What follows belongs to an exercise in optimizing a design on an open flow for small area, a short achievable clock period and few clock cycles per item; a production flow would make more cautious choices. Where RTL was checked, it was by simulation tests only, not by an equivalence proof against the original. Some runs may be left out. An edit can pass the tests and still lose a function that they never use. Only the layout flow was run in runs 4 to 11; the RTL was not checked for function there.

==> flow/flow/run.sh <==
#!/bin/bash
set -euo pipefail
bash standard.sh BUFFER_PORTS_ARGS="-buffer_cell sky130_fd_sc_hd__buf_1" finish > standard.log 2>&1
==> flow/standard.sh <==
#!/bin/bash
# synth_recipe.tcl (not shown) runs the flow's synth.tcl, then flattens the netlist and writes it again
# the make line also repeats each setting of config.mk as NAME=value (left out here)
make -C /OpenROAD-flow-scripts/flow DESIGN_CONFIG=/design/flow/config.mk WORK_HOME=/design/flow/orfs CLKGATE_MAP_FILE= SYNTH_SCRIPT=/design/flow/synth_recipe.tcl "${@:-finish}"
==> flow/config.mk <==
export PLATFORM = sky130hd
export DESIGN_NAME = arbiter
export DESIGN_NICKNAME = arbiter
export VERILOG_FILES = /design/flow/design.v
export SDC_FILE = /design/flow/constraint.sdc
export NUM_CORES = 4
export LEC_CHECK = 0
export CAP_MARGIN = 20
export CORE_MARGIN = 2
export CORE_UTILIZATION = 20
export SETUP_SLACK_MARGIN = 2.0
export SLEW_MARGIN = 20
==> flow/constraint.sdc <==
create_clock -name core_clock -period 4.0 [get_ports {axis_aclk}]
set_input_delay 0.8000 -clock core_clock [delete_from_list [all_inputs] [get_ports {axis_aclk}]]
set_output_delay 0.8000 -clock core_clock [all_outputs]
set_load 0.01 [all_outputs]
==> flow/design.v <==
`timescale 1 ns / 1 ps
`default_nettype none
module arbiter
(
	input  wire          axis_aclk,
	input  wire          axis_aresetn,
	input  wire [31 : 0] s0a_axis_tdata,
	input  wire  		 s0a_axis_tvalid,
	output wire  		 s0a_axis_tready,
	input  wire  		 s0a_axis_tlast,
	input  wire [31 : 0] s0b_axis_tdata,
	input  wire          s0b_axis_tvalid,
	output wire          s0b_axis_tready,
	input  wire          s0b_axis_tlast,
	output wire [31 : 0] m0k_axis_tdata,
	output wire          m0k_axis_tvalid,
	input wire           m0k_axis_tready,
	output wire          m0k_axis_tlast,
    output wire          m0k_axis_a,
    output wire          m0k_axis_b
);
reg ga, gb;
reg lock;
wire sel_valid = gb ? s0b_axis_tvalid : s0a_axis_tvalid;
wire sel_last  = gb ? s0b_axis_tlast  : s0a_axis_tlast;
wire oth_valid = gb ? s0a_axis_tvalid : s0b_axis_tvalid;
wire take      = sel_valid & m0k_axis_tready;
wire flip = take ? (sel_last & oth_valid) : (~lock & ~sel_valid);
always @(posedge axis_aclk or negedge axis_aresetn)
    if (~axis_aresetn) lock <= 1'b0;
    else if (take) lock <= ~sel_last;
always @(posedge axis_aclk or negedge axis_aresetn)
    if (~axis_aresetn) ga <= 1'b1;
    else if (flip) ga <= ~ga;
always @(posedge axis_aclk or negedge axis_aresetn)
    if (~axis_aresetn) gb <= 1'b0;
    else if (flip) gb <= ~gb;
assign m0k_axis_tvalid = sel_valid;
assign m0k_axis_tdata  = ({32{ga}} & s0a_axis_tdata) | ({32{gb}} & s0b_axis_tdata);
assign m0k_axis_tlast  = (ga & s0a_axis_tlast) | (gb & s0b_axis_tlast);
assign m0k_axis_a      = ga;
assign m0k_axis_b      = gb;
assign s0a_axis_tready = m0k_axis_tready & ~gb;
assign s0b_axis_tready = m0k_axis_tready & gb;
endmodule
`default_nettype wire
### Full-chip view from the flow's report step, run 1

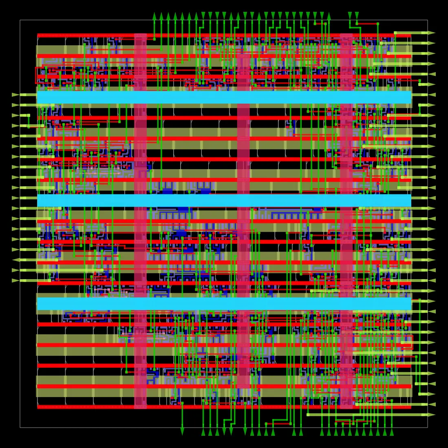
Finished Core Util: 0.482
full die area: 2880 um^2
Layout Cells excl Fill: 202
Horiz. Die Dim: 53.7 um
final wirelength: 2.75 mm

### Cell area per tile, run 1

The die is cut into 11 by 11 equal tiles; white is low, dark blue is high, 0 to 100% covered.
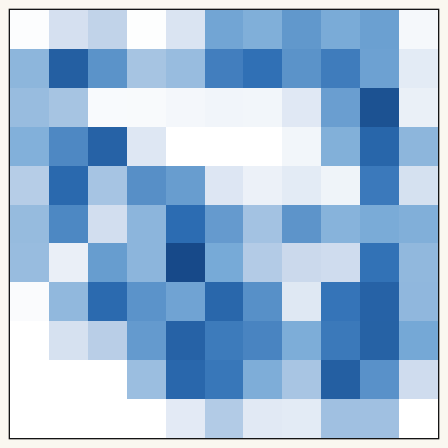
emptiest ninth of the die = lower left
tiles over 75% full = 12%
nearly empty tiles = 12%
fullest tile = 90%
initial core utilization: 0.205
core area: 2410 um^2

==> impl_results.md, run 1 <==
- Worst path depth: 3
- RSZ-0062 raised after global routing: yes
- Top cell category: non-clock buffers
- Slew headroom: 0.835
- Drt initial violations: 7
- GRT Max-Usage Layer: met2
- Synthesized instance count: 54
- Slew Viols, Final: 0
- Critical Path Sink: m0k_axis_tvalid
- Most used cell, CP: buf_6
- Inverters: 0
- DRC viols: 0
- Buf+Inv Stages, Crit Path: 2
- Root Buffer: clkbuf_4
- Req. time, crit path: about 3.2 ns
- Tap Cells: 30
- Worst Skew: about 0.004 ns
- Fraction of area in registers: 0.0721
- Worst EP arrival: between 1 and 1.5 ns
- Most frequent cells in the layout: buf_1, buf_2, a22o_1
- Register area: approximately 84 um^2
- PortBufs: about 110
- Global Route Usage Sum: 0.156
- CTS Hold Buffers Added: 0
- Worst-path clk slew: approximately 0.04 ns
- Setup violators final: 0
- Clk latency of the worst-skew pair: about 0.23 ns
- Mean Syn Cell Area: roughly 9.2 um^2
- Post-route ant nets: 0
- Synth warn: 1
- Initial antenna violation count: 0
- Worst reg-to-reg setup slack: 2.49 ns
- Commonest non-fill, non-tap cell in the layout: buf_1
- Wl on met1: 1.03 mm
- Status: complete, no violations
- Clk buf depth: 2
- HPWL after DPL: ~1.9 mm
- Actual slew at the worst max-slew pin: approximately 0.24 ns
- R2R depth: 4
- First-pass GRT wire length: ~3.3 mm
- Worst r2r src: gb
- Overflow after GRT: 0
- Num rows: 18
- N_diodes: 0
- Avg WL per Cell: around 14 um
- DR pass1 iterations: 4
Testbench counts for the RTL of run 1, summed over its fixed seeds: cycles 32,092, items 24,069.
### Close-up of the layout, run 1

Scale bar: 10 um. Region (24, 24) to (54, 54) um. Cells in grey, sequential cells in the stronger grey; small squares are vias.
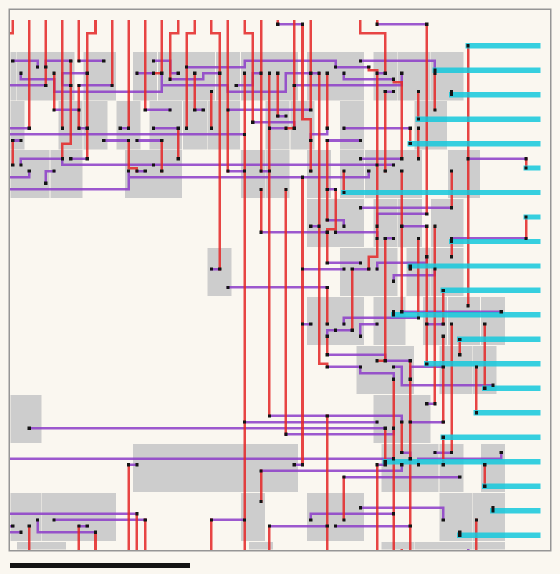
purple -> met1
cyan -> met3
red -> met2
sequential cells in the window = 0
cells with their middle in the window = 57
most frequent = buf_1 (25), buf_2 (15), a22o_1 (14)

==> run 1: registers in the layout, indices dropped and copies added, names as in the netlist <==
name and cells:
gb 1, lock 1, ga 1
==> run 1: synth_stat cells <==
cell	instances	area share
mux2i_1	1	0.020
a22o_1	33	0.58
nand2_1	1	0.0076
mux2_2	1	0.023
nor2b_1	1	0.013
buf_4	1	0.015
xor2_1	2	0.035
clkbuf_1	1	0.0076
buf_2	6	0.061
o22ai_2	1	0.025
dfrtp_1	2	0.10
and2_1	1	0.013
nand3_1	1	0.010
dfstp_2	1	0.053
mux2_4	1	0.030
==> run 1: kinds of logic (layout without fill, tap and decap cells) <==
family          count (synthesis)  after routing  synth area share
compound gates                 34             34             0.610
buf+inv                         8            126            0.0835
simple gates                    4              4            0.0430
mux                             3              3            0.0734
flops                           3              3             0.154
xor+xnor                        2              2            0.0354
==> run 1: stage by stage <==
stage | hold slack, ns | cell area [um^2]
final | 0.372 | 1160
after detailed placement | 0.522 | 896
after global routing | 0.379 | 1160
after floorplan | 0.500 | 494
after CTS | 0.360 | 1060
after global placement | 0.519 | 896
==> inputs of run 2 (changes only) <==
--- a/flow/config.mk
+++ b/flow/config.mk
@@ -10,3 +10,3 @@
 export CORE_UTILIZATION = 20
-export SETUP_SLACK_MARGIN = 2.0
+export SETUP_SLACK_MARGIN = 1.7
 export SLEW_MARGIN = 20
==> impl_results.md, run 2 <==
- Status: complete, no violations
- Worst EP arrival: 1.44 ns (+0.14 ns)
- Root Buffer: clkbuf_4
- RSZ-0062 raised after global routing: yes
- DR pass1 iterations: 4 (unchanged)
- Top cells by count, synth: a22o_1, buf_2, dfrtp_1, xor2_1
- Worst path depth: 2 (-1)
- Initial core utilization: 0.205 (unchanged)
- PortBufs: 108 (unchanged)
- Top FF cell, synth: dfrtp_1
- Post-place instance area: 896 um^2 (unchanged)
- Clk latency of the worst-skew pair: 0.23 ns (about the same)
- Top cell category: non-clock buffers
- Biggest regs: ga (1), gb (1), lock (1)
- Worst Skew: 0.00521 ns (+0.00123 ns)
- Commonest non-fill, non-tap cell in the layout: buf_1
- Actual slew at the worst max-slew pin: 0.403 ns (+0.162 ns)
- Worst r2r src: gb
- Most common cell in the netlist: a22o_1
- Most frequent cells in the layout: buf_1, a22o_1, clkbuf_4
- Worst-path clk slew: 0.04 ns (about the same)
- Synth warn: 1 (unchanged)
- HPWL after DPL: 1.93 mm (unchanged)
- WHS: 0.363 ns (-0.00917 ns)
- Fraction of area in registers: 0.0902 (+0.0181)
- Number of flops mapped to enable cells by yosys: 0 (unchanged)
- CTS Hold Buffers Added: 0 (unchanged)
- First-pass GRT wire length: 2.88 mm (-12%)
- Area leader, netlist: a22o_1
- Mean Syn Cell Area: 9.15 um^2 (unchanged)
- Initial antenna violation count: 0 (unchanged)
- Overflow after GRT: 0 (unchanged)
- Buf+Inv Stages, Crit Path: 1 (-1)
- Post-Layout Inst Area: 930 um^2 (-20%)
- Post-route ant nets: 0 (unchanged)
- Ranking of synthesized cells by area: a22o_1, dfrtp_1, buf_2
- Horiz. Die Dim: 53.7 um (unchanged)
- Slew Viols, Final: 0 (unchanged)
- Layout Cells excl Fill: 188 (-6.9%)
## run 2: cells by family (layout without fill, tap and decap cells)
family / Yosys count / count (layout) / share of synthesized area
compound gates: 34 / 34 / 0.610
xor+xnor: 2 / 2 / 0.0354
buf+inv: 8 / 112 / 0.0835
flops: 3 / 3 / 0.154
mux: 3 / 3 / 0.0734
simple gates: 4 / 4 / 0.0430
## run 2: worst paths after layout
kind / slack, ns / end
worst max-delay path: 1.76 / m0k_axis_tdata[30]
worst min-delay path: 0.36 / lock
max in group asynchronous: 3.41 / ga
min in group core_clock: 0.53 / lock
worst max register to register: 2.45 / lock
worst min register to register: 0.53 / lock
## run 2: per-layer routing
| metal | part of all wire | GRT usage | up-vias |
|---|---|---|---|
| met2 | 0.50 | 0.264 | 57 |
| met1 | 0.38 | 0.143 | 402 |
| met4 | 0 | 0.0256 | 0 |
| li1 | - | - | 433 |
| met5 | 0 | 0 | - |
| met3 | 0.11 | 0.0306 | 0 |
### Cell area per tile, run 2

The die is cut into 11 by 11 equal tiles; white is low, dark blue is high, 0 to 100% covered.
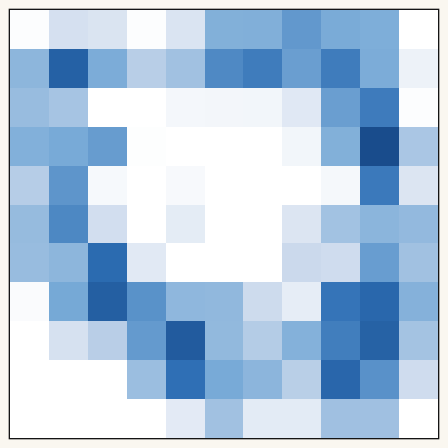
mean over tiles = 31%
nearly empty tiles = 24%
fullest tile = 89%

### Full-chip view from the flow's report step, run 2

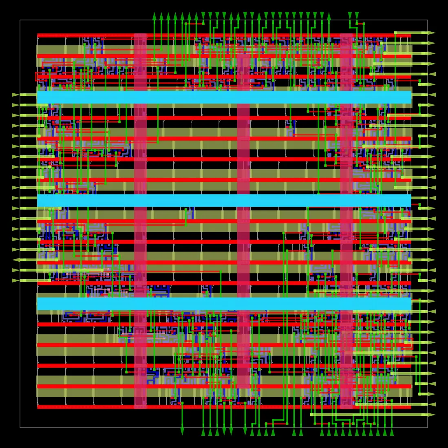
num rows: 18
Finished Core Util: 0.386
IO Pins: 109

### Selected gate families, run 2

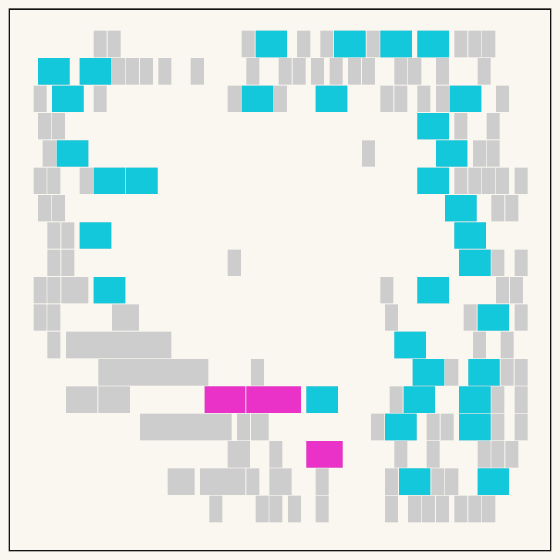
magenta -> multiplexers  # cells 3
cyan -> AND-OR and OR-AND gates  # cells 33, most used a22o_1, where spread over the die

### Wiring heat map, run 2

Scale bar: 20 um. The die is cut into 11 by 11 equal tiles; white is low, dark blue is high, scaled to the fullest tile. Values are wire area over tile area, all layers added.
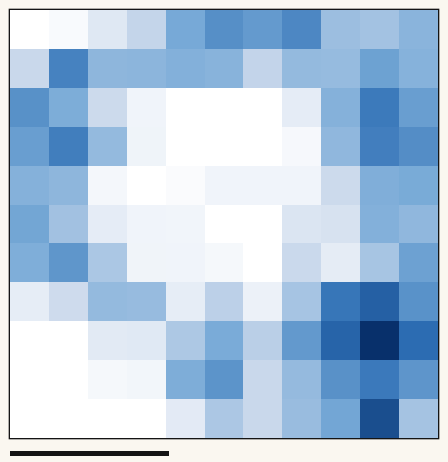
tiles over half the peak = 24%
emptiest ninth of the die = centre
fullest tile = 0.42
densest ninth of the die = lower right
via count: 892
Global Route Usage Sum: 0.134
Avg WL per Cell: 12.3 um
final wirelength: 2.32 mm

==> inputs of run 3 (changes only) <==
--- a/flow/config.mk
+++ b/flow/config.mk
@@ -8,4 +8,4 @@
 export CAP_MARGIN = 20
-export CORE_MARGIN = 2
-export CORE_UTILIZATION = 20
+export CORE_AREA = 2.3 2.72 67.62 65.28
+export DIE_AREA = 0 0 70 68
 export SETUP_SLACK_MARGIN = 1.7
==> impl_results.md, run 3 <==
- Status: complete, no violations
- Worst-path clk slew: 0.03 ns (about the same)
- Wl on met1: 974 um (+9.3%)
- Mean Syn Cell Area: 9.15 um^2 (unchanged)
- First-pass GRT wire length: 3.42 mm (+19%)
- WHS: 0.401 ns (+0.0385 ns)
- Top cells by count, synth: a22o_1, buf_2, dfrtp_1, xor2_1
- Post-place instance area: 928 um^2 (+3.6%)
- Synth Area in Compound Gates: 0.610 (unchanged)
- Met3 routed wirelength: 243 um (-8.6%)
- DR pass1 iterations: 4 (unchanged)
- Overflow after GRT: 0 (unchanged)
- Worst EP arrival: 1.42 ns (-0.02 ns)
- Actual slew at the worst max-slew pin: 0.320 ns (-0.0834 ns)
- Met1 Track Usage GR: 0.101 (-0.0419)
- Post-route ant nets: 0 (unchanged)
- Highest routed metal layer: met3
- Adder-cell share of the synthesized area: 0 (unchanged)
- Biggest regs: ga (1), gb (1), lock (1)
- Via count: 904 (+1.3%)
- Met2 routed WL: 1.32 mm (+14%)
- Simple-gate portion of the synthesized area: 0.0430 (unchanged)
- Slew Viols, Final: 0 (unchanged)
- HPWL after DPL: 2.11 mm (+9.7%)
- Most common cell in the netlist: a22o_1
- Multiplexer area fraction after synthesis: 0.0734 (unchanged)
- Cell Chain, Critical Path: a22o_1 -> buf_1
- Number of flops mapped to enable cells by yosys: 0 (unchanged)
- GR Util met3: 0.0250 (-0.00552)
- Area leader, netlist: a22o_1
- IO Pins: 109 (unchanged)
- Global Route Usage Sum: 0.0915 (-0.0428)
- PortBufs: 108 (unchanged)
- End of the worst register-to-register path: lock
- Initial antenna violation count: 0 (unchanged)
- Largest family of logic cells by synthesized area: compound AO/OA/AOI/OAI gates
- RSZ-0062 raised after global routing: yes
- XOR/XNOR Fraction of Synth Area: 0.0354 (unchanged)
- Clk latency of the worst-skew pair: 0.21 ns (-0.02 ns)
- Root Buffer: clkbuf_8
- Sequential area share after synthesis: 0.154
- Ranking of synthesized cells by area: a22o_1, dfrtp_1, buf_2
- Final wirelength: 2.53 mm (+9.4%)
- Worst r2r src: gb
- Yosys reg bits: 3
- GRT Max-Usage Layer: met2
[run 3: cell counts after synthesis]
Identical to the previous run, type by type.
[run 3: worst max-delay path by stage]
stage,start,end,cells past startpoint
floorplan,ga,m0k_axis_tdata[11],3
global placement,gb,m0k_axis_tdata[24],3
detailed placement,gb,m0k_axis_tdata[24],3
CTS,gb,m0k_axis_tdata[24],3
global route,ga,m0k_axis_tdata[24],2
finish,ga,m0k_axis_tdata[24],2
[run 3: final cells by class]
class | count | area, um^2 | area share
timing repair buffer | 109 | 413 | 0.421
tap | 50 | 62.6 | 0.0638
multi-input combinational | 43 | 377 | 0.384
sequential | 3 | 83.8 | 0.0855
clock buffer | 4 | 45.0 | 0.0459
[run 3: critical path, delay by kind of cell (launching register included)]
kind                   cells  cell delay [ns]
AO/OA/AOI/OAI              1             0.22
buffers and inverters      1             0.17
flip-flops                 1             0.82
[run 3: timing repair]
action / 4_1_cts / 5_1_grt
resized for setup: 2 / 1
hold buffers: 0 / 0
pin swaps: 0 / 0
setup endpoints to repair: 35 / 15
### Cell area per tile, run 3

The die is cut into 7 by 7 equal tiles; white is low, dark blue is high, 0 to 100% covered.
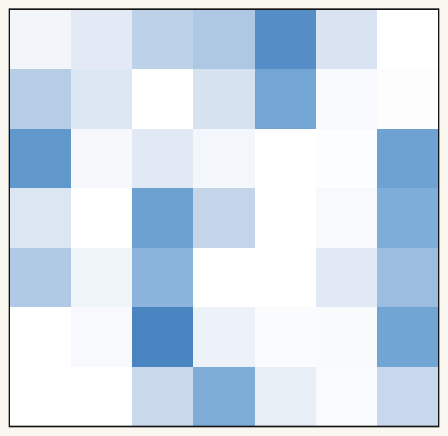
emptiest ninth of the die = lower left
mean over tiles = 19%
nearly empty tiles = 25%
fullest tile = 65%
densest ninth of the die = top centre
Finished Core Util: 0.240
core area: 4090 um^2
initial core utilization: 0.121

### Wiring heat map, run 3

Scale bar: 20 um. The die is cut into 14 by 14 equal tiles; white is low, dark blue is high, scaled to the fullest tile. Values are wire area over tile area, all layers added.
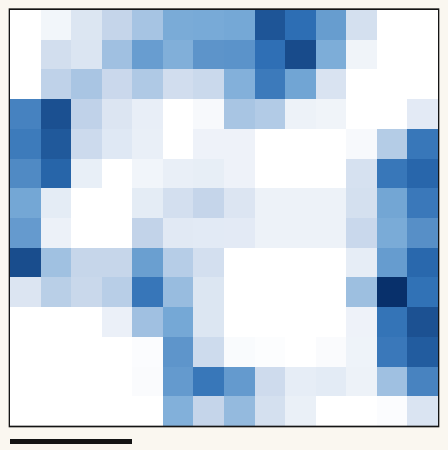
tiles over half the peak = 22%
densest ninth of the die = top centre
emptiest ninth of the die = lower left
fullest tile = 0.35

### Selected gate families, run 3

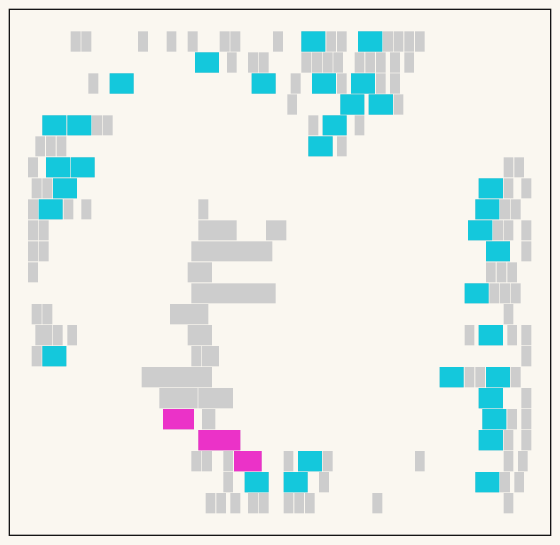
cyan -> AND-OR and OR-AND gates  # cells 33, most used a22o_1, where spread over the die
magenta -> multiplexers  # cells 3

### Full-chip view from the flow's report step, run 3

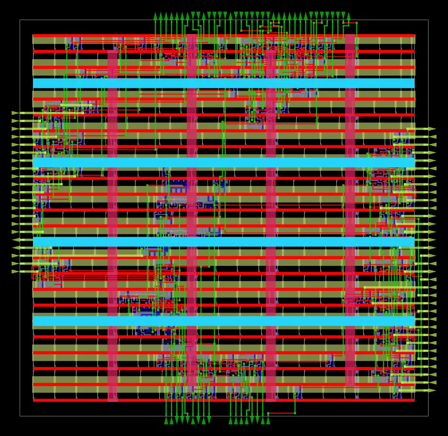
Post-Layout Inst Area: 981 um^2
Horiz. Die Dim: 70 um
full die area: 4760 um^2
num rows: 23
Die Height: 68 um

==> inputs of run 4 (changes only) <==
--- a/flow/design.v
+++ b/flow/design.v
@@ -37,3 +37,3 @@
     else if (flip) gb <= ~gb;
-assign m0k_axis_tvalid = sel_valid;
+assign m0k_axis_tvalid = (ga & s0a_axis_tvalid) | (gb & s0b_axis_tvalid);
 assign m0k_axis_tdata  = ({32{ga}} & s0a_axis_tdata) | ({32{gb}} & s0b_axis_tdata);
--- a/flow/config.mk
+++ b/flow/config.mk
@@ -9,4 +9,6 @@
 export CORE_AREA = 2.3 2.72 67.62 65.28
+export CTS_CLUSTER_DIAMETER = 100
+export CTS_CLUSTER_SIZE = 30
 export DIE_AREA = 0 0 70 68
-export SETUP_SLACK_MARGIN = 1.7
+export SETUP_SLACK_MARGIN = 1.8
 export SLEW_MARGIN = 20
==> impl_results.md, run 4 <==
- Actual slew at the worst max-slew pin: 0.359 ns (+0.0389 ns)
- Simple-gate portion of the synthesized area: 0.0498 (+0.00671)
- Core area: 4090 um^2 (unchanged)
- DR pass1 iterations: 4 (unchanged)
- Status: complete, no violations
- Root Buffer: clkbuf_8
- First-pass GRT wire length: 3.88 mm (+13%)
- Crit. Startpoint: gb
- Most common cell in the netlist: a22o_1
- Sequential area share after synthesis: 0.152 (-0.00269)
- Area leader, netlist: a22o_1
- Num rows: 23 (unchanged)
- Horiz. Die Dim: 70 um (unchanged)
- Die Height: 68 um (unchanged)
- Post-route ant nets: 0 (unchanged)
- Clk latency of the worst-skew pair: 0.21 ns (about the same)
- HPWL after DPL: 2.02 mm (-4.4%)
- Initial antenna violation count: 0 (unchanged)
- Overflow after GRT: 0 (unchanged)
- PortBufs: 108 (unchanged)
- Biggest regs: ga (1), gb (1), lock (1)
- Synth Area in Compound Gates: 0.644 (+0.0342)
- CTS Hold Buffers Added: 0 (unchanged)
- Worst EP arrival: 1.33 ns (-0.09 ns)
==> run 4: worst max-delay path: stages, from the launching register on <==
cell	delay, ns
dfrtp_4	0.57
buf_6	0.20
a22o_1	0.20
buf_1	0.13
==> run 4: final timing paths <==
path                       slack [ns]             end  cells after the start
setup / recovery                 1.87  m0k_axis_tlast                      3
hold / removal                   0.38              gb                      1
setup reg to reg                 2.43              gb                      4
hold reg to reg                  0.57            lock                      1
max in group asynchronous        3.39              ga                      1
min in group core_clock          0.57            lock                      1
==> run 4: cell type report <==
class                      instances  area, um^2  share of cell area
sequential                         3        83.8              0.0801
tap                               50        62.6              0.0598
timing repair buffer             112         464               0.444
multi-input combinational         47         390               0.373
clock buffer                       4        45.0              0.0431
==> run 4: layer usage <==
layer,vias up,wire length [um],GRT usage
li1,461,-,-
met1,440,1080,0.118
met2,52,1400,0.198
met3,0,218,0.0191
met4,0,0,0.0216
met5,-,0,0
### Wiring heat map, run 4

Scale bar: 20 um. The die is cut into 14 by 14 equal tiles; white is low, dark blue is high, scaled to the fullest tile. Values are wire area over tile area, all layers added.
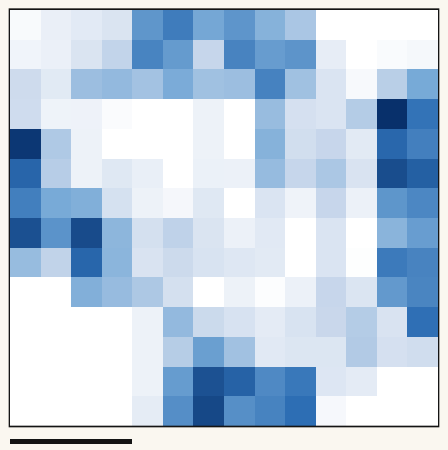
emptiest ninth of the die = lower left
fullest tile = 0.34
nearly empty tiles = 22%
mean over tiles = 0.091
tiles over half the peak = 22%
final wirelength: 2.70 mm
Global Route Usage Sum: 0.102
Avg WL per Cell: 12.5 um
via count: 953

### Full-chip view from the flow's report step, run 4

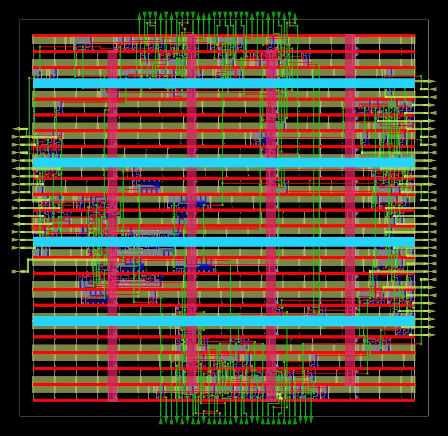
Layout Cells excl Fill: 216
Finished Core Util: 0.256
Post-Layout Inst Area: 1050 um^2

### Close-up of the layout, run 4

Scale bar: 10 um. Region (38, 36) to (68, 66) um. Cells in grey, sequential cells in the stronger grey; small squares are vias.
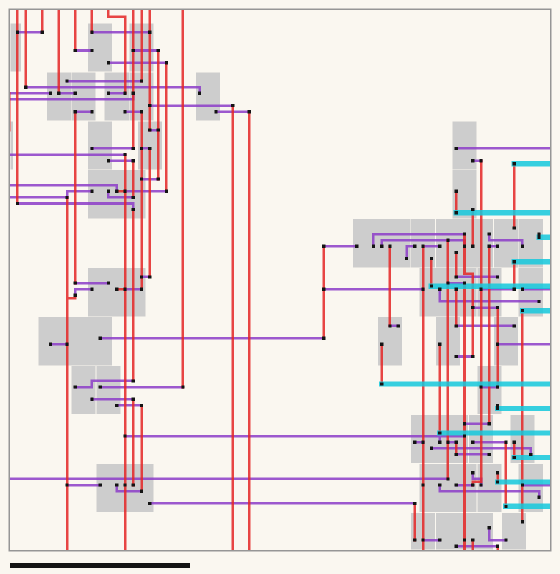
red -> met2
cyan -> met3
purple -> met1
most frequent = buf_1 (28), a22o_1 (9), buf_6 (1)
sequential cells in the window = 0
cells with their middle in the window = 38

### Cell area per tile, run 4

The die is cut into 7 by 7 equal tiles; white is low, dark blue is high, 0 to 100% covered.
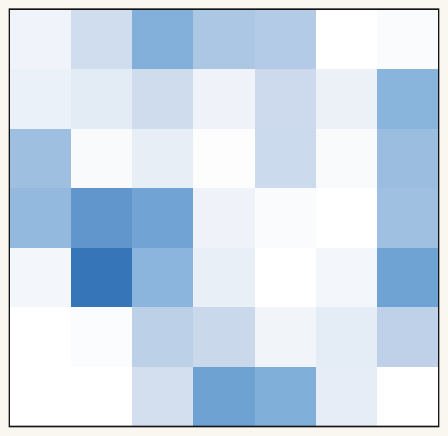
emptiest ninth of the die = lower left
mean over tiles = 21%
fullest tile = 72%
initial core utilization: 0.123

==> inputs of run 5 (changes only) <==
--- a/flow/config.mk
+++ b/flow/config.mk
@@ -9,2 +9,3 @@
 export CORE_AREA = 2.3 2.72 67.62 65.28
+export CTS_BUF_LIST = sky130_fd_sc_hd__clkbuf_2 sky130_fd_sc_hd__clkbuf_4
 export CTS_CLUSTER_DIAMETER = 100
@@ -12,3 +13,3 @@
 export DIE_AREA = 0 0 70 68
-export SETUP_SLACK_MARGIN = 1.8
+export SETUP_SLACK_MARGIN = 1.9
 export SLEW_MARGIN = 20
==> impl_results.md, run 5 <==
- Critical Path Max Stage Delay: 0.64 ns (+0.07 ns)
- Clk latency of the worst-skew pair: 0.23 ns (+0.02 ns)
- Worst reg-to-reg setup slack: 2.47 ns (+0.04 ns)
- Clock buffer count: 4 (unchanged)
- Actual slew at the worst max-slew pin: 0.352 ns (-0.00678 ns)
- Area leader, netlist: a22o_1
- Tap Cells: 50 (unchanged)
- Multi-In Gates: 47 (unchanged)
- CTS Hold Buffers Added: 0 (unchanged)
- Final wirelength: 2.77 mm (+2.6%)
- Simple-gate portion of the synthesized area: 0.0498 (unchanged)
- Core area: 4090 um^2 (unchanged)
- Overflow after GRT: 0 (unchanged)
- Die Height: 68 um (unchanged)
- Root Buffer: clkbuf_4
- Fraction of area in registers: 0.0763 (-0.00383)
- Cell Chain, Critical Path: buf_12 -> a22o_1 -> buf_1
- Num rows: 23 (unchanged)
- Multi-input logic area: 390 um^2 (unchanged)
- Buf+Inv Stages, Crit Path: 2 (unchanged)
- Delay-heaviest family, CP: flip-flops
- DR pass1 iterations: 4 (unchanged)
- Post-route ant nets: 0 (unchanged)
- Seq cells: 3 (unchanged)
- Status: complete, no violations
- Synth Area in Compound Gates: 0.644 (unchanged)
- Most common cell in the netlist: a22o_1
- Clock network share of area: 0.0273 (-0.0157)
- PortBufs: 108 (unchanged)
- Finished Core Util: 0.269 (+0.0129)
- Worst EP arrival: 1.32 ns (about the same)
- CP max-delay cell: dfstp_4
- Register area: 83.8 um^2 (unchanged)
- Buffer share of cell area: 0.484 (+0.0403)
- R2R depth: 4 (unchanged)
[run 5: cell counts after synthesis]
No cell type changed its count.
[run 5: worst max-delay path by stage]
stage / slack (ns) / startpoint / to / cells past startpoint
final: 1.88 / ga / m0k_axis_tdata[20] / 3
after global routing: 1.83 / ga / m0k_axis_tdata[20] / 3
after CTS: 1.86 / ga / m0k_axis_tdata[26] / 3
after detailed placement: 1.75 / gb / m0k_axis_tdata[0] / 3
after global placement: 1.83 / gb / m0k_axis_tdata[15] / 3
after floorplan: 1.99 / ga / m0k_axis_tdata[21] / 3
[run 5: metrics by stage]
stage / cell area (um^2) / setup slack, ns
finish: 1100 / 1.88
global route: 1100 / 1.83
CTS: 1080 / 1.86
detailed placement: 942 / 1.75
global placement: 942 / 1.83
floorplan: 503 / 1.99
[run 5: metal layers]
metal,vias up,share of wire,GRT usage
met3,2,0.078,0.0191
met5,-,0,0
li1,470,-,-
met1,450,0.39,0.117
met2,52,0.53,0.213
met4,0,0.0054,0.0288
### Close-up of the layout, run 5

Scale bar: 10 um. Region (38, 36) to (68, 66) um. Cells in grey, sequential cells in the stronger grey; small squares are vias.
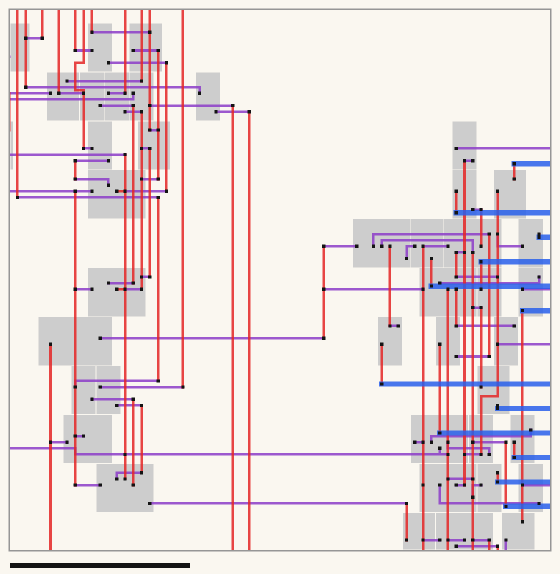
red -> met2
blue -> met3
purple -> met1
most frequent = buf_1 (20), a22o_1 (9), buf_2 (8)
sequential cells in the window = 0
cells with their middle in the window = 40

### Full-chip view from the flow's report step, run 5

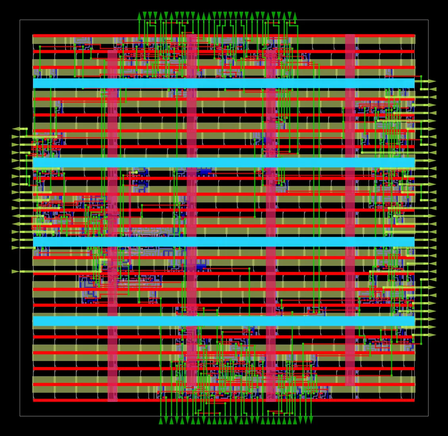
Layout Cells excl Fill: 220
Post-Layout Inst Area: 1100 um^2

### Wiring heat map, run 5

Scale bar: 20 um. The die is cut into 14 by 14 equal tiles; white is low, dark blue is high, scaled to the fullest tile. Values are wire area over tile area, all layers added.
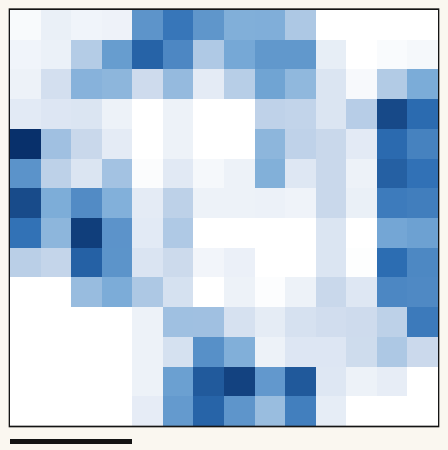
emptiest ninth of the die = lower left
tiles over half the peak = 22%
mean over tiles = 0.094
via count: 974
Avg WL per Cell: 12.6 um

### Selected gate families, run 5

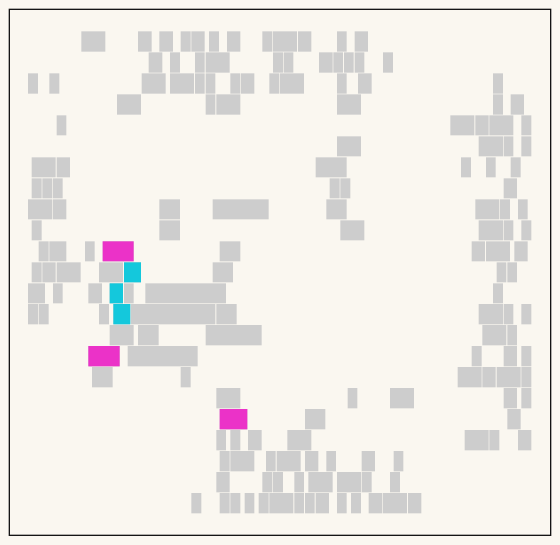
cyan -> inverting AOI/OAI gates  # cells 3, most used o22ai_1
magenta -> multiplexers  # cells 3, most used mux2_1

==> inputs of run 6 (changes only) <==
==> flow/flow/run.sh (replaced) <==
#!/bin/bash
set -euo pipefail
bash standard.sh \
  BUFFER_PORTS_ARGS="-buffer_cell sky130_fd_sc_hd__buf_1" \
  CTS_ARGS="-buf_list sky130_fd_sc_hd__clkbuf_2 -root_buf sky130_fd_sc_hd__clkbuf_2 -dont_use_dummy_load -repair_clock_nets" \
  finish > standard.log 2>&1
--- a/flow/config.mk
+++ b/flow/config.mk
@@ -9,7 +9,4 @@
 export CORE_AREA = 2.3 2.72 67.62 65.28
-export CTS_BUF_LIST = sky130_fd_sc_hd__clkbuf_2 sky130_fd_sc_hd__clkbuf_4
-export CTS_CLUSTER_DIAMETER = 100
-export CTS_CLUSTER_SIZE = 30
 export DIE_AREA = 0 0 70 68
-export SETUP_SLACK_MARGIN = 1.9
+export SETUP_SLACK_MARGIN = 1.8
 export SLEW_MARGIN = 20
==> impl_results.md, run 6 <==
- Most common cell in the netlist: a22o_1
- Biggest regs: ga (1), gb (1), lock (1)
- Clk latency of the worst-skew pair: 0.20 ns (-0.03 ns)
- GRT Max-Usage Layer: met2
- Avg WL per Cell: 12.5 um (-0.45%)
- Critical Path Sink: m0k_axis_tlast
- Actual slew at the worst max-slew pin: 0.357 ns (+0.00516 ns)
- DR pass1 iterations: 2 (-2)
- CTS Hold Buffers Added: 0 (unchanged)
- Post-route ant nets: 0 (unchanged)
- R2R depth: 4 (unchanged)
- Die Height: 68 um (unchanged)
- Delay-heaviest family, CP: flip-flops
- Via count: 961 (-1.3%)
- Highest routed metal layer: met3
- Sequential area share after synthesis: 0.152
- Simple-gate portion of the synthesized area: 0.0498 (unchanged)
- Critical Path Max Stage Delay: 0.57 ns (-0.07 ns)
- Initial core utilization: 0.123
- Met2 routed WL: 1.40 mm (-3.9%)
- PortBufs: 108 (unchanged)
- Post-place instance area: 942 um^2 (unchanged)
- Synth Area in Compound Gates: 0.644 (unchanged)
- Worst reg-to-reg setup slack: 2.44 ns (-0.03 ns)
- Overflow after GRT: 0 (unchanged)
- Crit. Startpoint: gb
- Vias in the first global route: 864
- CP max-delay cell: dfrtp_4
- Worst path depth: 3 (unchanged)
- Met3 routed wirelength: 216 um (-0.46%)
- Area leader, netlist: a22o_1
- Largest net degree at the start of global routing: 23
- Buf+Inv Stages, Crit Path: 2 (unchanged)
- GR Util met3: 0.0191 (unchanged)
- Wl on met1: 1.07 mm (about the same)
- Status: complete, no violations
- Cell Chain, Critical Path: buf_6 -> a22o_1 -> buf_1
## run 6: layout make-up
type	instances	area (um^2)	share of cell area
well taps	50	62.6	0.0616
flip-flops and latches	3	83.8	0.0825
multi-input cells	47	390	0.384
clock buffers	3	15.0	0.0148
repair buffers	112	464	0.457
## run 6: worst register-to-register path, stage by stage, from the launching register on
cell and delay, ns:
dfrtp_4 0.54, buf_6 0.23, mux2i_1 0.39, o22a_1 0.21, o22ai_1 0.07
## run 6: worst min-delay path by stage
stage	cells past startpoint	from	end
after CTS	1	axis_aresetn	lock
final	1	axis_aresetn	lock
after detailed placement	1	lock	lock
after floorplan	0	axis_aresetn	gb
after global routing	1	axis_aresetn	lock
after global placement	1	lock	lock
## run 6: stage by stage
stage,std cells,hold WS [ns],worst slack (ns)
6_report,215,0.396,1.90
2_1_floorplan,58,0.504,1.99
3_3_place_gp,209,0.534,1.83
5_1_grt,215,0.387,1.81
4_1_cts,215,0.380,1.81
3_5_place_dp,209,0.548,1.75
### Close-up of the layout, run 6

Scale bar: 10 um. Region (38, 36) to (68, 66) um. Cells in grey, sequential cells in the stronger grey; small squares are vias.
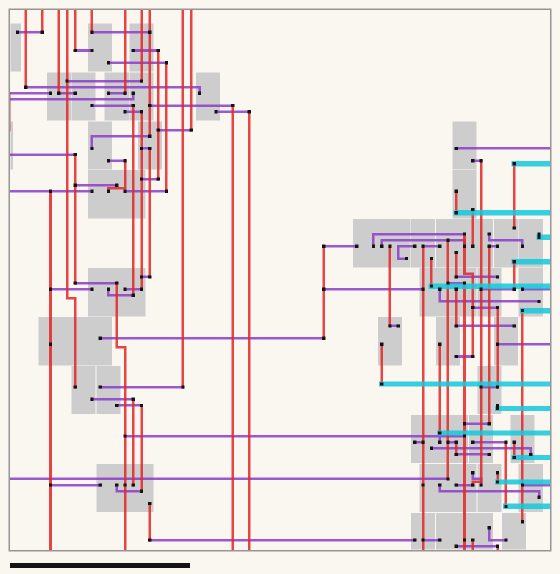
purple -> met1
cyan -> met3
red -> met2
most frequent = buf_1 (28), a22o_1 (9), buf_6 (1)
cells with their middle in the window = 38
sequential cells in the window = 0

### Selected gate families, run 6

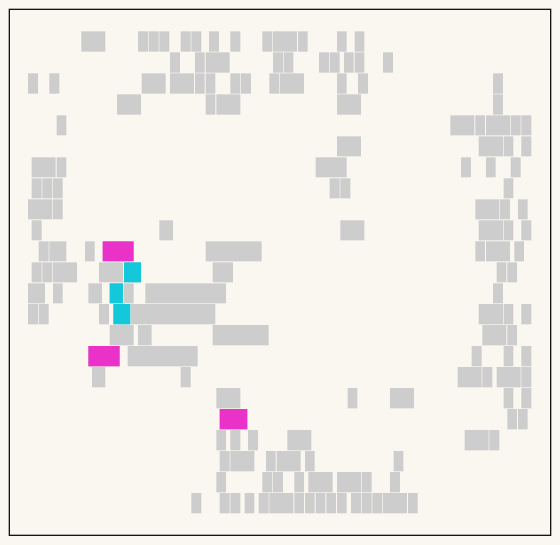
magenta -> multiplexers  # cells 3, most used mux2_1
cyan -> inverting AOI/OAI gates  # cells 3, most used o22ai_1
Layout Cells excl Fill: 215
commonest non-fill, non-tap cell in the layout: buf_1
multi-input gate share of total cell area: 0.384

### Cell area per tile, run 6

The die is cut into 7 by 7 equal tiles; white is low, dark blue is high, 0 to 100% covered.
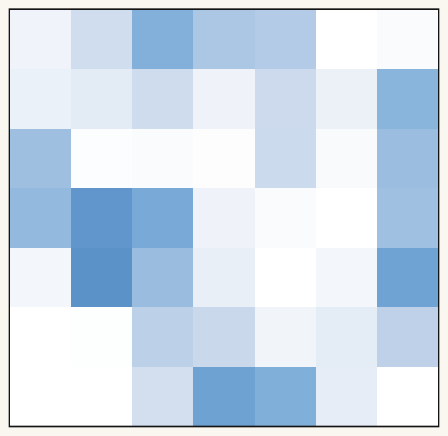
mean over tiles = 20%
nearly empty tiles = 20%
fullest tile = 60%
emptiest ninth of the die = lower left
densest ninth of the die = middle left
Finished Core Util: 0.249

### Full-chip view from the flow's report step, run 6

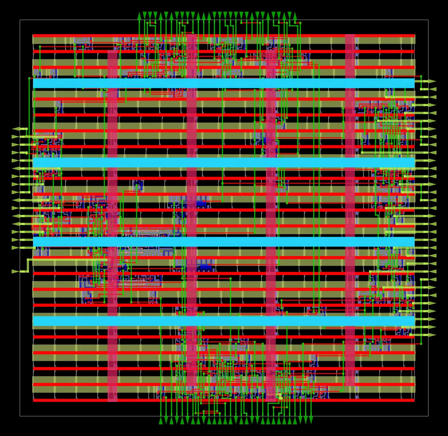
Post-Layout Inst Area: 1020 um^2
final wirelength: 2.69 mm

==> inputs of run 7 (changes only) <==
==> flow/flow/run.sh (replaced) <==
#!/bin/bash
set -euo pipefail
bash standard.sh \
  BUFFER_PORTS_ARGS="-buffer_cell sky130_fd_sc_hd__buf_1" \
  CTS_ARGS="-buf_list sky130_fd_sc_hd__clkbuf_4 -root_buf sky130_fd_sc_hd__clkbuf_4 -dont_use_dummy_load -repair_clock_nets" \
  finish > standard.log 2>&1
==> impl_results.md, run 7 <==
- Status: complete, no violations
- Most common cell in the netlist: a22o_1
- Synth Area in Compound Gates: 0.644 (unchanged)
- Biggest regs: ga (1), gb (1), lock (1)
- Routed vias/inst: ~4.4
- Delay-heaviest family, CP: flip-flops
- Vias in the first global route: 864 (unchanged)
- WHS: 0.364 ns (-0.0320 ns)
- Final worst setup slack: 1.87 ns (-0.0333 ns)
- Die Height: 68 um (unchanged)
- Sequential area share after synthesis: 0.152 (unchanged)
- Post-place instance area: 942 um^2 (unchanged)
- Mean Syn Cell Area: between 8 and 9 um^2
- Multi-input logic area: 390 um^2 (unchanged)
- Avg WL per Cell: 12.5 um (-0.26%)
- Slew headroom: 0.755
- Setup crit start kind: register
- PortBufs: 108 (unchanged)
- H-tree levels: 1
- DR pass1 iterations: 2 (unchanged)
- Area leader, netlist: a22o_1
- Cell Chain, Critical Path: buf_6 -> a22o_1 -> buf_1
- Overflow after GRT: 0 (unchanged)
- Post-route ant nets: 0 (unchanged)
- Initial core utilization: 0.123 (unchanged)
- Largest family of logic cells by synthesized area: compound AO/OA/AOI/OAI gates
- Clk latency of the worst-skew pair: 0.23 ns (+0.03 ns)
- Critical Path Max Stage Delay: 0.57 ns (about the same)
- Worst-path fanout max: 22
- Largest net degree at the start of global routing: 23 (unchanged)
- Buf+Inv Stages, Crit Path: 2 (unchanged)
- Register area: 83.8 um^2 (unchanged)
- Commonest non-fill, non-tap cell in the layout: buf_1
- Post-Place Worst Slack: 1.75 ns (unchanged)
- Post-Place Cells: 209 (unchanged)
[run 7: changes by cell type in the layout (fill, tap and decap cells not counted)]
cell      before  now
buf_1        108  105
clkbuf_4       0    3
[run 7: worst paths after layout]
path,start,slack (ns),endpoint,depth (start not counted)
worst max-delay path,gb,1.87,m0k_axis_tlast,3
worst min-delay path,axis_aresetn,0.36,lock,1
worst max register to register,gb,2.44,gb,4
worst min register to register,lock,0.57,lock,1
max in group asynchronous,axis_aresetn,3.41,ga,1
min in group core_clock,lock,0.57,lock,1
[run 7: layer usage]
layer | share of wire | vias up | GRT usage | routed length, um
li1 | - | 461 | - | -
met1 | 0.39 | 442 | 0.118 | 1060
met2 | 0.52 | 52 | 0.196 | 1400
met3 | 0.083 | 0 | 0.0191 | 222
met4 | 0 | 0 | 0.0216 | 0
met5 | 0 | - | 0 | 0
[run 7: final cells by class]
| class | instances | share of cell area |
|---|---|---|
| tap | 50 | 0.0609 |
| clock buffer | 3 | 0.0219 |
| multi-input combinational | 47 | 0.380 |
| timing repair buffer | 112 | 0.456 |
| sequential | 3 | 0.0816 |
### Full-chip view from the flow's report step, run 7

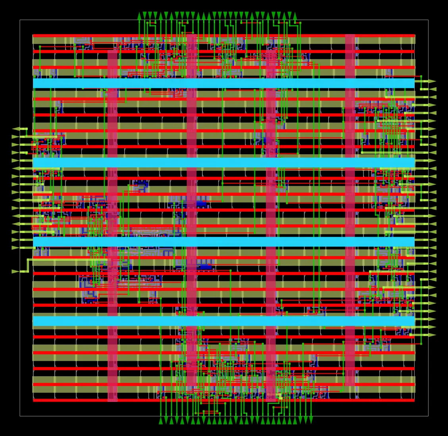
Finished Core Util: 0.251
Post-Layout Inst Area: 1030 um^2
final wirelength: 2.68 mm

### Selected gate families, run 7

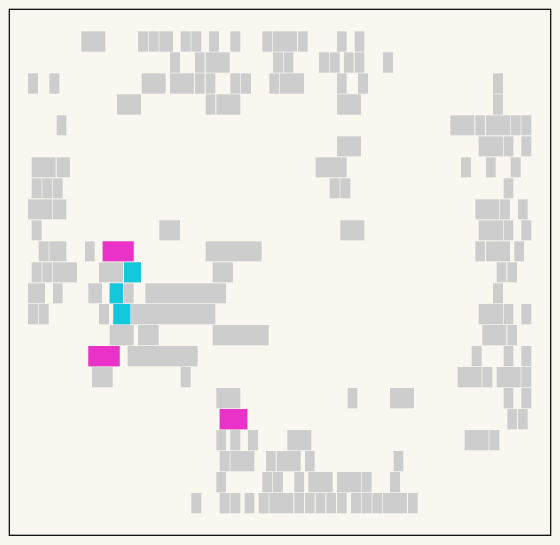
cyan -> inverting AOI/OAI gates  # cells 3, most used o22ai_1
magenta -> multiplexers  # cells 3, most used mux2_1
multi-input gate share of total cell area: 0.380

### Cell area per tile, run 7

The die is cut into 7 by 7 equal tiles; white is low, dark blue is high, 0 to 100% covered.
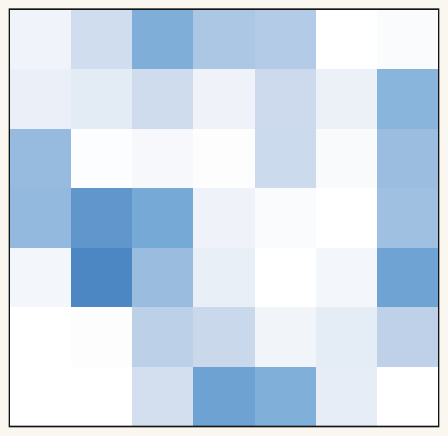
densest ninth of the die = middle left
fullest tile = 65%
emptiest ninth of the die = lower left
nearly empty tiles = 20%
mean over tiles = 20%

### Wiring heat map, run 7

Scale bar: 20 um. The die is cut into 14 by 14 equal tiles; white is low, dark blue is high, scaled to the fullest tile. Values are wire area over tile area, all layers added.
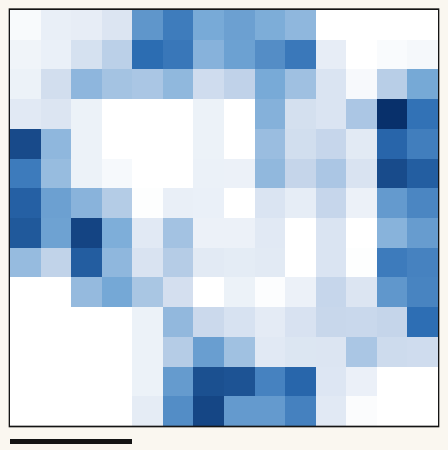
tiles over half the peak = 22%
mean over tiles = 0.091
fullest tile = 0.33

==> inputs of run 8 (changes only) <==
==> flow/flow/run.sh (replaced) <==
#!/bin/bash
set -euo pipefail
DU="sky130_fd_sc_hd__probe_p_8 sky130_fd_sc_hd__probec_p_8 sky130_fd_sc_hd__lpflow_bleeder_1 sky130_fd_sc_hd__lpflow_clkbufkapwr_1 sky130_fd_sc_hd__lpflow_clkbufkapwr_16 sky130_fd_sc_hd__lpflow_clkbufkapwr_2 sky130_fd_sc_hd__lpflow_clkbufkapwr_4 sky130_fd_sc_hd__lpflow_clkbufkapwr_8 sky130_fd_sc_hd__lpflow_clkinvkapwr_1 sky130_fd_sc_hd__lpflow_clkinvkapwr_16 sky130_fd_sc_hd__lpflow_clkinvkapwr_2 sky130_fd_sc_hd__lpflow_clkinvkapwr_4 sky130_fd_sc_hd__lpflow_clkinvkapwr_8 sky130_fd_sc_hd__lpflow_decapkapwr_12 sky130_fd_sc_hd__lpflow_decapkapwr_3 sky130_fd_sc_hd__lpflow_decapkapwr_4 sky130_fd_sc_hd__lpflow_decapkapwr_6 sky130_fd_sc_hd__lpflow_decapkapwr_8 sky130_fd_sc_hd__lpflow_inputiso0n_1 sky130_fd_sc_hd__lpflow_inputiso0p_1 sky130_fd_sc_hd__lpflow_inputiso1n_1 sky130_fd_sc_hd__lpflow_inputiso1p_1 sky130_fd_sc_hd__lpflow_inputisolatch_1 sky130_fd_sc_hd__lpflow_isobufsrc_1 sky130_fd_sc_hd__lpflow_isobufsrc_16 sky130_fd_sc_hd__lpflow_isobufsrc_2 sky130_fd_sc_hd__lpflow_isobufsrc_4 sky130_fd_sc_hd__lpflow_isobufsrc_8 sky130_fd_sc_hd__lpflow_isobufsrckapwr_16 sky130_fd_sc_hd__lpflow_lsbuf_lh_hl_isowell_tap_1 sky130_fd_sc_hd__lpflow_lsbuf_lh_hl_isowell_tap_2 sky130_fd_sc_hd__lpflow_lsbuf_lh_hl_isowell_tap_4 sky130_fd_sc_hd__lpflow_lsbuf_lh_isowell_4 sky130_fd_sc_hd__lpflow_lsbuf_lh_isowell_tap_1 sky130_fd_sc_hd__lpflow_lsbuf_lh_isowell_tap_2 sky130_fd_sc_hd__lpflow_lsbuf_lh_isowell_tap_4"
DU="$DU sky130_fd_sc_hd__buf_12 sky130_fd_sc_hd__buf_16 sky130_fd_sc_hd__clkbuf_8 sky130_fd_sc_hd__clkbuf_16"
DU="$DU sky130_fd_sc_hd__dfrtp_2 sky130_fd_sc_hd__dfrtp_4 sky130_fd_sc_hd__dfstp_2 sky130_fd_sc_hd__dfstp_4"
bash standard.sh \
  DONT_USE_CELLS="$DU" \
  BUFFER_PORTS_ARGS="-buffer_cell sky130_fd_sc_hd__buf_1" \
  CTS_ARGS="-buf_list sky130_fd_sc_hd__clkbuf_2 -root_buf sky130_fd_sc_hd__clkbuf_2 -dont_use_dummy_load -repair_clock_nets" \
  finish > standard.log 2>&1
--- a/flow/config.mk
+++ b/flow/config.mk
@@ -10,3 +10,3 @@
 export DIE_AREA = 0 0 70 68
-export SETUP_SLACK_MARGIN = 1.8
+export SETUP_SLACK_MARGIN = 1.9
 export SLEW_MARGIN = 20
==> impl_results.md, run 8 <==
- Setup crit start kind: register
- Layout area overhead: 114%
- Most common cell in the netlist: a22o_1
- Cell Chain, Critical Path: buf_8 -> buf_8 -> a22o_1 -> clkbuf_2
- Status: complete, no violations
- Worst-path fanout max: 9 (-59%)
- Ranking of synthesized cells by area: a22o_1, dfrtp_1, dfstp_1
- DR pass1 iterations: 4 (+2)
- Vias in the first global route: 773 (-11%)
- H-tree levels: 1 (unchanged)
- Routed vias/inst: 4.23 (-4.8%)
- Post-place instance area: 940 um^2 (-0.27%)
- Synth warn: 1
- Clk latency of the worst-skew pair: 0.21 ns (-0.02 ns)
- GRT Max-Usage Layer: met2
- PortBufs: 108 (unchanged)
- GR Layer Usage met2: 0.175 (-0.0214)
- Fmax: 0.475 GHz
- GR Util met3: 0.0191 (unchanged)
- Delay-heaviest family, CP: flip-flops
- WHS: 0.386 ns (+0.0227 ns)
- Biggest regs: ga (1), gb (1), lock (1)
- R2R depth: 4 (unchanged)
- Met2 routed WL: 1.37 mm (-2.3%)
- Die Height: 68 um (unchanged)
- Buf+Inv Stages, Crit Path: 3 (+1)
- Met3 routed wirelength: 221 um (-0.45%)
- Met1 Track Usage GR: 0.122 (+0.00416)
- Worst path depth: 4 (+1)
- Slew headroom: 0.750 (-0.00525)
- DRC viols: 0
- Initial core utilization: 0.123 (-0.000306)
- Number of flops mapped to enable cells by yosys: 0
- Post-route ant nets: 0 (unchanged)
- Wl on met1: 1.13 mm (+6.6%)
- Largest net degree at the start of global routing: 23 (unchanged)
- Highest routed metal layer: met3
- Area leader, netlist: a22o_1
run 8: changes by cell type in the layout (fill, tap and decap cells not counted), sizes merged:
cell / change
clkbuf: +8
run 8: worst paths after layout:
check                                   from                end  slack (ns)
worst min register to register          lock               lock        0.55
worst max-delay path                      ga  m0k_axis_tdata[8]        1.90
max in group asynchronous       axis_aresetn                 ga        3.39
worst min-delay path            axis_aresetn               lock        0.39
min in group core_clock                 lock               lock        0.55
worst max register to register            gb                 gb        2.58
run 8: area by class of cell:
type | count | area (um^2)
Sequential cell | 3 | 76.3
Tap cell | 50 | 62.6
Timing Repair Buffer | 120 | 528
Fill cell | 463 | 3010
Clock buffer | 3 | 15.0
Multi-Input combinational cell | 47 | 390
run 8: logic make-up after synthesis:
logic type,Yosys count,synth area share
AOI/OAI and AO/OA,38,0.646
xor gates and xnor gates,1,0.0175
buffers and inverters,8,0.0698
DFF,3,0.152
muxes,3,0.0648
and+or+nand+nor,5,0.0499
### Full-chip view from the flow's report step, run 8

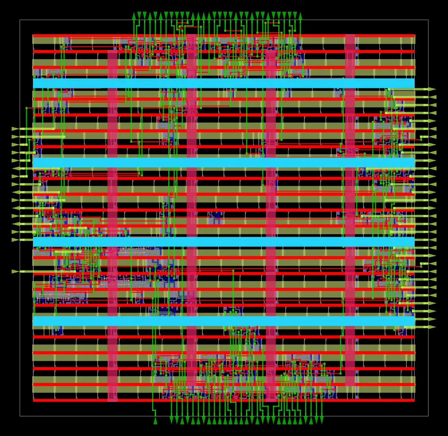
Layout Cells excl Fill: 223
final wirelength: 2.72 mm
Post-Layout Inst Area: 1070 um^2
Finished Core Util: 0.262

### Close-up of the layout, run 8

Scale bar: 10 um. Region (38, 36) to (68, 66) um. Cells in grey, sequential cells in the stronger grey; small squares are vias.
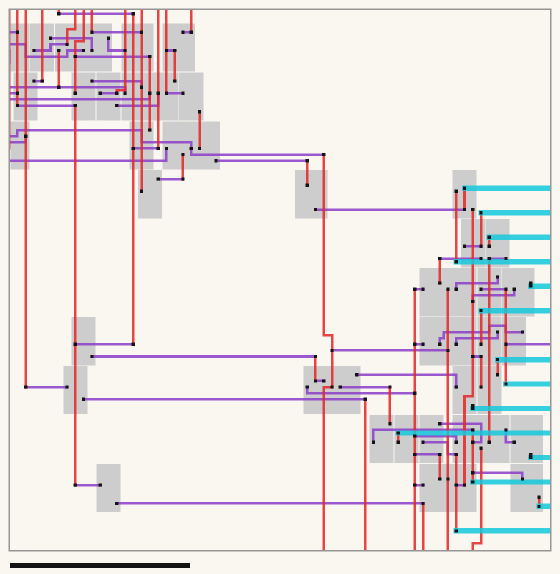
red -> met2
purple -> met1
cyan -> met3
cells with their middle in the window = 37
most frequent = buf_1 (22), a22o_1 (8), buf_2 (4)
sequential cells in the window = 0

### Cell area per tile, run 8

The die is cut into 7 by 7 equal tiles; white is low, dark blue is high, 0 to 100% covered.
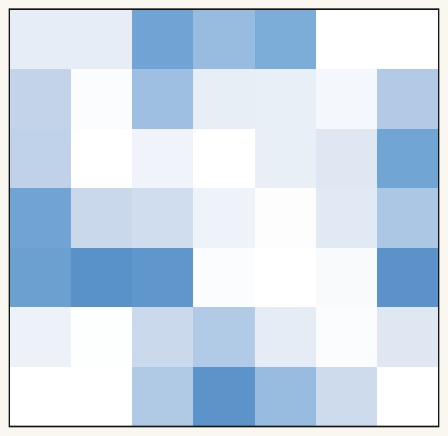
emptiest ninth of the die = centre
densest ninth of the die = middle left
nearly empty tiles = 27%
fullest tile = 60%
mean over tiles = 21%

### Wiring heat map, run 8

Scale bar: 20 um. The die is cut into 14 by 14 equal tiles; white is low, dark blue is high, scaled to the fullest tile. Values are wire area over tile area, all layers added.
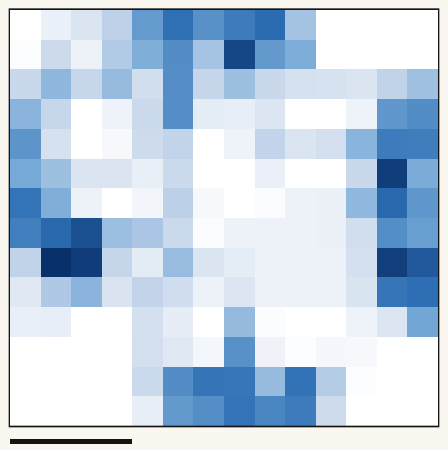
mean over tiles = 0.092
tiles over half the peak = 21%
nearly empty tiles = 25%
fullest tile = 0.35
emptiest ninth of the die = lower left
Global Route Usage Sum: 0.0974
via count: 943
Avg WL per Cell: 12.2 um

==> inputs of run 9 (changes only) <==
--- a/flow/config.mk
+++ b/flow/config.mk
@@ -10,3 +10,3 @@
 export DIE_AREA = 0 0 70 68
-export SETUP_SLACK_MARGIN = 1.9
+export SETUP_SLACK_MARGIN = 1.8
 export SLEW_MARGIN = 20
==> impl_results.md, run 9 <==
- H-tree levels: 1 (unchanged)
- Avg WL per Cell: 11.9 um (-2.2%)
- Worst-path fanout max: 11 (+2)
- Setup crit start kind: register
- Adder-cell share of the synthesized area: 0 (unchanged)
- Via count: 927 (-1.7%)
- Synth warn: 1 (unchanged)
- Vias in the first global route: 773 (unchanged)
- Simple-gate portion of the synthesized area: 0.0499 (unchanged)
- XOR/XNOR Fraction of Synth Area: 0.0175 (unchanged)
- Status: complete, no violations
- Largest net degree at the start of global routing: 23 (unchanged)
- Largest family of logic cells by synthesized area: compound AO/OA/AOI/OAI gates
- DR pass1 iterations: 4 (unchanged)
- Multiplexer area fraction after synthesis: 0.0648 (unchanged)
- Most common cell in the netlist: a22o_1
- Final wirelength: 2.60 mm (-4.4%)
- Biggest regs: ga (1), gb (1), lock (1)
- Fillers: 465 (+0.43%)
- Post-place instance area: 940 um^2 (unchanged)
- Clk latency of the worst-skew pair: 0.21 ns (about the same)
- Synth Area in Compound Gates: 0.646 (unchanged)
- Global Route Usage Sum: 0.0974 (unchanged)
- Die Height: 68 um (unchanged)
- PortBufs: 108 (unchanged)
==> run 9: path summary, 6_finish.rpt <==
| kind | from | slack (ns) | end | cells past startpoint |
|---|---|---|---|---|
| worst max-delay path | ga | 1.92 | m0k_axis_tdata[31] | 3 |
| worst min-delay path | axis_aresetn | 0.39 | lock | 1 |
| worst max register to register | gb | 2.58 | gb | 4 |
| worst min register to register | lock | 0.55 | lock | 1 |
| max in group asynchronous | axis_aresetn | 3.39 | ga | 1 |
| min in group core_clock | lock | 0.55 | lock | 1 |
==> run 9: per-layer routing <==
metal  global-route usage  part of all wire
met1                0.122              0.42
met2                0.175              0.50
met3               0.0191             0.080
met4               0.0216                 0
met5                    0                 0
==> run 9: area by class of cell <==
| type | instances | area (um^2) | share of cell area |
|---|---|---|---|
| multi-input cells | 47 | 390 | 0.391 |
| repair buffers | 115 | 454 | 0.455 |
| clock buffers | 3 | 15.0 | 0.0150 |
| flip-flops and latches | 3 | 76.3 | 0.0764 |
| well taps | 50 | 62.6 | 0.0627 |
==> run 9: critical path: stages (launching register included) <==
cell and delay (ns):
dfstp_1 0.54, buf_4 0.20, a22o_1 0.17, buf_1 0.15
### Wiring heat map, run 9

Scale bar: 20 um. The die is cut into 14 by 14 equal tiles; white is low, dark blue is high, scaled to the fullest tile. Values are wire area over tile area, all layers added.
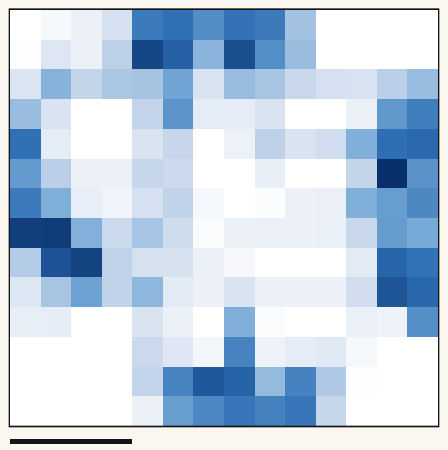
mean over tiles = 0.088
tiles over half the peak = 22%
fullest tile = 0.33
emptiest ninth of the die = lower left
nearly empty tiles = 26%

### Selected gate families, run 9

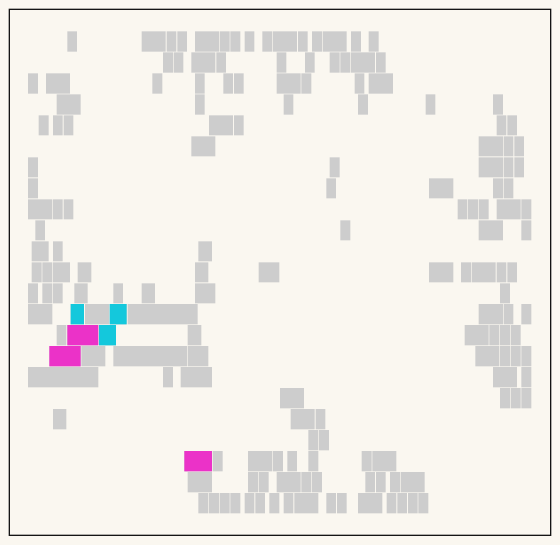
magenta -> multiplexers  # cells 3, most used mux2_1
cyan -> inverting AOI/OAI gates  # cells 3, most used o22ai_1

### Cell area per tile, run 9

The die is cut into 7 by 7 equal tiles; white is low, dark blue is high, 0 to 100% covered.
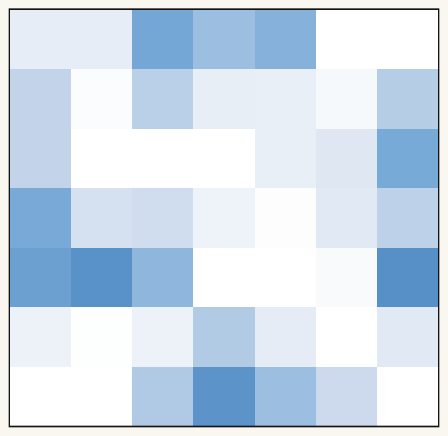
mean over tiles = 20%
emptiest ninth of the die = centre
fullest tile = 61%
nearly empty tiles = 29%
densest ninth of the die = middle left
Finished Core Util: 0.244
initial core utilization: 0.123

### Close-up of the layout, run 9

Scale bar: 10 um. Region (38, 36) to (68, 66) um. Cells in grey, sequential cells in the stronger grey; small squares are vias.
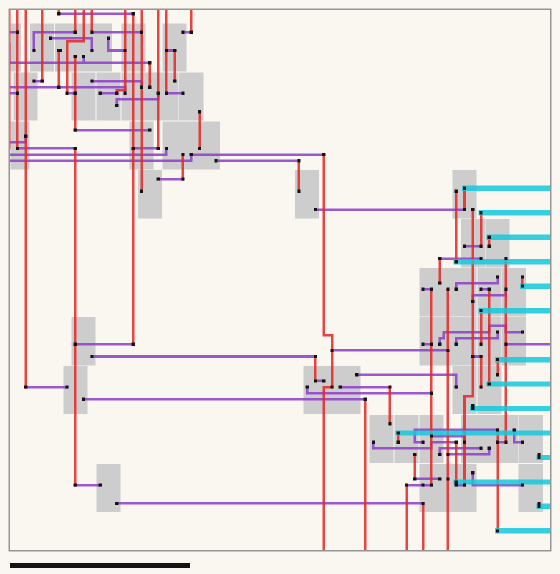
cyan -> met3
red -> met2
purple -> met1
most frequent = buf_1 (28), a22o_1 (8)
cells with their middle in the window = 36
sequential cells in the window = 0

## Run 10: files that changed since run 9, shown whole
removed: flow/flow/run.sh
removed: flow/standard.sh
==> flow/design.v <==
module eb15_ctrl #(
    parameter S0 = 5'b1_0_10_0,
    parameter S1 = 5'b1_1_01_0,
    parameter S2 = 5'b0_1_00_0,
    parameter S3 = 5'b1_1_10_1,
    parameter S4 = 5'b0_1_00_1
) (
    input  s_valid,
    output s_ready,
    output m_valid,
    input  m_ready,
    output en0, en1, sel,
    input  clk, reset_n
);
reg [4:0] state, state_nxt;
always @(posedge clk or negedge reset_n)
    if (~reset_n) state <= S0;
    else          state <= state_nxt;
always @*
    casez({state, s_valid, m_ready})
        {S0, 2'b1?} : state_nxt = S1;
        {S1, 2'b01} : state_nxt = S0;
        {S1, 2'b10} : state_nxt = S2;
        {S1, 2'b11} : state_nxt = S3;
        {S2, 2'b?1} : state_nxt = S3;
        {S3, 2'b01} : state_nxt = S0;
        {S3, 2'b10} : state_nxt = S4;
        {S3, 2'b11} : state_nxt = S1;
        {S4, 2'b?1} : state_nxt = S1;
        default       state_nxt = state;
    endcase
assign s_ready = state[4];
assign m_valid = state[3];
assign en0     = state[2] & s_valid;
assign en1     = state[1] & s_valid;
assign sel     = state[0];
endmodule
`default_nettype none
module elbuf_ctrl (
    input   wire           clk,
    input   wire           reset_n,
    input   wire           s0_valid,
    output  wire           s0_ready,
    output  wire           m0_valid,
    input   wire           m0_ready,
    output  wire           en0_0,
    output  wire           en0_1,
    output  wire           sel0
);
wire             req0, ack0, ack0_0, req0_0;
assign req0 = s0_valid;
assign s0_ready = ack0;
wire ack0m, req0m;
eb15_ctrl u_eb15_ctrl(
	.s_valid (req0 ),
    .s_ready (ack0 ),
    .m_valid (req0m ),
    .m_ready (ack0m ),
    .en0     (en0_0 ),
    .en1     (en0_1 ),
    .sel     (sel0  ),
    .clk     (clk   ),
    .reset_n (reset_n )
);
assign req0_0 = req0m;
assign ack0m = ack0_0;
assign m0_valid = req0_0;
assign ack0_0 = m0_ready;
endmodule  
`default_nettype wire
module elbuf (
    input              clk,
    input              reset_n,
    input       [32:0] s0_data,
    input              s0_valid,
    output             s0_ready,
    output      [32:0] m0_data,
    output             m0_valid,
    input              m0_ready
);
wire      [32:0] dat0, dat0_nxt;
assign dat0_nxt = s0_data; 
assign m0_data = dat0; 
wire en0_0, en0_1, sel0;
reg [32:0] dat0_r0, dat0_r1;
always @(posedge clk) if (en0_0) dat0_r0 <= dat0_nxt;
always @(posedge clk) if (en0_1) dat0_r1 <= dat0_nxt;
assign dat0 = sel0 ? dat0_r1 : dat0_r0;
elbuf_ctrl u_elbuf_ctrl(
	.clk      (clk      ),
    .reset_n  (reset_n  ),
    .s0_valid (s0_valid ),
    .s0_ready (s0_ready ),
    .m0_valid (m0_valid ),
    .m0_ready (m0_ready ),
    .en0_0    (en0_0    ),
    .en0_1    (en0_1    ),
    .sel0     (sel0     )
);
endmodule
`timescale 1 ns / 1 ps
`default_nettype none
module arbiter
(
	input  wire          axis_aclk,
	input  wire          axis_aresetn,
	input  wire [31 : 0] s0a_axis_tdata,
	input  wire  		 s0a_axis_tvalid,
	output wire  		 s0a_axis_tready,
	input  wire  		 s0a_axis_tlast,
	input  wire [31 : 0] s0b_axis_tdata,
	input  wire          s0b_axis_tvalid,
	output wire          s0b_axis_tready,
	input  wire          s0b_axis_tlast,
	output wire [31 : 0] m0k_axis_tdata,
	output wire          m0k_axis_tvalid,
	input wire           m0k_axis_tready,
	output wire          m0k_axis_tlast,
    output wire          m0k_axis_a,
    output wire          m0k_axis_b
);
reg arb;
wire [31:0] dat0, dat1;
wire dat0_last, dat1_last;
wire ack0, req0;
wire ack1, req1;
wire s_ready;
elbuf u_elbuf0(
	.clk      (axis_aclk       ),
    .reset_n  (axis_aresetn    ),
    .s0_data  ({s0a_axis_tlast, s0a_axis_tdata}),
    .s0_valid (s0a_axis_tvalid ),
    .s0_ready (s0a_axis_tready ),
    .m0_data ({dat0_last, dat0}),
    .m0_valid (req0),
    .m0_ready (ack0)
);
elbuf u_elbuf1(
	.clk      (axis_aclk       ),
    .reset_n  (axis_aresetn    ),
    .s0_data  ({s0b_axis_tlast, s0b_axis_tdata}),
    .s0_valid (s0b_axis_tvalid ),
    .s0_ready (s0b_axis_tready ),
    .m0_data ({dat1_last, dat1}),
    .m0_valid (req1),
    .m0_ready (ack1)
);
wire [31:0] dat0_nxt;
wire dat0_nlast, dat0_nreq;
assign dat0_nxt = (arb) ? dat1 : dat0;
assign dat0_nlast = (arb) ? dat1_last: dat0_last;
assign dat0_nreq = (arb) ? req1 : req0;
assign {ack1, ack0} = (arb) ? {s_ready, 1'b0} : {1'b0, s_ready};
wire m_valid, en0_0, en0_1, sel0;
eb15_ctrl u_eb15_ctrl(
    .s_valid (dat0_nreq      ),
    .s_ready (s_ready        ),
    .m_valid (m_valid        ),
    .m_ready (m0k_axis_tready),
    .en0     (en0_0          ),
    .en1     (en0_1          ),
    .sel     (sel0           ),
    .clk     (axis_aclk      ),
    .reset_n (axis_aresetn   )
);
wire take = dat0_nreq & s_ready;
reg  lock;
always @(posedge axis_aclk or negedge axis_aresetn)
    if (~axis_aresetn) lock <= 1'b0;
    else if (take) lock <= ~dat0_nlast;
always @(posedge axis_aclk or negedge axis_aresetn)
    if (~axis_aresetn) arb <= 1'b0;
    else if (take ? dat0_nlast : (~lock & ~dat0_nreq)) arb <= ~arb;
reg [33:0] dat0_r0, dat0_r1;
wire [33:0] dat0_r;
always @(posedge axis_aclk) if (en0_0) dat0_r0 <= {arb, dat0_nlast, dat0_nxt};
always @(posedge axis_aclk) if (en0_1) dat0_r1 <= {arb, dat0_nlast, dat0_nxt};
assign dat0_r = sel0 ? dat0_r1 : dat0_r0;
assign m0k_axis_tvalid = m_valid;
assign m0k_axis_tdata = dat0_r[31:0];
assign m0k_axis_tlast = dat0_r[32];
assign m0k_axis_a = ~dat0_r[33];
assign m0k_axis_b = dat0_r[33];
endmodule
`default_nettype wire
==> flow/run.sh <==
#!/bin/bash
# synth_recipe.tcl (not shown) runs the flow's synth.tcl, then flattens the netlist and writes it again
# the make line also repeats each setting of config.mk as NAME=value (left out here)
make -C /OpenROAD-flow-scripts/flow DESIGN_CONFIG=/design/flow/config.mk WORK_HOME=/design/flow/orfs CLKGATE_MAP_FILE= SYNTH_SCRIPT=/design/flow/synth_recipe.tcl finish
==> flow/config.mk <==
export PLATFORM = sky130hd
export DESIGN_NAME = arbiter
export DESIGN_NICKNAME = arbiter
export VERILOG_FILES = /design/flow/design.v
export SDC_FILE = /design/flow/constraint.sdc
export NUM_CORES = 4
export LEC_CHECK = 0
export CAP_MARGIN = 20
export CORE_MARGIN = 2
export CORE_UTILIZATION = 40
export SLEW_MARGIN = 20
==> impl_results.md, run 10 <==
- Status: complete, no violations
- Synth warn: 3 (+2)
- GR Util met3: 0.0373 (+0.0182)
- Met3 routed wirelength: 1.08 mm (+420%)
- Multiplexer area fraction after synthesis: 0.0901 (+0.0253)
- Worst-path fanout max: 41 (+30)
- Biggest regs: dat0_r0 (34), dat0_r1 (34)
- DR pass1 iterations: 4 (unchanged)
- Fillers: 1789 (+280%)
- Crit. Startpoint: u_eb15_ctrl.state[0]
- Worst reg-to-reg setup slack: 1.65 ns (-0.93 ns)
- CP max-delay cell: dfrtp_2
- Delay-heaviest family, CP: flip-flops
- Vias in the first global route: 5048 (+550%)
- Critical Path Sink: m0k_axis_tdata[31]
- Hold EP: lock
- Worst r2r src: arb
- Adder-cell share of the synthesized area: 0 (unchanged)
- Largest family of logic cells by synthesized area: multiplexers
- R2R depth: 2 (-2)
- Buf+Inv Stages, Crit Path: 1 (-1)
- Worst path depth: 2 (-1)
- XOR/XNOR Fraction of Synth Area: 0.00304 (-0.0144)
- Critical Path Max Stage Delay: 1.00 ns (+0.46 ns)
- Most common cell in the netlist: edfxtp_1
==> run 10: changes by cell type after synthesis, moves of 6 or more <==
| cell | previous run | this run |
|---|---|---|
| edfxtp_1 | 0 | 200 |
| mux2i_1 | 1 | 37 |
| mux2_2 | 0 | 35 |
| a21oi_1 | 0 | 34 |
| a22o_1 | 34 | 0 |
| nor2b_1 | 1 | 34 |
| a211oi_1 | 0 | 32 |
| nand2_1 | 1 | 16 |
| dfrtp_1 | 2 | 11 |
| nor2_1 | 1 | 9 |
| buf_1 | 0 | 6 |
| buf_2 | 4 | 10 |
| dfstp_2 | 0 | 6 |
==> run 10: worst min-delay path, stage by stage, from the launching register on <==
cell and delay (ns):
dfrtp_1 0.35, nand2_1 0.05, o21ai_0 0.07
==> run 10: area by class of cell <==
cell class,count,area (um^2),area share
Sequential cell,217,6440,0.608
Multi-Input combinational cell,268,2040,0.192
Inverter,3,11.3,0.00106
Tap cell,275,344,0.0325
Timing Repair Buffer,111,1100,0.104
Clock buffer,28,594,0.0561
Clock inverter,14,61.3,0.00579
### Close-up of the layout, run 10

Scale bar: 10 um. Region (98, 98) to (128, 128) um. Cells in grey, sequential cells in the stronger grey; small squares are vias.
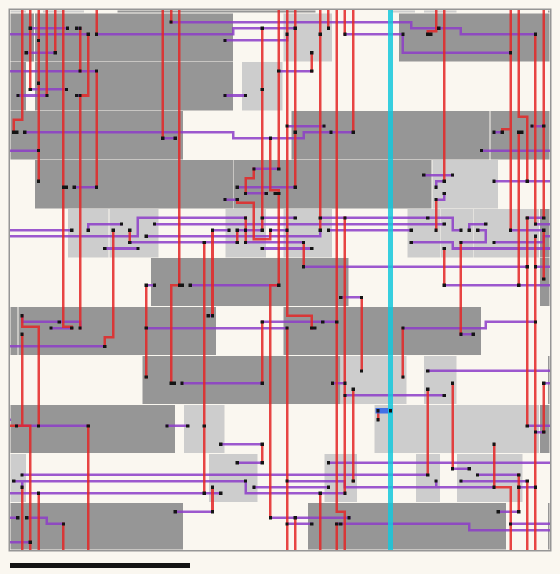
purple -> met1
blue -> met3
cyan -> met4
red -> met2
most frequent = edfxtp_1 (14)
cells with their middle in the window = 32
sequential cells in the window = 14
netlist names of flops here include = u_elbuf1.dat0_r1 (5), u_elbuf0.dat0_r0 (3), u_elbuf0.dat0_r1 (3)

### Cell area per tile, run 10

The die is cut into 15 by 15 equal tiles; white is low, dark blue is high, 0 to 100% covered.
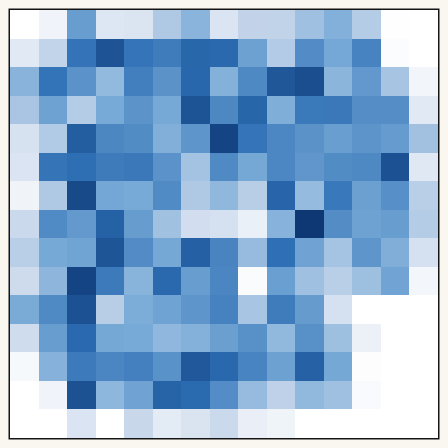
tiles over 75% full = 12%
emptiest ninth of the die = lower right
fullest tile = 97%
nearly empty tiles = 10%
mean over tiles = 45%

### Wiring heat map, run 10

Scale bar: 50 um. The die is cut into 30 by 30 equal tiles; white is low, dark blue is high, scaled to the fullest tile. Values are wire area over tile area, all layers added.
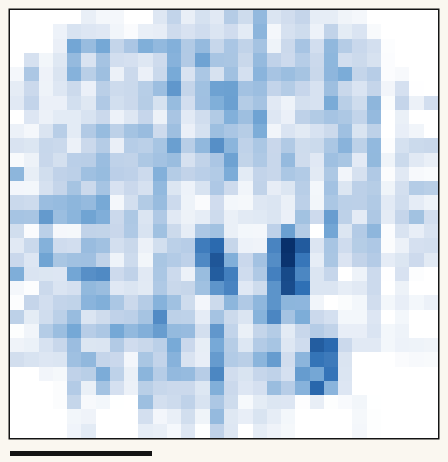
mean over tiles = 0.12
emptiest ninth of the die = lower right
nearly empty tiles = 14%
fullest tile = 0.53
tiles over half the peak = 6.9%
Avg WL per Cell: 18.7 um
via count: 4770
final wirelength: 17.1 mm

### Selected gate families, run 10

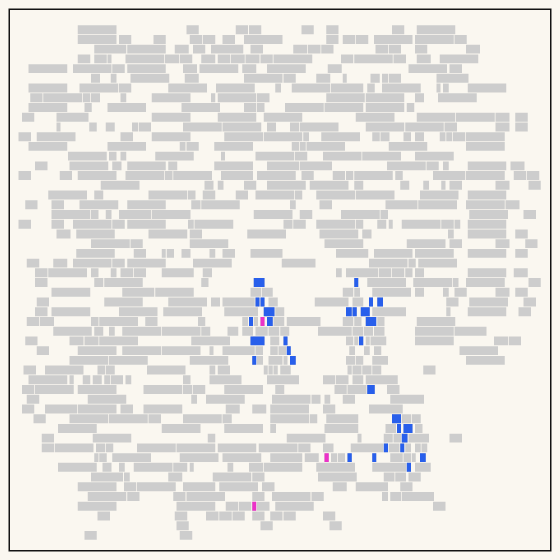
blue -> NAND gates  # cells 30, most used nand2_1
magenta -> inverters  # cells 3, most used inv_1

## Run 11: files that changed since run 10, shown whole
removed: flow/run.sh
==> flow/design.v <==
`timescale 1 ns / 1 ps
`default_nettype none
module arbiter
(
	input  wire          axis_aclk,
	input  wire          axis_aresetn,
	input  wire [31 : 0] s0a_axis_tdata,
	input  wire  		 s0a_axis_tvalid,
	output wire  		 s0a_axis_tready,
	input  wire  		 s0a_axis_tlast,
	input  wire [31 : 0] s0b_axis_tdata,
	input  wire          s0b_axis_tvalid,
	output wire          s0b_axis_tready,
	input  wire          s0b_axis_tlast,
	output wire [31 : 0] m0k_axis_tdata,
	output wire          m0k_axis_tvalid,
	input wire           m0k_axis_tready,
	output wire          m0k_axis_tlast,
    output wire          m0k_axis_a,
    output wire          m0k_axis_b
);
reg ga, gb;
reg lock;
wire sel_valid = (ga & s0a_axis_tvalid) | (gb & s0b_axis_tvalid);
wire sel_last  = (ga & s0a_axis_tlast)  | (gb & s0b_axis_tlast);
wire oth_valid = (gb & s0a_axis_tvalid) | (ga & s0b_axis_tvalid);
wire take      = sel_valid & m0k_axis_tready;
wire flip = oth_valid & (take ? sel_last : (~lock & ~sel_valid));
wire gb_nxt = gb ^ flip;
always @(posedge axis_aclk or negedge axis_aresetn)
    if (~axis_aresetn) lock <= 1'b0;
    else if (take) lock <= ~sel_last;
always @(posedge axis_aclk or negedge axis_aresetn)
    if (~axis_aresetn) gb <= 1'b0;
    else gb <= gb_nxt;
always @(posedge axis_aclk or negedge axis_aresetn)
    if (~axis_aresetn) ga <= 1'b1;
    else ga <= ~gb_nxt;
assign m0k_axis_tvalid = sel_valid;
assign m0k_axis_tdata  = ({32{ga}} & s0a_axis_tdata) | ({32{gb}} & s0b_axis_tdata);
assign m0k_axis_tlast  = sel_last;
assign m0k_axis_a      = ga;
assign m0k_axis_b      = gb;
assign s0a_axis_tready = m0k_axis_tready & ga;
assign s0b_axis_tready = m0k_axis_tready & gb;
endmodule
`default_nettype wire
==> flow/flow/run.sh <==
#!/bin/bash
set -euo pipefail
R=orfs/results/sky130hd/arbiter/base

bash standard.sh synth > synth.log 2>&1

regs() { grep -oE 'sky130_fd_sc_hd__(df|ed|sdf|dl)[a-z]+_[0-9]+ +[^ (]+' "$1" | sed -E 's/_[0-9]+ +/ /' | sort; }
regs $R/1_2_yosys.v > regs_standard.txt
regs flow/netlist.v > regs_hand.txt
if [[ -s regs_standard.txt ]] && cmp -s regs_standard.txt regs_hand.txt; then
  echo "registers match: using flow/netlist.v" > netlist_choice.log
  cp $R/1_2_yosys.v $R/1_2_yosys_standard.v
  cp flow/netlist.v $R/1_2_yosys.v
  rm -f $R/1_synth.odb $R/1_synth.sdc
  bash standard.sh synth > synth_odb.log 2>&1
else
  echo "registers differ: keeping the standard netlist" > netlist_choice.log
fi

bash standard.sh \
  BUFFER_PORTS_ARGS="-buffer_cell sky130_fd_sc_hd__buf_1" \
  GPL_TIMING_DRIVEN=0 \
  CTS_ARGS="-buf_list sky130_fd_sc_hd__clkbuf_2 -root_buf sky130_fd_sc_hd__clkbuf_2 -dont_use_dummy_load -repair_clock_nets" \
  finish > standard.log 2>&1
==> flow/flow/netlist.v <==
/* hand-mapped netlist of arbiter, see gen/mknet.py */
module arbiter(axis_aclk, axis_aresetn, s0a_axis_tdata, s0a_axis_tvalid, s0a_axis_tready, s0a_axis_tlast, s0b_axis_tdata, s0b_axis_tvalid, s0b_axis_tready, s0b_axis_tlast, m0k_axis_tdata, m0k_axis_tvalid, m0k_axis_tready, m0k_axis_tlast, m0k_axis_a, m0k_axis_b);
  input axis_aclk;
  input axis_aresetn;
  input [31:0] s0a_axis_tdata;
  input s0a_axis_tvalid;
  output s0a_axis_tready;
  input s0a_axis_tlast;
  input [31:0] s0b_axis_tdata;
  input s0b_axis_tvalid;
  output s0b_axis_tready;
  input s0b_axis_tlast;
  output [31:0] m0k_axis_tdata;
  output m0k_axis_tvalid;
  input m0k_axis_tready;
  output m0k_axis_tlast;
  output m0k_axis_a;
  output m0k_axis_b;

  wire gax;
  wire gbx;
  wire ov;
  wire take;
  wire idle;
  wire xfree;
  wire flip;
  wire gb_nxt;
  wire ga_nxt;
  wire nlk;
  wire lock_nxt;
  wire lock;
  sky130_fd_sc_hd__buf_6 gbuf_a (.A(m0k_axis_a), .X(gax));
  sky130_fd_sc_hd__buf_6 gbuf_b (.A(m0k_axis_b), .X(gbx));
  sky130_fd_sc_hd__a22o_1 mx_d0 (.A1(gax), .A2(s0a_axis_tdata[0]), .B1(s0b_axis_tdata[0]), .B2(gbx), .X(m0k_axis_tdata[0]));
  sky130_fd_sc_hd__a22o_1 mx_d1 (.A1(gax), .A2(s0a_axis_tdata[1]), .B1(s0b_axis_tdata[1]), .B2(gbx), .X(m0k_axis_tdata[1]));
  sky130_fd_sc_hd__a22o_1 mx_d2 (.A1(gax), .A2(s0a_axis_tdata[2]), .B1(s0b_axis_tdata[2]), .B2(gbx), .X(m0k_axis_tdata[2]));
  sky130_fd_sc_hd__a22o_1 mx_d3 (.A1(gax), .A2(s0a_axis_tdata[3]), .B1(s0b_axis_tdata[3]), .B2(gbx), .X(m0k_axis_tdata[3]));
  sky130_fd_sc_hd__a22o_1 mx_d4 (.A1(gax), .A2(s0a_axis_tdata[4]), .B1(s0b_axis_tdata[4]), .B2(gbx), .X(m0k_axis_tdata[4]));
  sky130_fd_sc_hd__a22o_1 mx_d5 (.A1(gax), .A2(s0a_axis_tdata[5]), .B1(s0b_axis_tdata[5]), .B2(gbx), .X(m0k_axis_tdata[5]));
  sky130_fd_sc_hd__a22o_1 mx_d6 (.A1(gax), .A2(s0a_axis_tdata[6]), .B1(s0b_axis_tdata[6]), .B2(gbx), .X(m0k_axis_tdata[6]));
  sky130_fd_sc_hd__a22o_1 mx_d7 (.A1(gax), .A2(s0a_axis_tdata[7]), .B1(s0b_axis_tdata[7]), .B2(gbx), .X(m0k_axis_tdata[7]));
  sky130_fd_sc_hd__a22o_1 mx_d8 (.A1(gax), .A2(s0a_axis_tdata[8]), .B1(s0b_axis_tdata[8]), .B2(gbx), .X(m0k_axis_tdata[8]));
  sky130_fd_sc_hd__a22o_1 mx_d9 (.A1(gax), .A2(s0a_axis_tdata[9]), .B1(s0b_axis_tdata[9]), .B2(gbx), .X(m0k_axis_tdata[9]));
  sky130_fd_sc_hd__a22o_1 mx_d10 (.A1(gax), .A2(s0a_axis_tdata[10]), .B1(s0b_axis_tdata[10]), .B2(gbx), .X(m0k_axis_tdata[10]));
  sky130_fd_sc_hd__a22o_1 mx_d11 (.A1(gax), .A2(s0a_axis_tdata[11]), .B1(s0b_axis_tdata[11]), .B2(gbx), .X(m0k_axis_tdata[11]));
  sky130_fd_sc_hd__a22o_1 mx_d12 (.A1(gax), .A2(s0a_axis_tdata[12]), .B1(s0b_axis_tdata[12]), .B2(gbx), .X(m0k_axis_tdata[12]));
  sky130_fd_sc_hd__a22o_1 mx_d13 (.A1(gax), .A2(s0a_axis_tdata[13]), .B1(s0b_axis_tdata[13]), .B2(gbx), .X(m0k_axis_tdata[13]));
  sky130_fd_sc_hd__a22o_1 mx_d14 (.A1(gax), .A2(s0a_axis_tdata[14]), .B1(s0b_axis_tdata[14]), .B2(gbx), .X(m0k_axis_tdata[14]));
  sky130_fd_sc_hd__a22o_1 mx_d15 (.A1(gax), .A2(s0a_axis_tdata[15]), .B1(s0b_axis_tdata[15]), .B2(gbx), .X(m0k_axis_tdata[15]));
  sky130_fd_sc_hd__a22o_1 mx_d16 (.A1(gax), .A2(s0a_axis_tdata[16]), .B1(s0b_axis_tdata[16]), .B2(gbx), .X(m0k_axis_tdata[16]));
  sky130_fd_sc_hd__a22o_1 mx_d17 (.A1(gax), .A2(s0a_axis_tdata[17]), .B1(s0b_axis_tdata[17]), .B2(gbx), .X(m0k_axis_tdata[17]));
  sky130_fd_sc_hd__a22o_1 mx_d18 (.A1(gax), .A2(s0a_axis_tdata[18]), .B1(s0b_axis_tdata[18]), .B2(gbx), .X(m0k_axis_tdata[18]));
  sky130_fd_sc_hd__a22o_1 mx_d19 (.A1(gax), .A2(s0a_axis_tdata[19]), .B1(s0b_axis_tdata[19]), .B2(gbx), .X(m0k_axis_tdata[19]));
  sky130_fd_sc_hd__a22o_1 mx_d20 (.A1(gax), .A2(s0a_axis_tdata[20]), .B1(s0b_axis_tdata[20]), .B2(gbx), .X(m0k_axis_tdata[20]));
  sky130_fd_sc_hd__a22o_1 mx_d21 (.A1(gax), .A2(s0a_axis_tdata[21]), .B1(s0b_axis_tdata[21]), .B2(gbx), .X(m0k_axis_tdata[21]));
  sky130_fd_sc_hd__a22o_1 mx_d22 (.A1(gax), .A2(s0a_axis_tdata[22]), .B1(s0b_axis_tdata[22]), .B2(gbx), .X(m0k_axis_tdata[22]));
  sky130_fd_sc_hd__a22o_1 mx_d23 (.A1(gax), .A2(s0a_axis_tdata[23]), .B1(s0b_axis_tdata[23]), .B2(gbx), .X(m0k_axis_tdata[23]));
  sky130_fd_sc_hd__a22o_1 mx_d24 (.A1(gax), .A2(s0a_axis_tdata[24]), .B1(s0b_axis_tdata[24]), .B2(gbx), .X(m0k_axis_tdata[24]));
  sky130_fd_sc_hd__a22o_1 mx_d25 (.A1(gax), .A2(s0a_axis_tdata[25]), .B1(s0b_axis_tdata[25]), .B2(gbx), .X(m0k_axis_tdata[25]));
  sky130_fd_sc_hd__a22o_1 mx_d26 (.A1(gax), .A2(s0a_axis_tdata[26]), .B1(s0b_axis_tdata[26]), .B2(gbx), .X(m0k_axis_tdata[26]));
  sky130_fd_sc_hd__a22o_1 mx_d27 (.A1(gax), .A2(s0a_axis_tdata[27]), .B1(s0b_axis_tdata[27]), .B2(gbx), .X(m0k_axis_tdata[27]));
  sky130_fd_sc_hd__a22o_1 mx_d28 (.A1(gax), .A2(s0a_axis_tdata[28]), .B1(s0b_axis_tdata[28]), .B2(gbx), .X(m0k_axis_tdata[28]));
  sky130_fd_sc_hd__a22o_1 mx_d29 (.A1(gax), .A2(s0a_axis_tdata[29]), .B1(s0b_axis_tdata[29]), .B2(gbx), .X(m0k_axis_tdata[29]));
  sky130_fd_sc_hd__a22o_1 mx_d30 (.A1(gax), .A2(s0a_axis_tdata[30]), .B1(s0b_axis_tdata[30]), .B2(gbx), .X(m0k_axis_tdata[30]));
  sky130_fd_sc_hd__a22o_1 mx_d31 (.A1(gax), .A2(s0a_axis_tdata[31]), .B1(s0b_axis_tdata[31]), .B2(gbx), .X(m0k_axis_tdata[31]));
  sky130_fd_sc_hd__a22o_1 mx_v (.A1(gax), .A2(s0a_axis_tvalid), .B1(s0b_axis_tvalid), .B2(gbx), .X(m0k_axis_tvalid));
  sky130_fd_sc_hd__a22o_1 mx_l (.A1(gax), .A2(s0a_axis_tlast), .B1(s0b_axis_tlast), .B2(gbx), .X(m0k_axis_tlast));
  sky130_fd_sc_hd__a22o_1 mx_o (.A1(m0k_axis_a), .A2(s0b_axis_tvalid), .B1(s0a_axis_tvalid), .B2(m0k_axis_b), .X(ov));
  sky130_fd_sc_hd__and2_1 g_take (.A(m0k_axis_tvalid), .B(m0k_axis_tready), .X(take));
  sky130_fd_sc_hd__nor2_1 g_idle (.A(m0k_axis_tvalid), .B(lock), .Y(idle));
  sky130_fd_sc_hd__a21o_1 g_free (.A1(take), .A2(m0k_axis_tlast), .B1(idle), .X(xfree));
  sky130_fd_sc_hd__and2_1 g_flip (.A(ov), .B(xfree), .X(flip));
  sky130_fd_sc_hd__xor2_1 g_gbn (.A(m0k_axis_b), .B(flip), .X(gb_nxt));
  sky130_fd_sc_hd__inv_1 g_gan (.A(gb_nxt), .Y(ga_nxt));
  sky130_fd_sc_hd__nor2_1 g_nlk (.A(take), .B(lock), .Y(nlk));
  sky130_fd_sc_hd__a21oi_1 g_lock (.A1(take), .A2(m0k_axis_tlast), .B1(nlk), .Y(lock_nxt));
  sky130_fd_sc_hd__and2_1 g_rdya (.A(m0k_axis_tready), .B(m0k_axis_a), .X(s0a_axis_tready));
  sky130_fd_sc_hd__and2_1 g_rdyb (.A(m0k_axis_tready), .B(m0k_axis_b), .X(s0b_axis_tready));
  sky130_fd_sc_hd__dfstp_2 \ga$_DFF_PN1_  (.CLK(axis_aclk), .D(ga_nxt), .SET_B(axis_aresetn), .Q(m0k_axis_a));
  sky130_fd_sc_hd__dfrtp_1 \gb$_DFF_PN0_  (.CLK(axis_aclk), .D(gb_nxt), .RESET_B(axis_aresetn), .Q(m0k_axis_b));
  sky130_fd_sc_hd__dfrtp_1 \lock$_DFFE_PN0P_  (.CLK(axis_aclk), .D(lock_nxt), .RESET_B(axis_aresetn), .Q(lock));
endmodule
==> flow/standard.sh <==
#!/bin/bash
# synth_recipe.tcl (not shown) runs the flow's synth.tcl, then flattens the netlist and writes it again
# the make line also repeats each setting of config.mk as NAME=value (left out here)
make -C /OpenROAD-flow-scripts/flow DESIGN_CONFIG=/design/flow/config.mk WORK_HOME=/design/flow/orfs CLKGATE_MAP_FILE= SYNTH_SCRIPT=/design/flow/synth_recipe.tcl "${@:-finish}"
==> flow/config.mk <==
export PLATFORM = sky130hd
export DESIGN_NAME = arbiter
export DESIGN_NICKNAME = arbiter
export VERILOG_FILES = /design/flow/design.v
export SDC_FILE = /design/flow/constraint.sdc
export NUM_CORES = 4
export LEC_CHECK = 0
export CAP_MARGIN = 20
export CORE_AREA = 2.3 2.72 67.62 65.28
export DIE_AREA = 0 0 70 68
export SLEW_MARGIN = 20
==> impl_results.md, run 11 <==
- Worst reg-to-reg setup slack: 2.25 ns (+0.60 ns)
- End of the worst register-to-register path: ga
- Crit Path Class: reg2out
- R2R depth: 7 (+5)
- Post-Place Worst Slack: approximately 1.9 ns
- Hold Vio Cnt, Final: 0
- Worst r2r src: ga
- First-pass GRT wire length: between 3 and 4 mm
- Final nets: roughly 230
- Worst EP arrival: approximately 1.4 ns
- Commonest non-fill, non-tap cell in the layout: buf_1
- Biggest regs: ga (1), gb (1), lock (1)
- RD Place Congestion: about 0.66
- CP max-delay cell: dfstp_2
- Num rows: 23
- Critical Path Max Stage Delay: 0.56 ns (-0.44 ns)
- Setup crit start kind: register
- Crit. Startpoint: ga
- Worst Skew: 0.0177 ns
- Status: complete, no violations
- Slew headroom: 0.834
- Req. time, crit path: between 3 and 4 ns
- Worst-path fanout max: 34 (-17%)
- Vias in the first global route: 736 (-85%)
- Post-cts sizing count: 0
- Worst Hold Class: in2async
- DR pass1 iterations: 4 (unchanged)
- Max_cap viols: 0
- Crit. End Element: output pin
- GR Util met3: 0.0177 (-0.0197)
- Largest net degree at the start of global routing: 35
- GRT Max-Usage Layer: met2
- Clk buf depth: 2
- Via count: 882 (-82%)
- Final worst setup slack: 1.81 ns
- Most frequent cells in the layout: buf_1, a22o_1, and2_1
- Synth warn: 1 (-2)
- Critical Path Sink: m0k_axis_tlast
## run 11: worst max-delay path: cells and delay by family (launching register included)
kind                   cells  cell delay [ns]
flip-flops                 1             0.56
buffers and inverters      2             0.41
AO/OA/AOI/OAI              1             0.23
## run 11: layout make-up
| type | instances | area (um^2) |
|---|---|---|
| clock buffer | 3 | 15.0 |
| timing repair buffer | 108 | 405 |
| inverter | 1 | 3.75 |
| buffer | 2 | 22.5 |
| tap | 50 | 62.6 |
| multi-input combinational | 44 | 360 |
| fill | 469 | 3140 |
| sequential | 3 | 76.3 |
## run 11: stage by stage
stage	util	instance area, um^2
6_report	0.231	946
2_1_floorplan	-	463
3_5_place_dp	0.228	931
5_1_grt	0.231	946
3_3_place_gp	0.228	931
4_1_cts	0.231	946
## run 11: routing by layer
metal	up-vias	share of wire
li1	442	-
met3	0	0.11
met4	0	0
met2	61	0.46
met5	-	0
met1	379	0.43
### Cell area per tile, run 11

The die is cut into 7 by 7 equal tiles; white is low, dark blue is high, 0 to 100% covered.
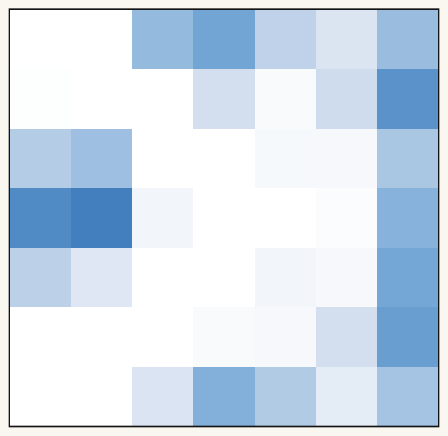
nearly empty tiles = 35%
fullest tile = 68%
densest ninth of the die = middle left
mean over tiles = 19%
emptiest ninth of the die = centre

### Selected gate families, run 11

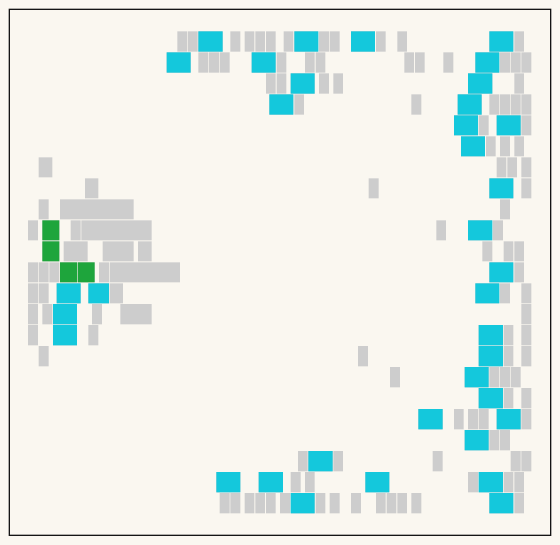
cyan -> AND-OR and OR-AND gates  # cells 36, most used a22o_1, where spread over the die
green -> AND and OR gates  # cells 4, most used and2_1, where middle left
multi-input gate share of total cell area: 0.381
Layout Cells excl Fill: 211

### Wiring heat map, run 11

Scale bar: 20 um. The die is cut into 14 by 14 equal tiles; white is low, dark blue is high, scaled to the fullest tile. Values are wire area over tile area, all layers added.
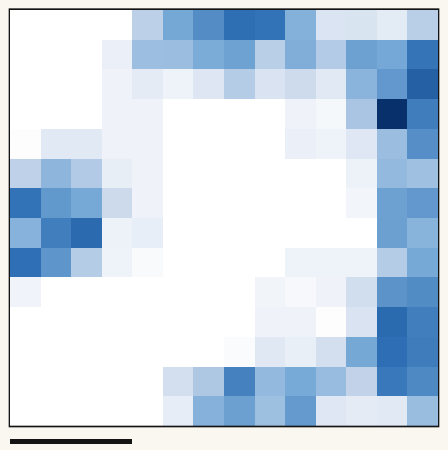
nearly empty tiles = 40%
mean over tiles = 0.077
emptiest ninth of the die = lower left
Global Route Usage Sum: 0.0814
final wirelength: 2.21 mm
Avg WL per Cell: 10.5 um

### Full-chip view from the flow's report step, run 11

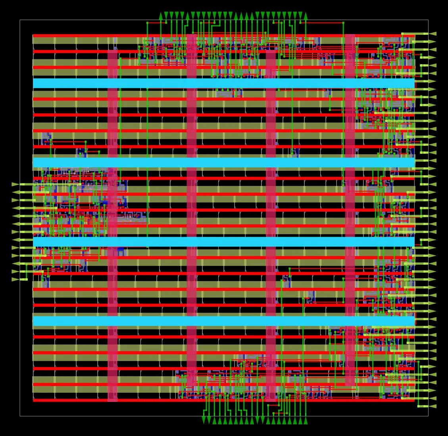
Post-Layout Inst Area: 946 um^2
Finished Core Util: 0.231

==> inputs of run 12 (changes only) <==
--- a/flow/design.v
+++ b/flow/design.v
@@ -21,7 +21,7 @@
 );
-reg ga, gb;
+reg gb;
 reg lock;
-wire sel_valid = (ga & s0a_axis_tvalid) | (gb & s0b_axis_tvalid);
-wire sel_last  = (ga & s0a_axis_tlast)  | (gb & s0b_axis_tlast);
-wire oth_valid = (gb & s0a_axis_tvalid) | (ga & s0b_axis_tvalid);
+wire sel_valid = gb ? s0b_axis_tvalid : s0a_axis_tvalid;
+wire sel_last  = gb ? s0b_axis_tlast  : s0a_axis_tlast;
+wire oth_valid = gb ? s0a_axis_tvalid : s0b_axis_tvalid;
 wire take      = sel_valid & m0k_axis_tready;
@@ -35,11 +35,8 @@
     else gb <= gb_nxt;
-always @(posedge axis_aclk or negedge axis_aresetn)
-    if (~axis_aresetn) ga <= 1'b1;
-    else ga <= ~gb_nxt;
 assign m0k_axis_tvalid = sel_valid;
-assign m0k_axis_tdata  = ({32{ga}} & s0a_axis_tdata) | ({32{gb}} & s0b_axis_tdata);
+assign m0k_axis_tdata  = gb ? s0b_axis_tdata : s0a_axis_tdata;
 assign m0k_axis_tlast  = sel_last;
-assign m0k_axis_a      = ga;
+assign m0k_axis_a      = ~gb;
 assign m0k_axis_b      = gb;
-assign s0a_axis_tready = m0k_axis_tready & ga;
+assign s0a_axis_tready = m0k_axis_tready & ~gb;
 assign s0b_axis_tready = m0k_axis_tready & gb;
--- a/flow/flow/netlist.v
+++ b/flow/flow/netlist.v
@@ -19,2 +19,3 @@
 
+  wire gb;
   wire gax;
@@ -27,3 +28,2 @@
   wire gb_nxt;
-  wire ga_nxt;
   wire nlk;
@@ -31,4 +31,4 @@
   wire lock;
-  sky130_fd_sc_hd__buf_6 gbuf_a (.A(m0k_axis_a), .X(gax));
-  sky130_fd_sc_hd__buf_6 gbuf_b (.A(m0k_axis_b), .X(gbx));
+  sky130_fd_sc_hd__inv_4 gbuf_a (.A(gb), .Y(gax));
+  sky130_fd_sc_hd__buf_6 gbuf_b (.A(gb), .X(gbx));
   sky130_fd_sc_hd__a22o_1 mx_d0 (.A1(gax), .A2(s0a_axis_tdata[0]), .B1(s0b_axis_tdata[0]), .B2(gbx), .X(m0k_axis_tdata[0]));
@@ -67,3 +67,3 @@
   sky130_fd_sc_hd__a22o_1 mx_l (.A1(gax), .A2(s0a_axis_tlast), .B1(s0b_axis_tlast), .B2(gbx), .X(m0k_axis_tlast));
-  sky130_fd_sc_hd__a22o_1 mx_o (.A1(m0k_axis_a), .A2(s0b_axis_tvalid), .B1(s0a_axis_tvalid), .B2(m0k_axis_b), .X(ov));
+  sky130_fd_sc_hd__a22o_1 mx_o (.A1(gax), .A2(s0b_axis_tvalid), .B1(s0a_axis_tvalid), .B2(gbx), .X(ov));
   sky130_fd_sc_hd__and2_1 g_take (.A(m0k_axis_tvalid), .B(m0k_axis_tready), .X(take));
@@ -72,11 +72,11 @@
   sky130_fd_sc_hd__and2_1 g_flip (.A(ov), .B(xfree), .X(flip));
-  sky130_fd_sc_hd__xor2_1 g_gbn (.A(m0k_axis_b), .B(flip), .X(gb_nxt));
-  sky130_fd_sc_hd__inv_1 g_gan (.A(gb_nxt), .Y(ga_nxt));
+  sky130_fd_sc_hd__xor2_1 g_gbn (.A(gb), .B(flip), .X(gb_nxt));
   sky130_fd_sc_hd__nor2_1 g_nlk (.A(take), .B(lock), .Y(nlk));
   sky130_fd_sc_hd__a21oi_1 g_lock (.A1(take), .A2(m0k_axis_tlast), .B1(nlk), .Y(lock_nxt));
-  sky130_fd_sc_hd__and2_1 g_rdya (.A(m0k_axis_tready), .B(m0k_axis_a), .X(s0a_axis_tready));
-  sky130_fd_sc_hd__and2_1 g_rdyb (.A(m0k_axis_tready), .B(m0k_axis_b), .X(s0b_axis_tready));
-  sky130_fd_sc_hd__dfstp_2 \ga$_DFF_PN1_  (.CLK(axis_aclk), .D(ga_nxt), .SET_B(axis_aresetn), .Q(m0k_axis_a));
-  sky130_fd_sc_hd__dfrtp_1 \gb$_DFF_PN0_  (.CLK(axis_aclk), .D(gb_nxt), .RESET_B(axis_aresetn), .Q(m0k_axis_b));
+  sky130_fd_sc_hd__and2_1 g_rdya (.A(m0k_axis_tready), .B(gax), .X(s0a_axis_tready));
+  sky130_fd_sc_hd__and2_1 g_rdyb (.A(m0k_axis_tready), .B(gbx), .X(s0b_axis_tready));
+  sky130_fd_sc_hd__dfrtp_1 \gb$_DFF_PN0_  (.CLK(axis_aclk), .D(gb_nxt), .RESET_B(axis_aresetn), .Q(gb));
   sky130_fd_sc_hd__dfrtp_1 \lock$_DFFE_PN0P_  (.CLK(axis_aclk), .D(lock_nxt), .RESET_B(axis_aresetn), .Q(lock));
+  assign m0k_axis_a = gax;
+  assign m0k_axis_b = gbx;
 endmodule
==> impl_results.md, run 12 <==
- Status: complete, no violations
- Commonest non-fill, non-tap cell in the layout: buf_1
- Worst r2r src: gb
- Crit. Startpoint: gb
- Post-cts sizing count: 0 (unchanged)
- Setup violators final: 0
- Buf+Inv Stages, Crit Path: 2 (unchanged)
- Worst Hold Class: in2async
- Final min period: 2.10 ns
- Worst path depth: 3 (unchanged)
- First-pass GRT wire length: 3.32 mm (+3.9%)
- R2R depth: 6 (-1)
- Avg WL per Cell: 10.5 um (about the same)
- Fmax: around 0.48 GHz
- Highest routed metal layer: met3
- CP max-delay cell: dfrtp_1
- HPWL after DPL: between 1.5 and 2 mm
- Via count: 877 (-0.57%)
- End of the worst register-to-register path: gb
- Synth warn: 1 (unchanged)
- Num rows: 23 (unchanged)
- Setup crit start kind: register
- Crit Path Class: reg2out
- Hold Vio Cnt, Final: 0 (unchanged)
- Final nets: 232 (-0.85%)
- Worst Skew: 0.00333 ns (-0.0144 ns)
- Worst EP arrival: 1.30 ns (-0.09 ns)
- Synthesized instance count: 48
- Biggest regs: gb (1), lock (1)
- Met3 routed wirelength: 252 um (+5.9%)
- Most frequent cells in the layout: buf_1, a22o_1, and2_1
- RD Place Congestion: 0.685 (+4.2%)
- Global Route Usage Sum: 0.0860 (+0.00465)
- Critical Path Sink: m0k_axis_tlast
- IO Pins: 109
- Worst reg-to-reg setup slack: 2.40 ns (+0.15 ns)
- Crit. End Element: output pin
- Worst-path fanout max: 37 (+8.8%)
- Largest net degree at the start of global routing: 38 (+8.6%)
- Req. time, crit path: 3.20 ns (about the same)
- Fillers: 464 (-1.1%)
- Clk buf depth: 2 (unchanged)
- Met2 routed WL: 1.07 mm (+6.1%)
- Post-CTS setup buffer count: 0
- Routed vias/inst: around 4.2
- Wl on met1: 859 um (-10%)
- Max_cap viols: 0 (unchanged)
- Slew headroom: 0.772 (-0.0615)
- Delay-heaviest family, CP: buffers and inverters
- DR pass1 iterations: 4 (unchanged)
- Vias in the first global route: 795 (+8.0%)
Testbench counts for the RTL of run 12, summed over its fixed seeds: cycles 32,092, items 24,069.
## run 12: cell types whose count changed in the layout (fill, tap and decap cells not counted), sizes merged
cell   before  now
buf       110  109
dfstp       1    0
## run 12: area by class of cell
cell class	instances	area (um^2)	area share
inverter	1	6.26	0.00687
timing repair buffer	108	405	0.445
clock buffer	3	15.0	0.0165
multi-input combinational	44	360	0.396
tap	50	62.6	0.0687
sequential	2	50.0	0.0549
buffer	1	11.3	0.0124
## run 12: layer usage
metal,track usage,up-vias
met5,0,-
met4,0.0361,0
met3,0.0221,0
met2,0.168,61
met1,0.0888,378
li1,-,438
## run 12: through the flow
step           instance area, um^2  setup WS (ns)
5_1_grt                        911           1.73
4_1_cts                        911           1.85
3_3_place_gp                   896           1.93
6_report                       911           1.90
3_5_place_dp                   896           1.93
2_1_floorplan                  428           2.14
### Full-chip view from the flow's report step, run 12

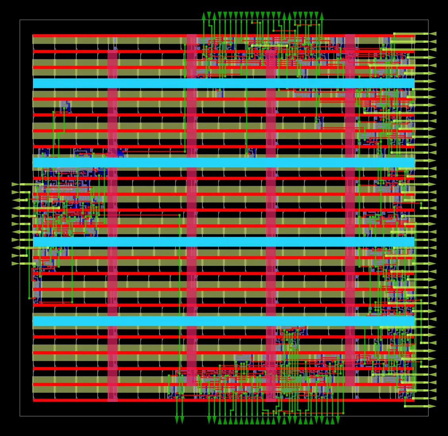
Layout Cells excl Fill: 209
Finished Core Util: 0.223
Post-Layout Inst Area: 911 um^2
final wirelength: 2.19 mm

### Close-up of the layout, run 12

Scale bar: 10 um. Region (38, 36) to (68, 66) um. Cells in grey, sequential cells in the stronger grey; small squares are vias.
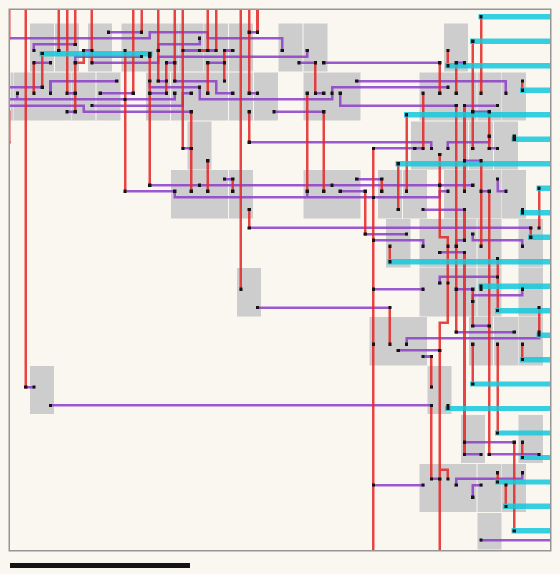
red -> met2
cyan -> met3
purple -> met1
sequential cells in the window = 0
cells with their middle in the window = 52
most frequent = buf_1 (39), a22o_1 (13)

### Wiring heat map, run 12

Scale bar: 20 um. The die is cut into 14 by 14 equal tiles; white is low, dark blue is high, scaled to the fullest tile. Values are wire area over tile area, all layers added.
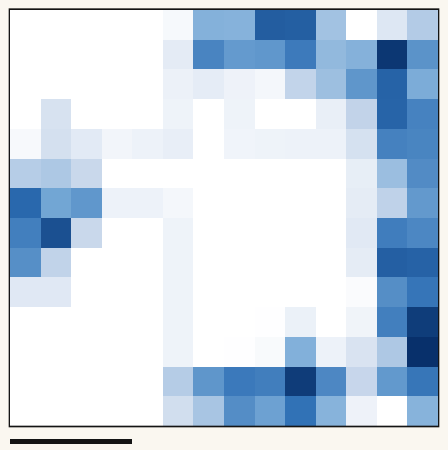
emptiest ninth of the die = lower left
densest ninth of the die = upper right
nearly empty tiles = 44%
tiles over half the peak = 21%
mean over tiles = 0.077
fullest tile = 0.36

### Cell area per tile, run 12

The die is cut into 7 by 7 equal tiles; white is low, dark blue is high, 0 to 100% covered.
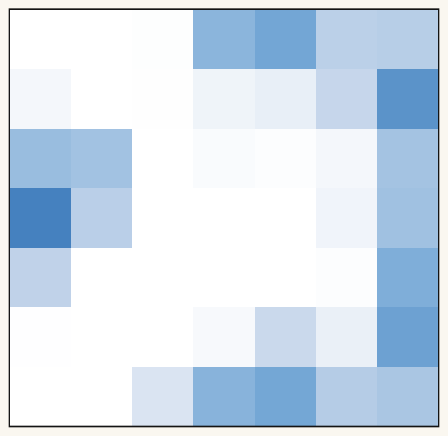
nearly empty tiles = 41%
emptiest ninth of the die = centre
fullest tile = 67%
mean over tiles = 18%

==> inputs of run 13 (changes only) <==
--- a/flow/flow/netlist.v
+++ b/flow/flow/netlist.v
@@ -31,3 +31,3 @@
   wire lock;
-  sky130_fd_sc_hd__inv_4 gbuf_a (.A(gb), .Y(gax));
+  sky130_fd_sc_hd__inv_6 gbuf_a (.A(gb), .Y(gax));
   sky130_fd_sc_hd__buf_6 gbuf_b (.A(gb), .X(gbx));
@@ -77,3 +77,3 @@
   sky130_fd_sc_hd__and2_1 g_rdyb (.A(m0k_axis_tready), .B(gbx), .X(s0b_axis_tready));
-  sky130_fd_sc_hd__dfrtp_1 \gb$_DFF_PN0_  (.CLK(axis_aclk), .D(gb_nxt), .RESET_B(axis_aresetn), .Q(gb));
+  sky130_fd_sc_hd__dfrtp_2 \gb$_DFF_PN0_  (.CLK(axis_aclk), .D(gb_nxt), .RESET_B(axis_aresetn), .Q(gb));
   sky130_fd_sc_hd__dfrtp_1 \lock$_DFFE_PN0P_  (.CLK(axis_aclk), .D(lock_nxt), .RESET_B(axis_aresetn), .Q(lock));
==> impl_results.md, run 13 <==
- Final min period: 2.07 ns (-0.0365 ns)
- Multi-In Gates: 44 (unchanged)
- End of the worst register-to-register path: gb
- Biggest regs: gb (1), lock (1)
- Register area: 51.3 um^2 (+2.5%)
- Commonest non-fill, non-tap cell in the layout: buf_1
- Buffer share of cell area: 0.456 (-0.00188)
- Inverters: 1 (unchanged)
- Buf+Inv Stages, Crit Path: 2 (unchanged)
- R2R depth: 6 (unchanged)
- Worst r2r src: gb
- Top cell category: non-clock buffers
- Slew headroom: 0.822 (+0.0493)
- CP max-delay cell: a22o_1
- Fillers: 465 (+0.22%)
- Post-place instance area: 900 um^2 (+0.42%)
- Setup violators final: 0 (unchanged)
- Fraction of area in registers: 0.0561 (+0.00114)
- Multi-input logic area: 360 um^2 (unchanged)
- Avg WL per Cell: 11.1 um (+6.2%)
- Global Route Usage Sum: 0.0835 (-0.00247)
- Setup crit start kind: input port
- RD Place Congestion: 0.716 (+4.5%)
- Status: complete, no violations
- Synthesized instance count: 48 (unchanged)
- Tap Cells: 50 (unchanged)
- Worst Skew: 0.000980 ns (-0.00235 ns)
- Final wirelength: 2.32 mm (+6.2%)
- Worst reg-to-reg setup slack: 2.38 ns (-0.02 ns)
- Max_cap viols: 0 (unchanged)
==> run 13: per-layer routing <==
metal	track usage	wire, um	vias to the layer above
li1	-	-	439
met1	0.0924	1000	356
met2	0.160	1100	65
met5	0	0	-
met4	0.0361	0	0
met3	0.0147	216	0
==> run 13: how the worst max path moves through the flow <==
stage	start	endpoint	depth (start not counted)
3_3_place_gp	s0a_axis_tvalid	m0k_axis_tvalid	3
3_5_place_dp	s0a_axis_tvalid	m0k_axis_tvalid	3
2_1_floorplan	s0a_axis_tlast	m0k_axis_tlast	1
5_1_grt	gb	m0k_axis_tdata[22]	3
4_1_cts	gb	m0k_axis_tlast	3
6_report	s0a_axis_tvalid	m0k_axis_tvalid	3
==> run 13: stage by stage <==
step | worst slack (ns) | std cells
final | 1.93 | 209
after global routing | 1.85 | 209
after CTS | 1.92 | 209
after detailed placement | 1.94 | 206
after global placement | 1.93 | 206
after floorplan | 2.14 | 48
### Wiring heat map, run 13

Scale bar: 20 um. The die is cut into 14 by 14 equal tiles; white is low, dark blue is high, scaled to the fullest tile. Values are wire area over tile area, all layers added.
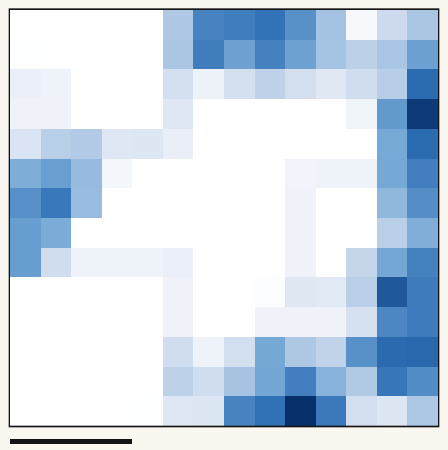
tiles over half the peak = 20%
emptiest ninth of the die = lower left
fullest tile = 0.38
mean over tiles = 0.080
nearly empty tiles = 42%
densest ninth of the die = lower right

### Selected gate families, run 13

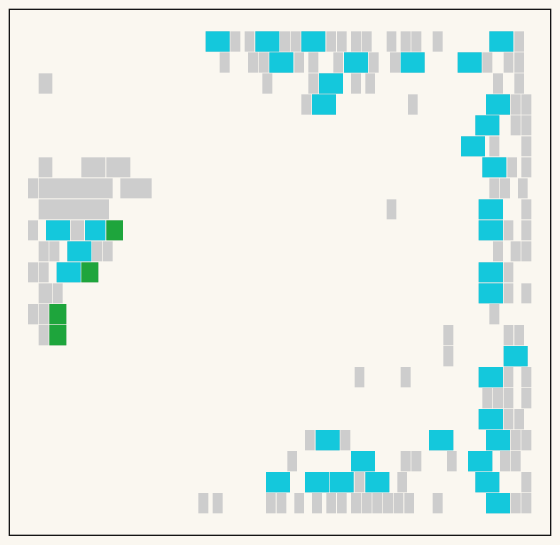
green -> AND and OR gates  # cells 4, most used and2_1, where middle left
cyan -> AND-OR and OR-AND gates  # cells 36, most used a22o_1, where spread over the die

### Cell area per tile, run 13

The die is cut into 7 by 7 equal tiles; white is low, dark blue is high, 0 to 100% covered.
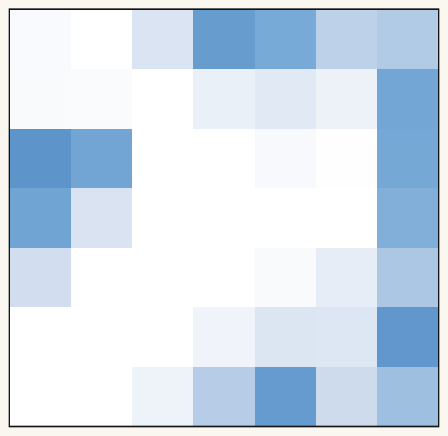
mean over tiles = 18%
emptiest ninth of the die = centre
fullest tile = 59%
nearly empty tiles = 35%
densest ninth of the die = lower right

### Full-chip view from the flow's report step, run 13

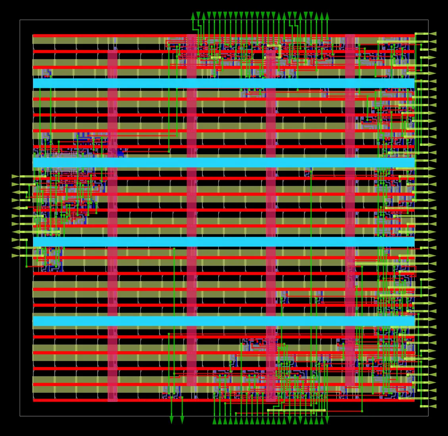
Post-Layout Inst Area: 915 um^2
Finished Core Util: 0.224


## Gallery

Selected gate families.
panel A
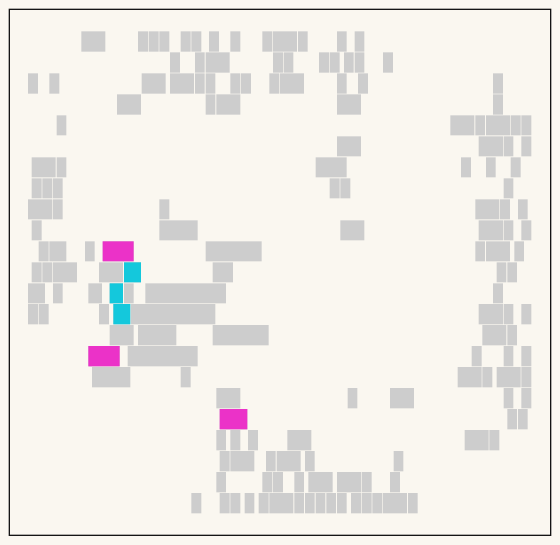
panel B
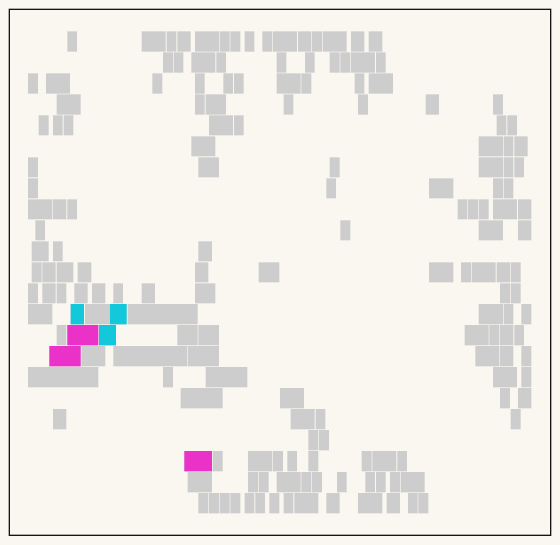
panel C
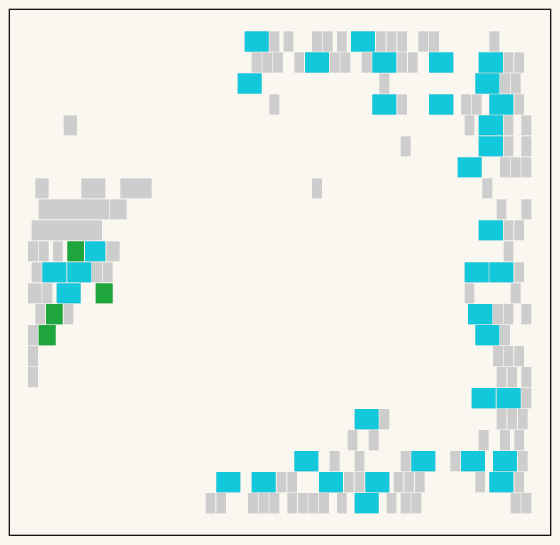
panel D
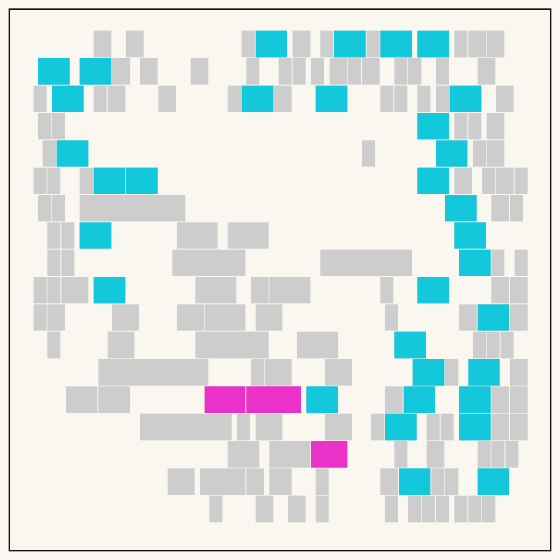
- panel D = run 1
- panel B = run 8
- panel C = run 12
- panel A = run 4

Key to panel B:
magenta -> multiplexers  # cells 3, most used mux2_1
cyan -> inverting AOI/OAI gates  # cells 3, most used o22ai_1


==> screenshots <==
Close-up of the layout.
picture 1
Scale bar: 10 um. Region (38, 36) to (68, 66) um. Cells in grey, sequential cells in the stronger grey; small squares are vias.
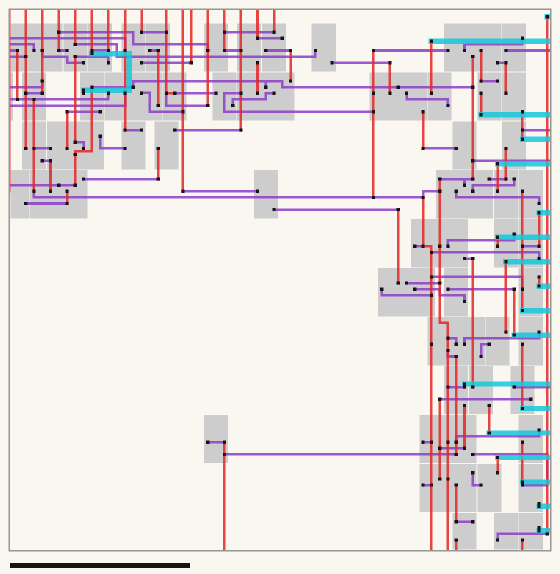
picture 2
Scale bar: 10 um. Region (24, 24) to (54, 54) um. Cells in grey, sequential cells in the stronger grey; small squares are vias.
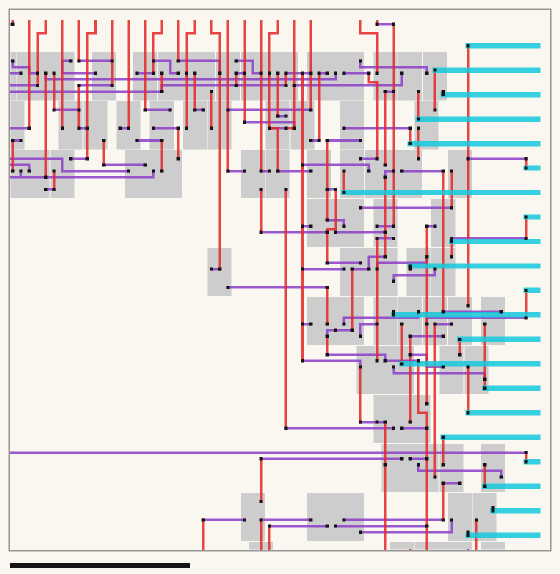
picture 3
Scale bar: 10 um. Region (38, 36) to (68, 66) um. Cells in grey, sequential cells in the stronger grey; small squares are vias.
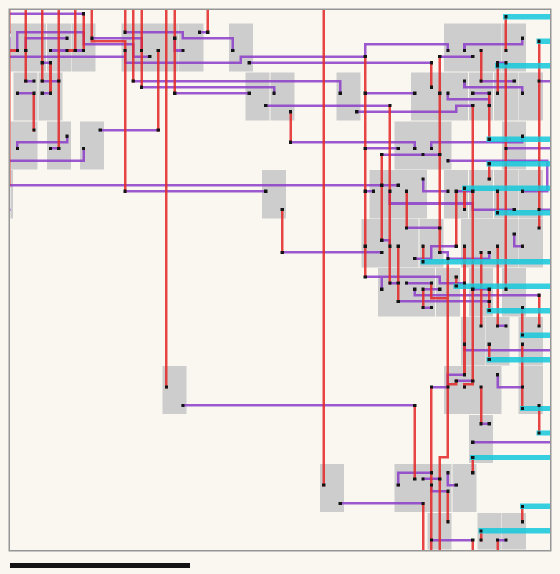
picture 4
Scale bar: 10 um. Region (38, 36) to (68, 66) um. Cells in grey, sequential cells in the stronger grey; small squares are vias.
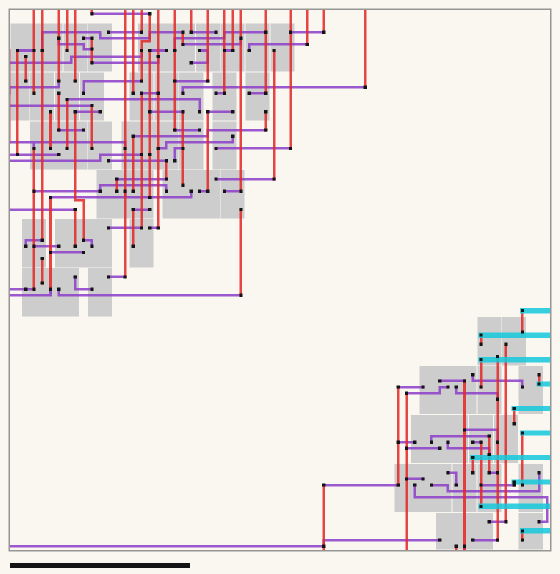
Picture 2 is run 2.
Picture 4 is run 3.
Picture 1 is run 13.
Picture 3 is run 11.
The one with the smallest die is picture 2.

Key to picture 3:
purple -> met1
cyan -> met3
red -> met2
most frequent = buf_1 (37), a22o_1 (11)
sequential cells in the window = 0
cells with their middle in the window = 48

-- afterwards: timing with drivers on the ports --
In the flow no input, the clock included, has a driving cell. The finished layouts below were timed again as built, in two steps.
Step 1 assumes that a clkbuf_16 drives the clock port and a buf_2 every other input.
Step 2 adds t to the input delays and takes it off the output delays; t is the mean of the earliest and latest rising clock arrival at the registers after step 1. Input paths then give back, and output paths get back, about the clock's delay inside the block.
a / b / c = ideal / step 1 / step 2; a / b = the first two.
| run | shift t [ns] | slack for setup (ns) | latest minus earliest clock arrival (ns) |
|---|---|---|---|
| run 1 | 0.247 | 1.904 / 1.871 / 1.871 | 0.004 / 0.004 |
| run 2 | 0.246 | 1.758 / 1.743 / 1.880 | 0.005 / 0.005 |
| run 3 | 0.232 | 1.776 / 1.757 / 1.874 | 0.002 / 0.003 |
| run 4 | 0.231 | 1.874 / 1.855 / 1.913 | 0.002 / 0.002 |
| run 5 | 0.251 | 1.882 / 1.866 / 1.904 | 0.000 / 0.000 |
| run 6 | 0.210 | 1.900 / 1.884 / 1.915 | 0.011 / 0.011 |
| run 7 | 0.243 | 1.867 / 1.851 / 1.915 | 0.008 / 0.008 |
| run 8 | 0.216 | 1.897 / 1.881 / 1.911 | 0.015 / 0.015 |
| run 9 | 0.215 | 1.923 / 1.908 / 1.915 | 0.017 / 0.017 |
| run 10 | 0.537 | 0.768 / 0.729 / 1.266 | 0.008 / 0.008 |
| run 11 | 0.208 | 1.813 / 1.798 / 1.915 | 0.018 / 0.018 |
| run 12 | 0.203 | 1.897 / 1.883 / 1.911 | 0.003 / 0.004 |
| run 13 | 0.205 | 1.933 / 1.913 / 1.913 | 0.001 / 0.001 |
After both steps setup and hold are still met in every run listed. For run 1, which loses most, drivers alone change the setup slack by -0.033 ns; drivers and shift together by -0.033 ns.
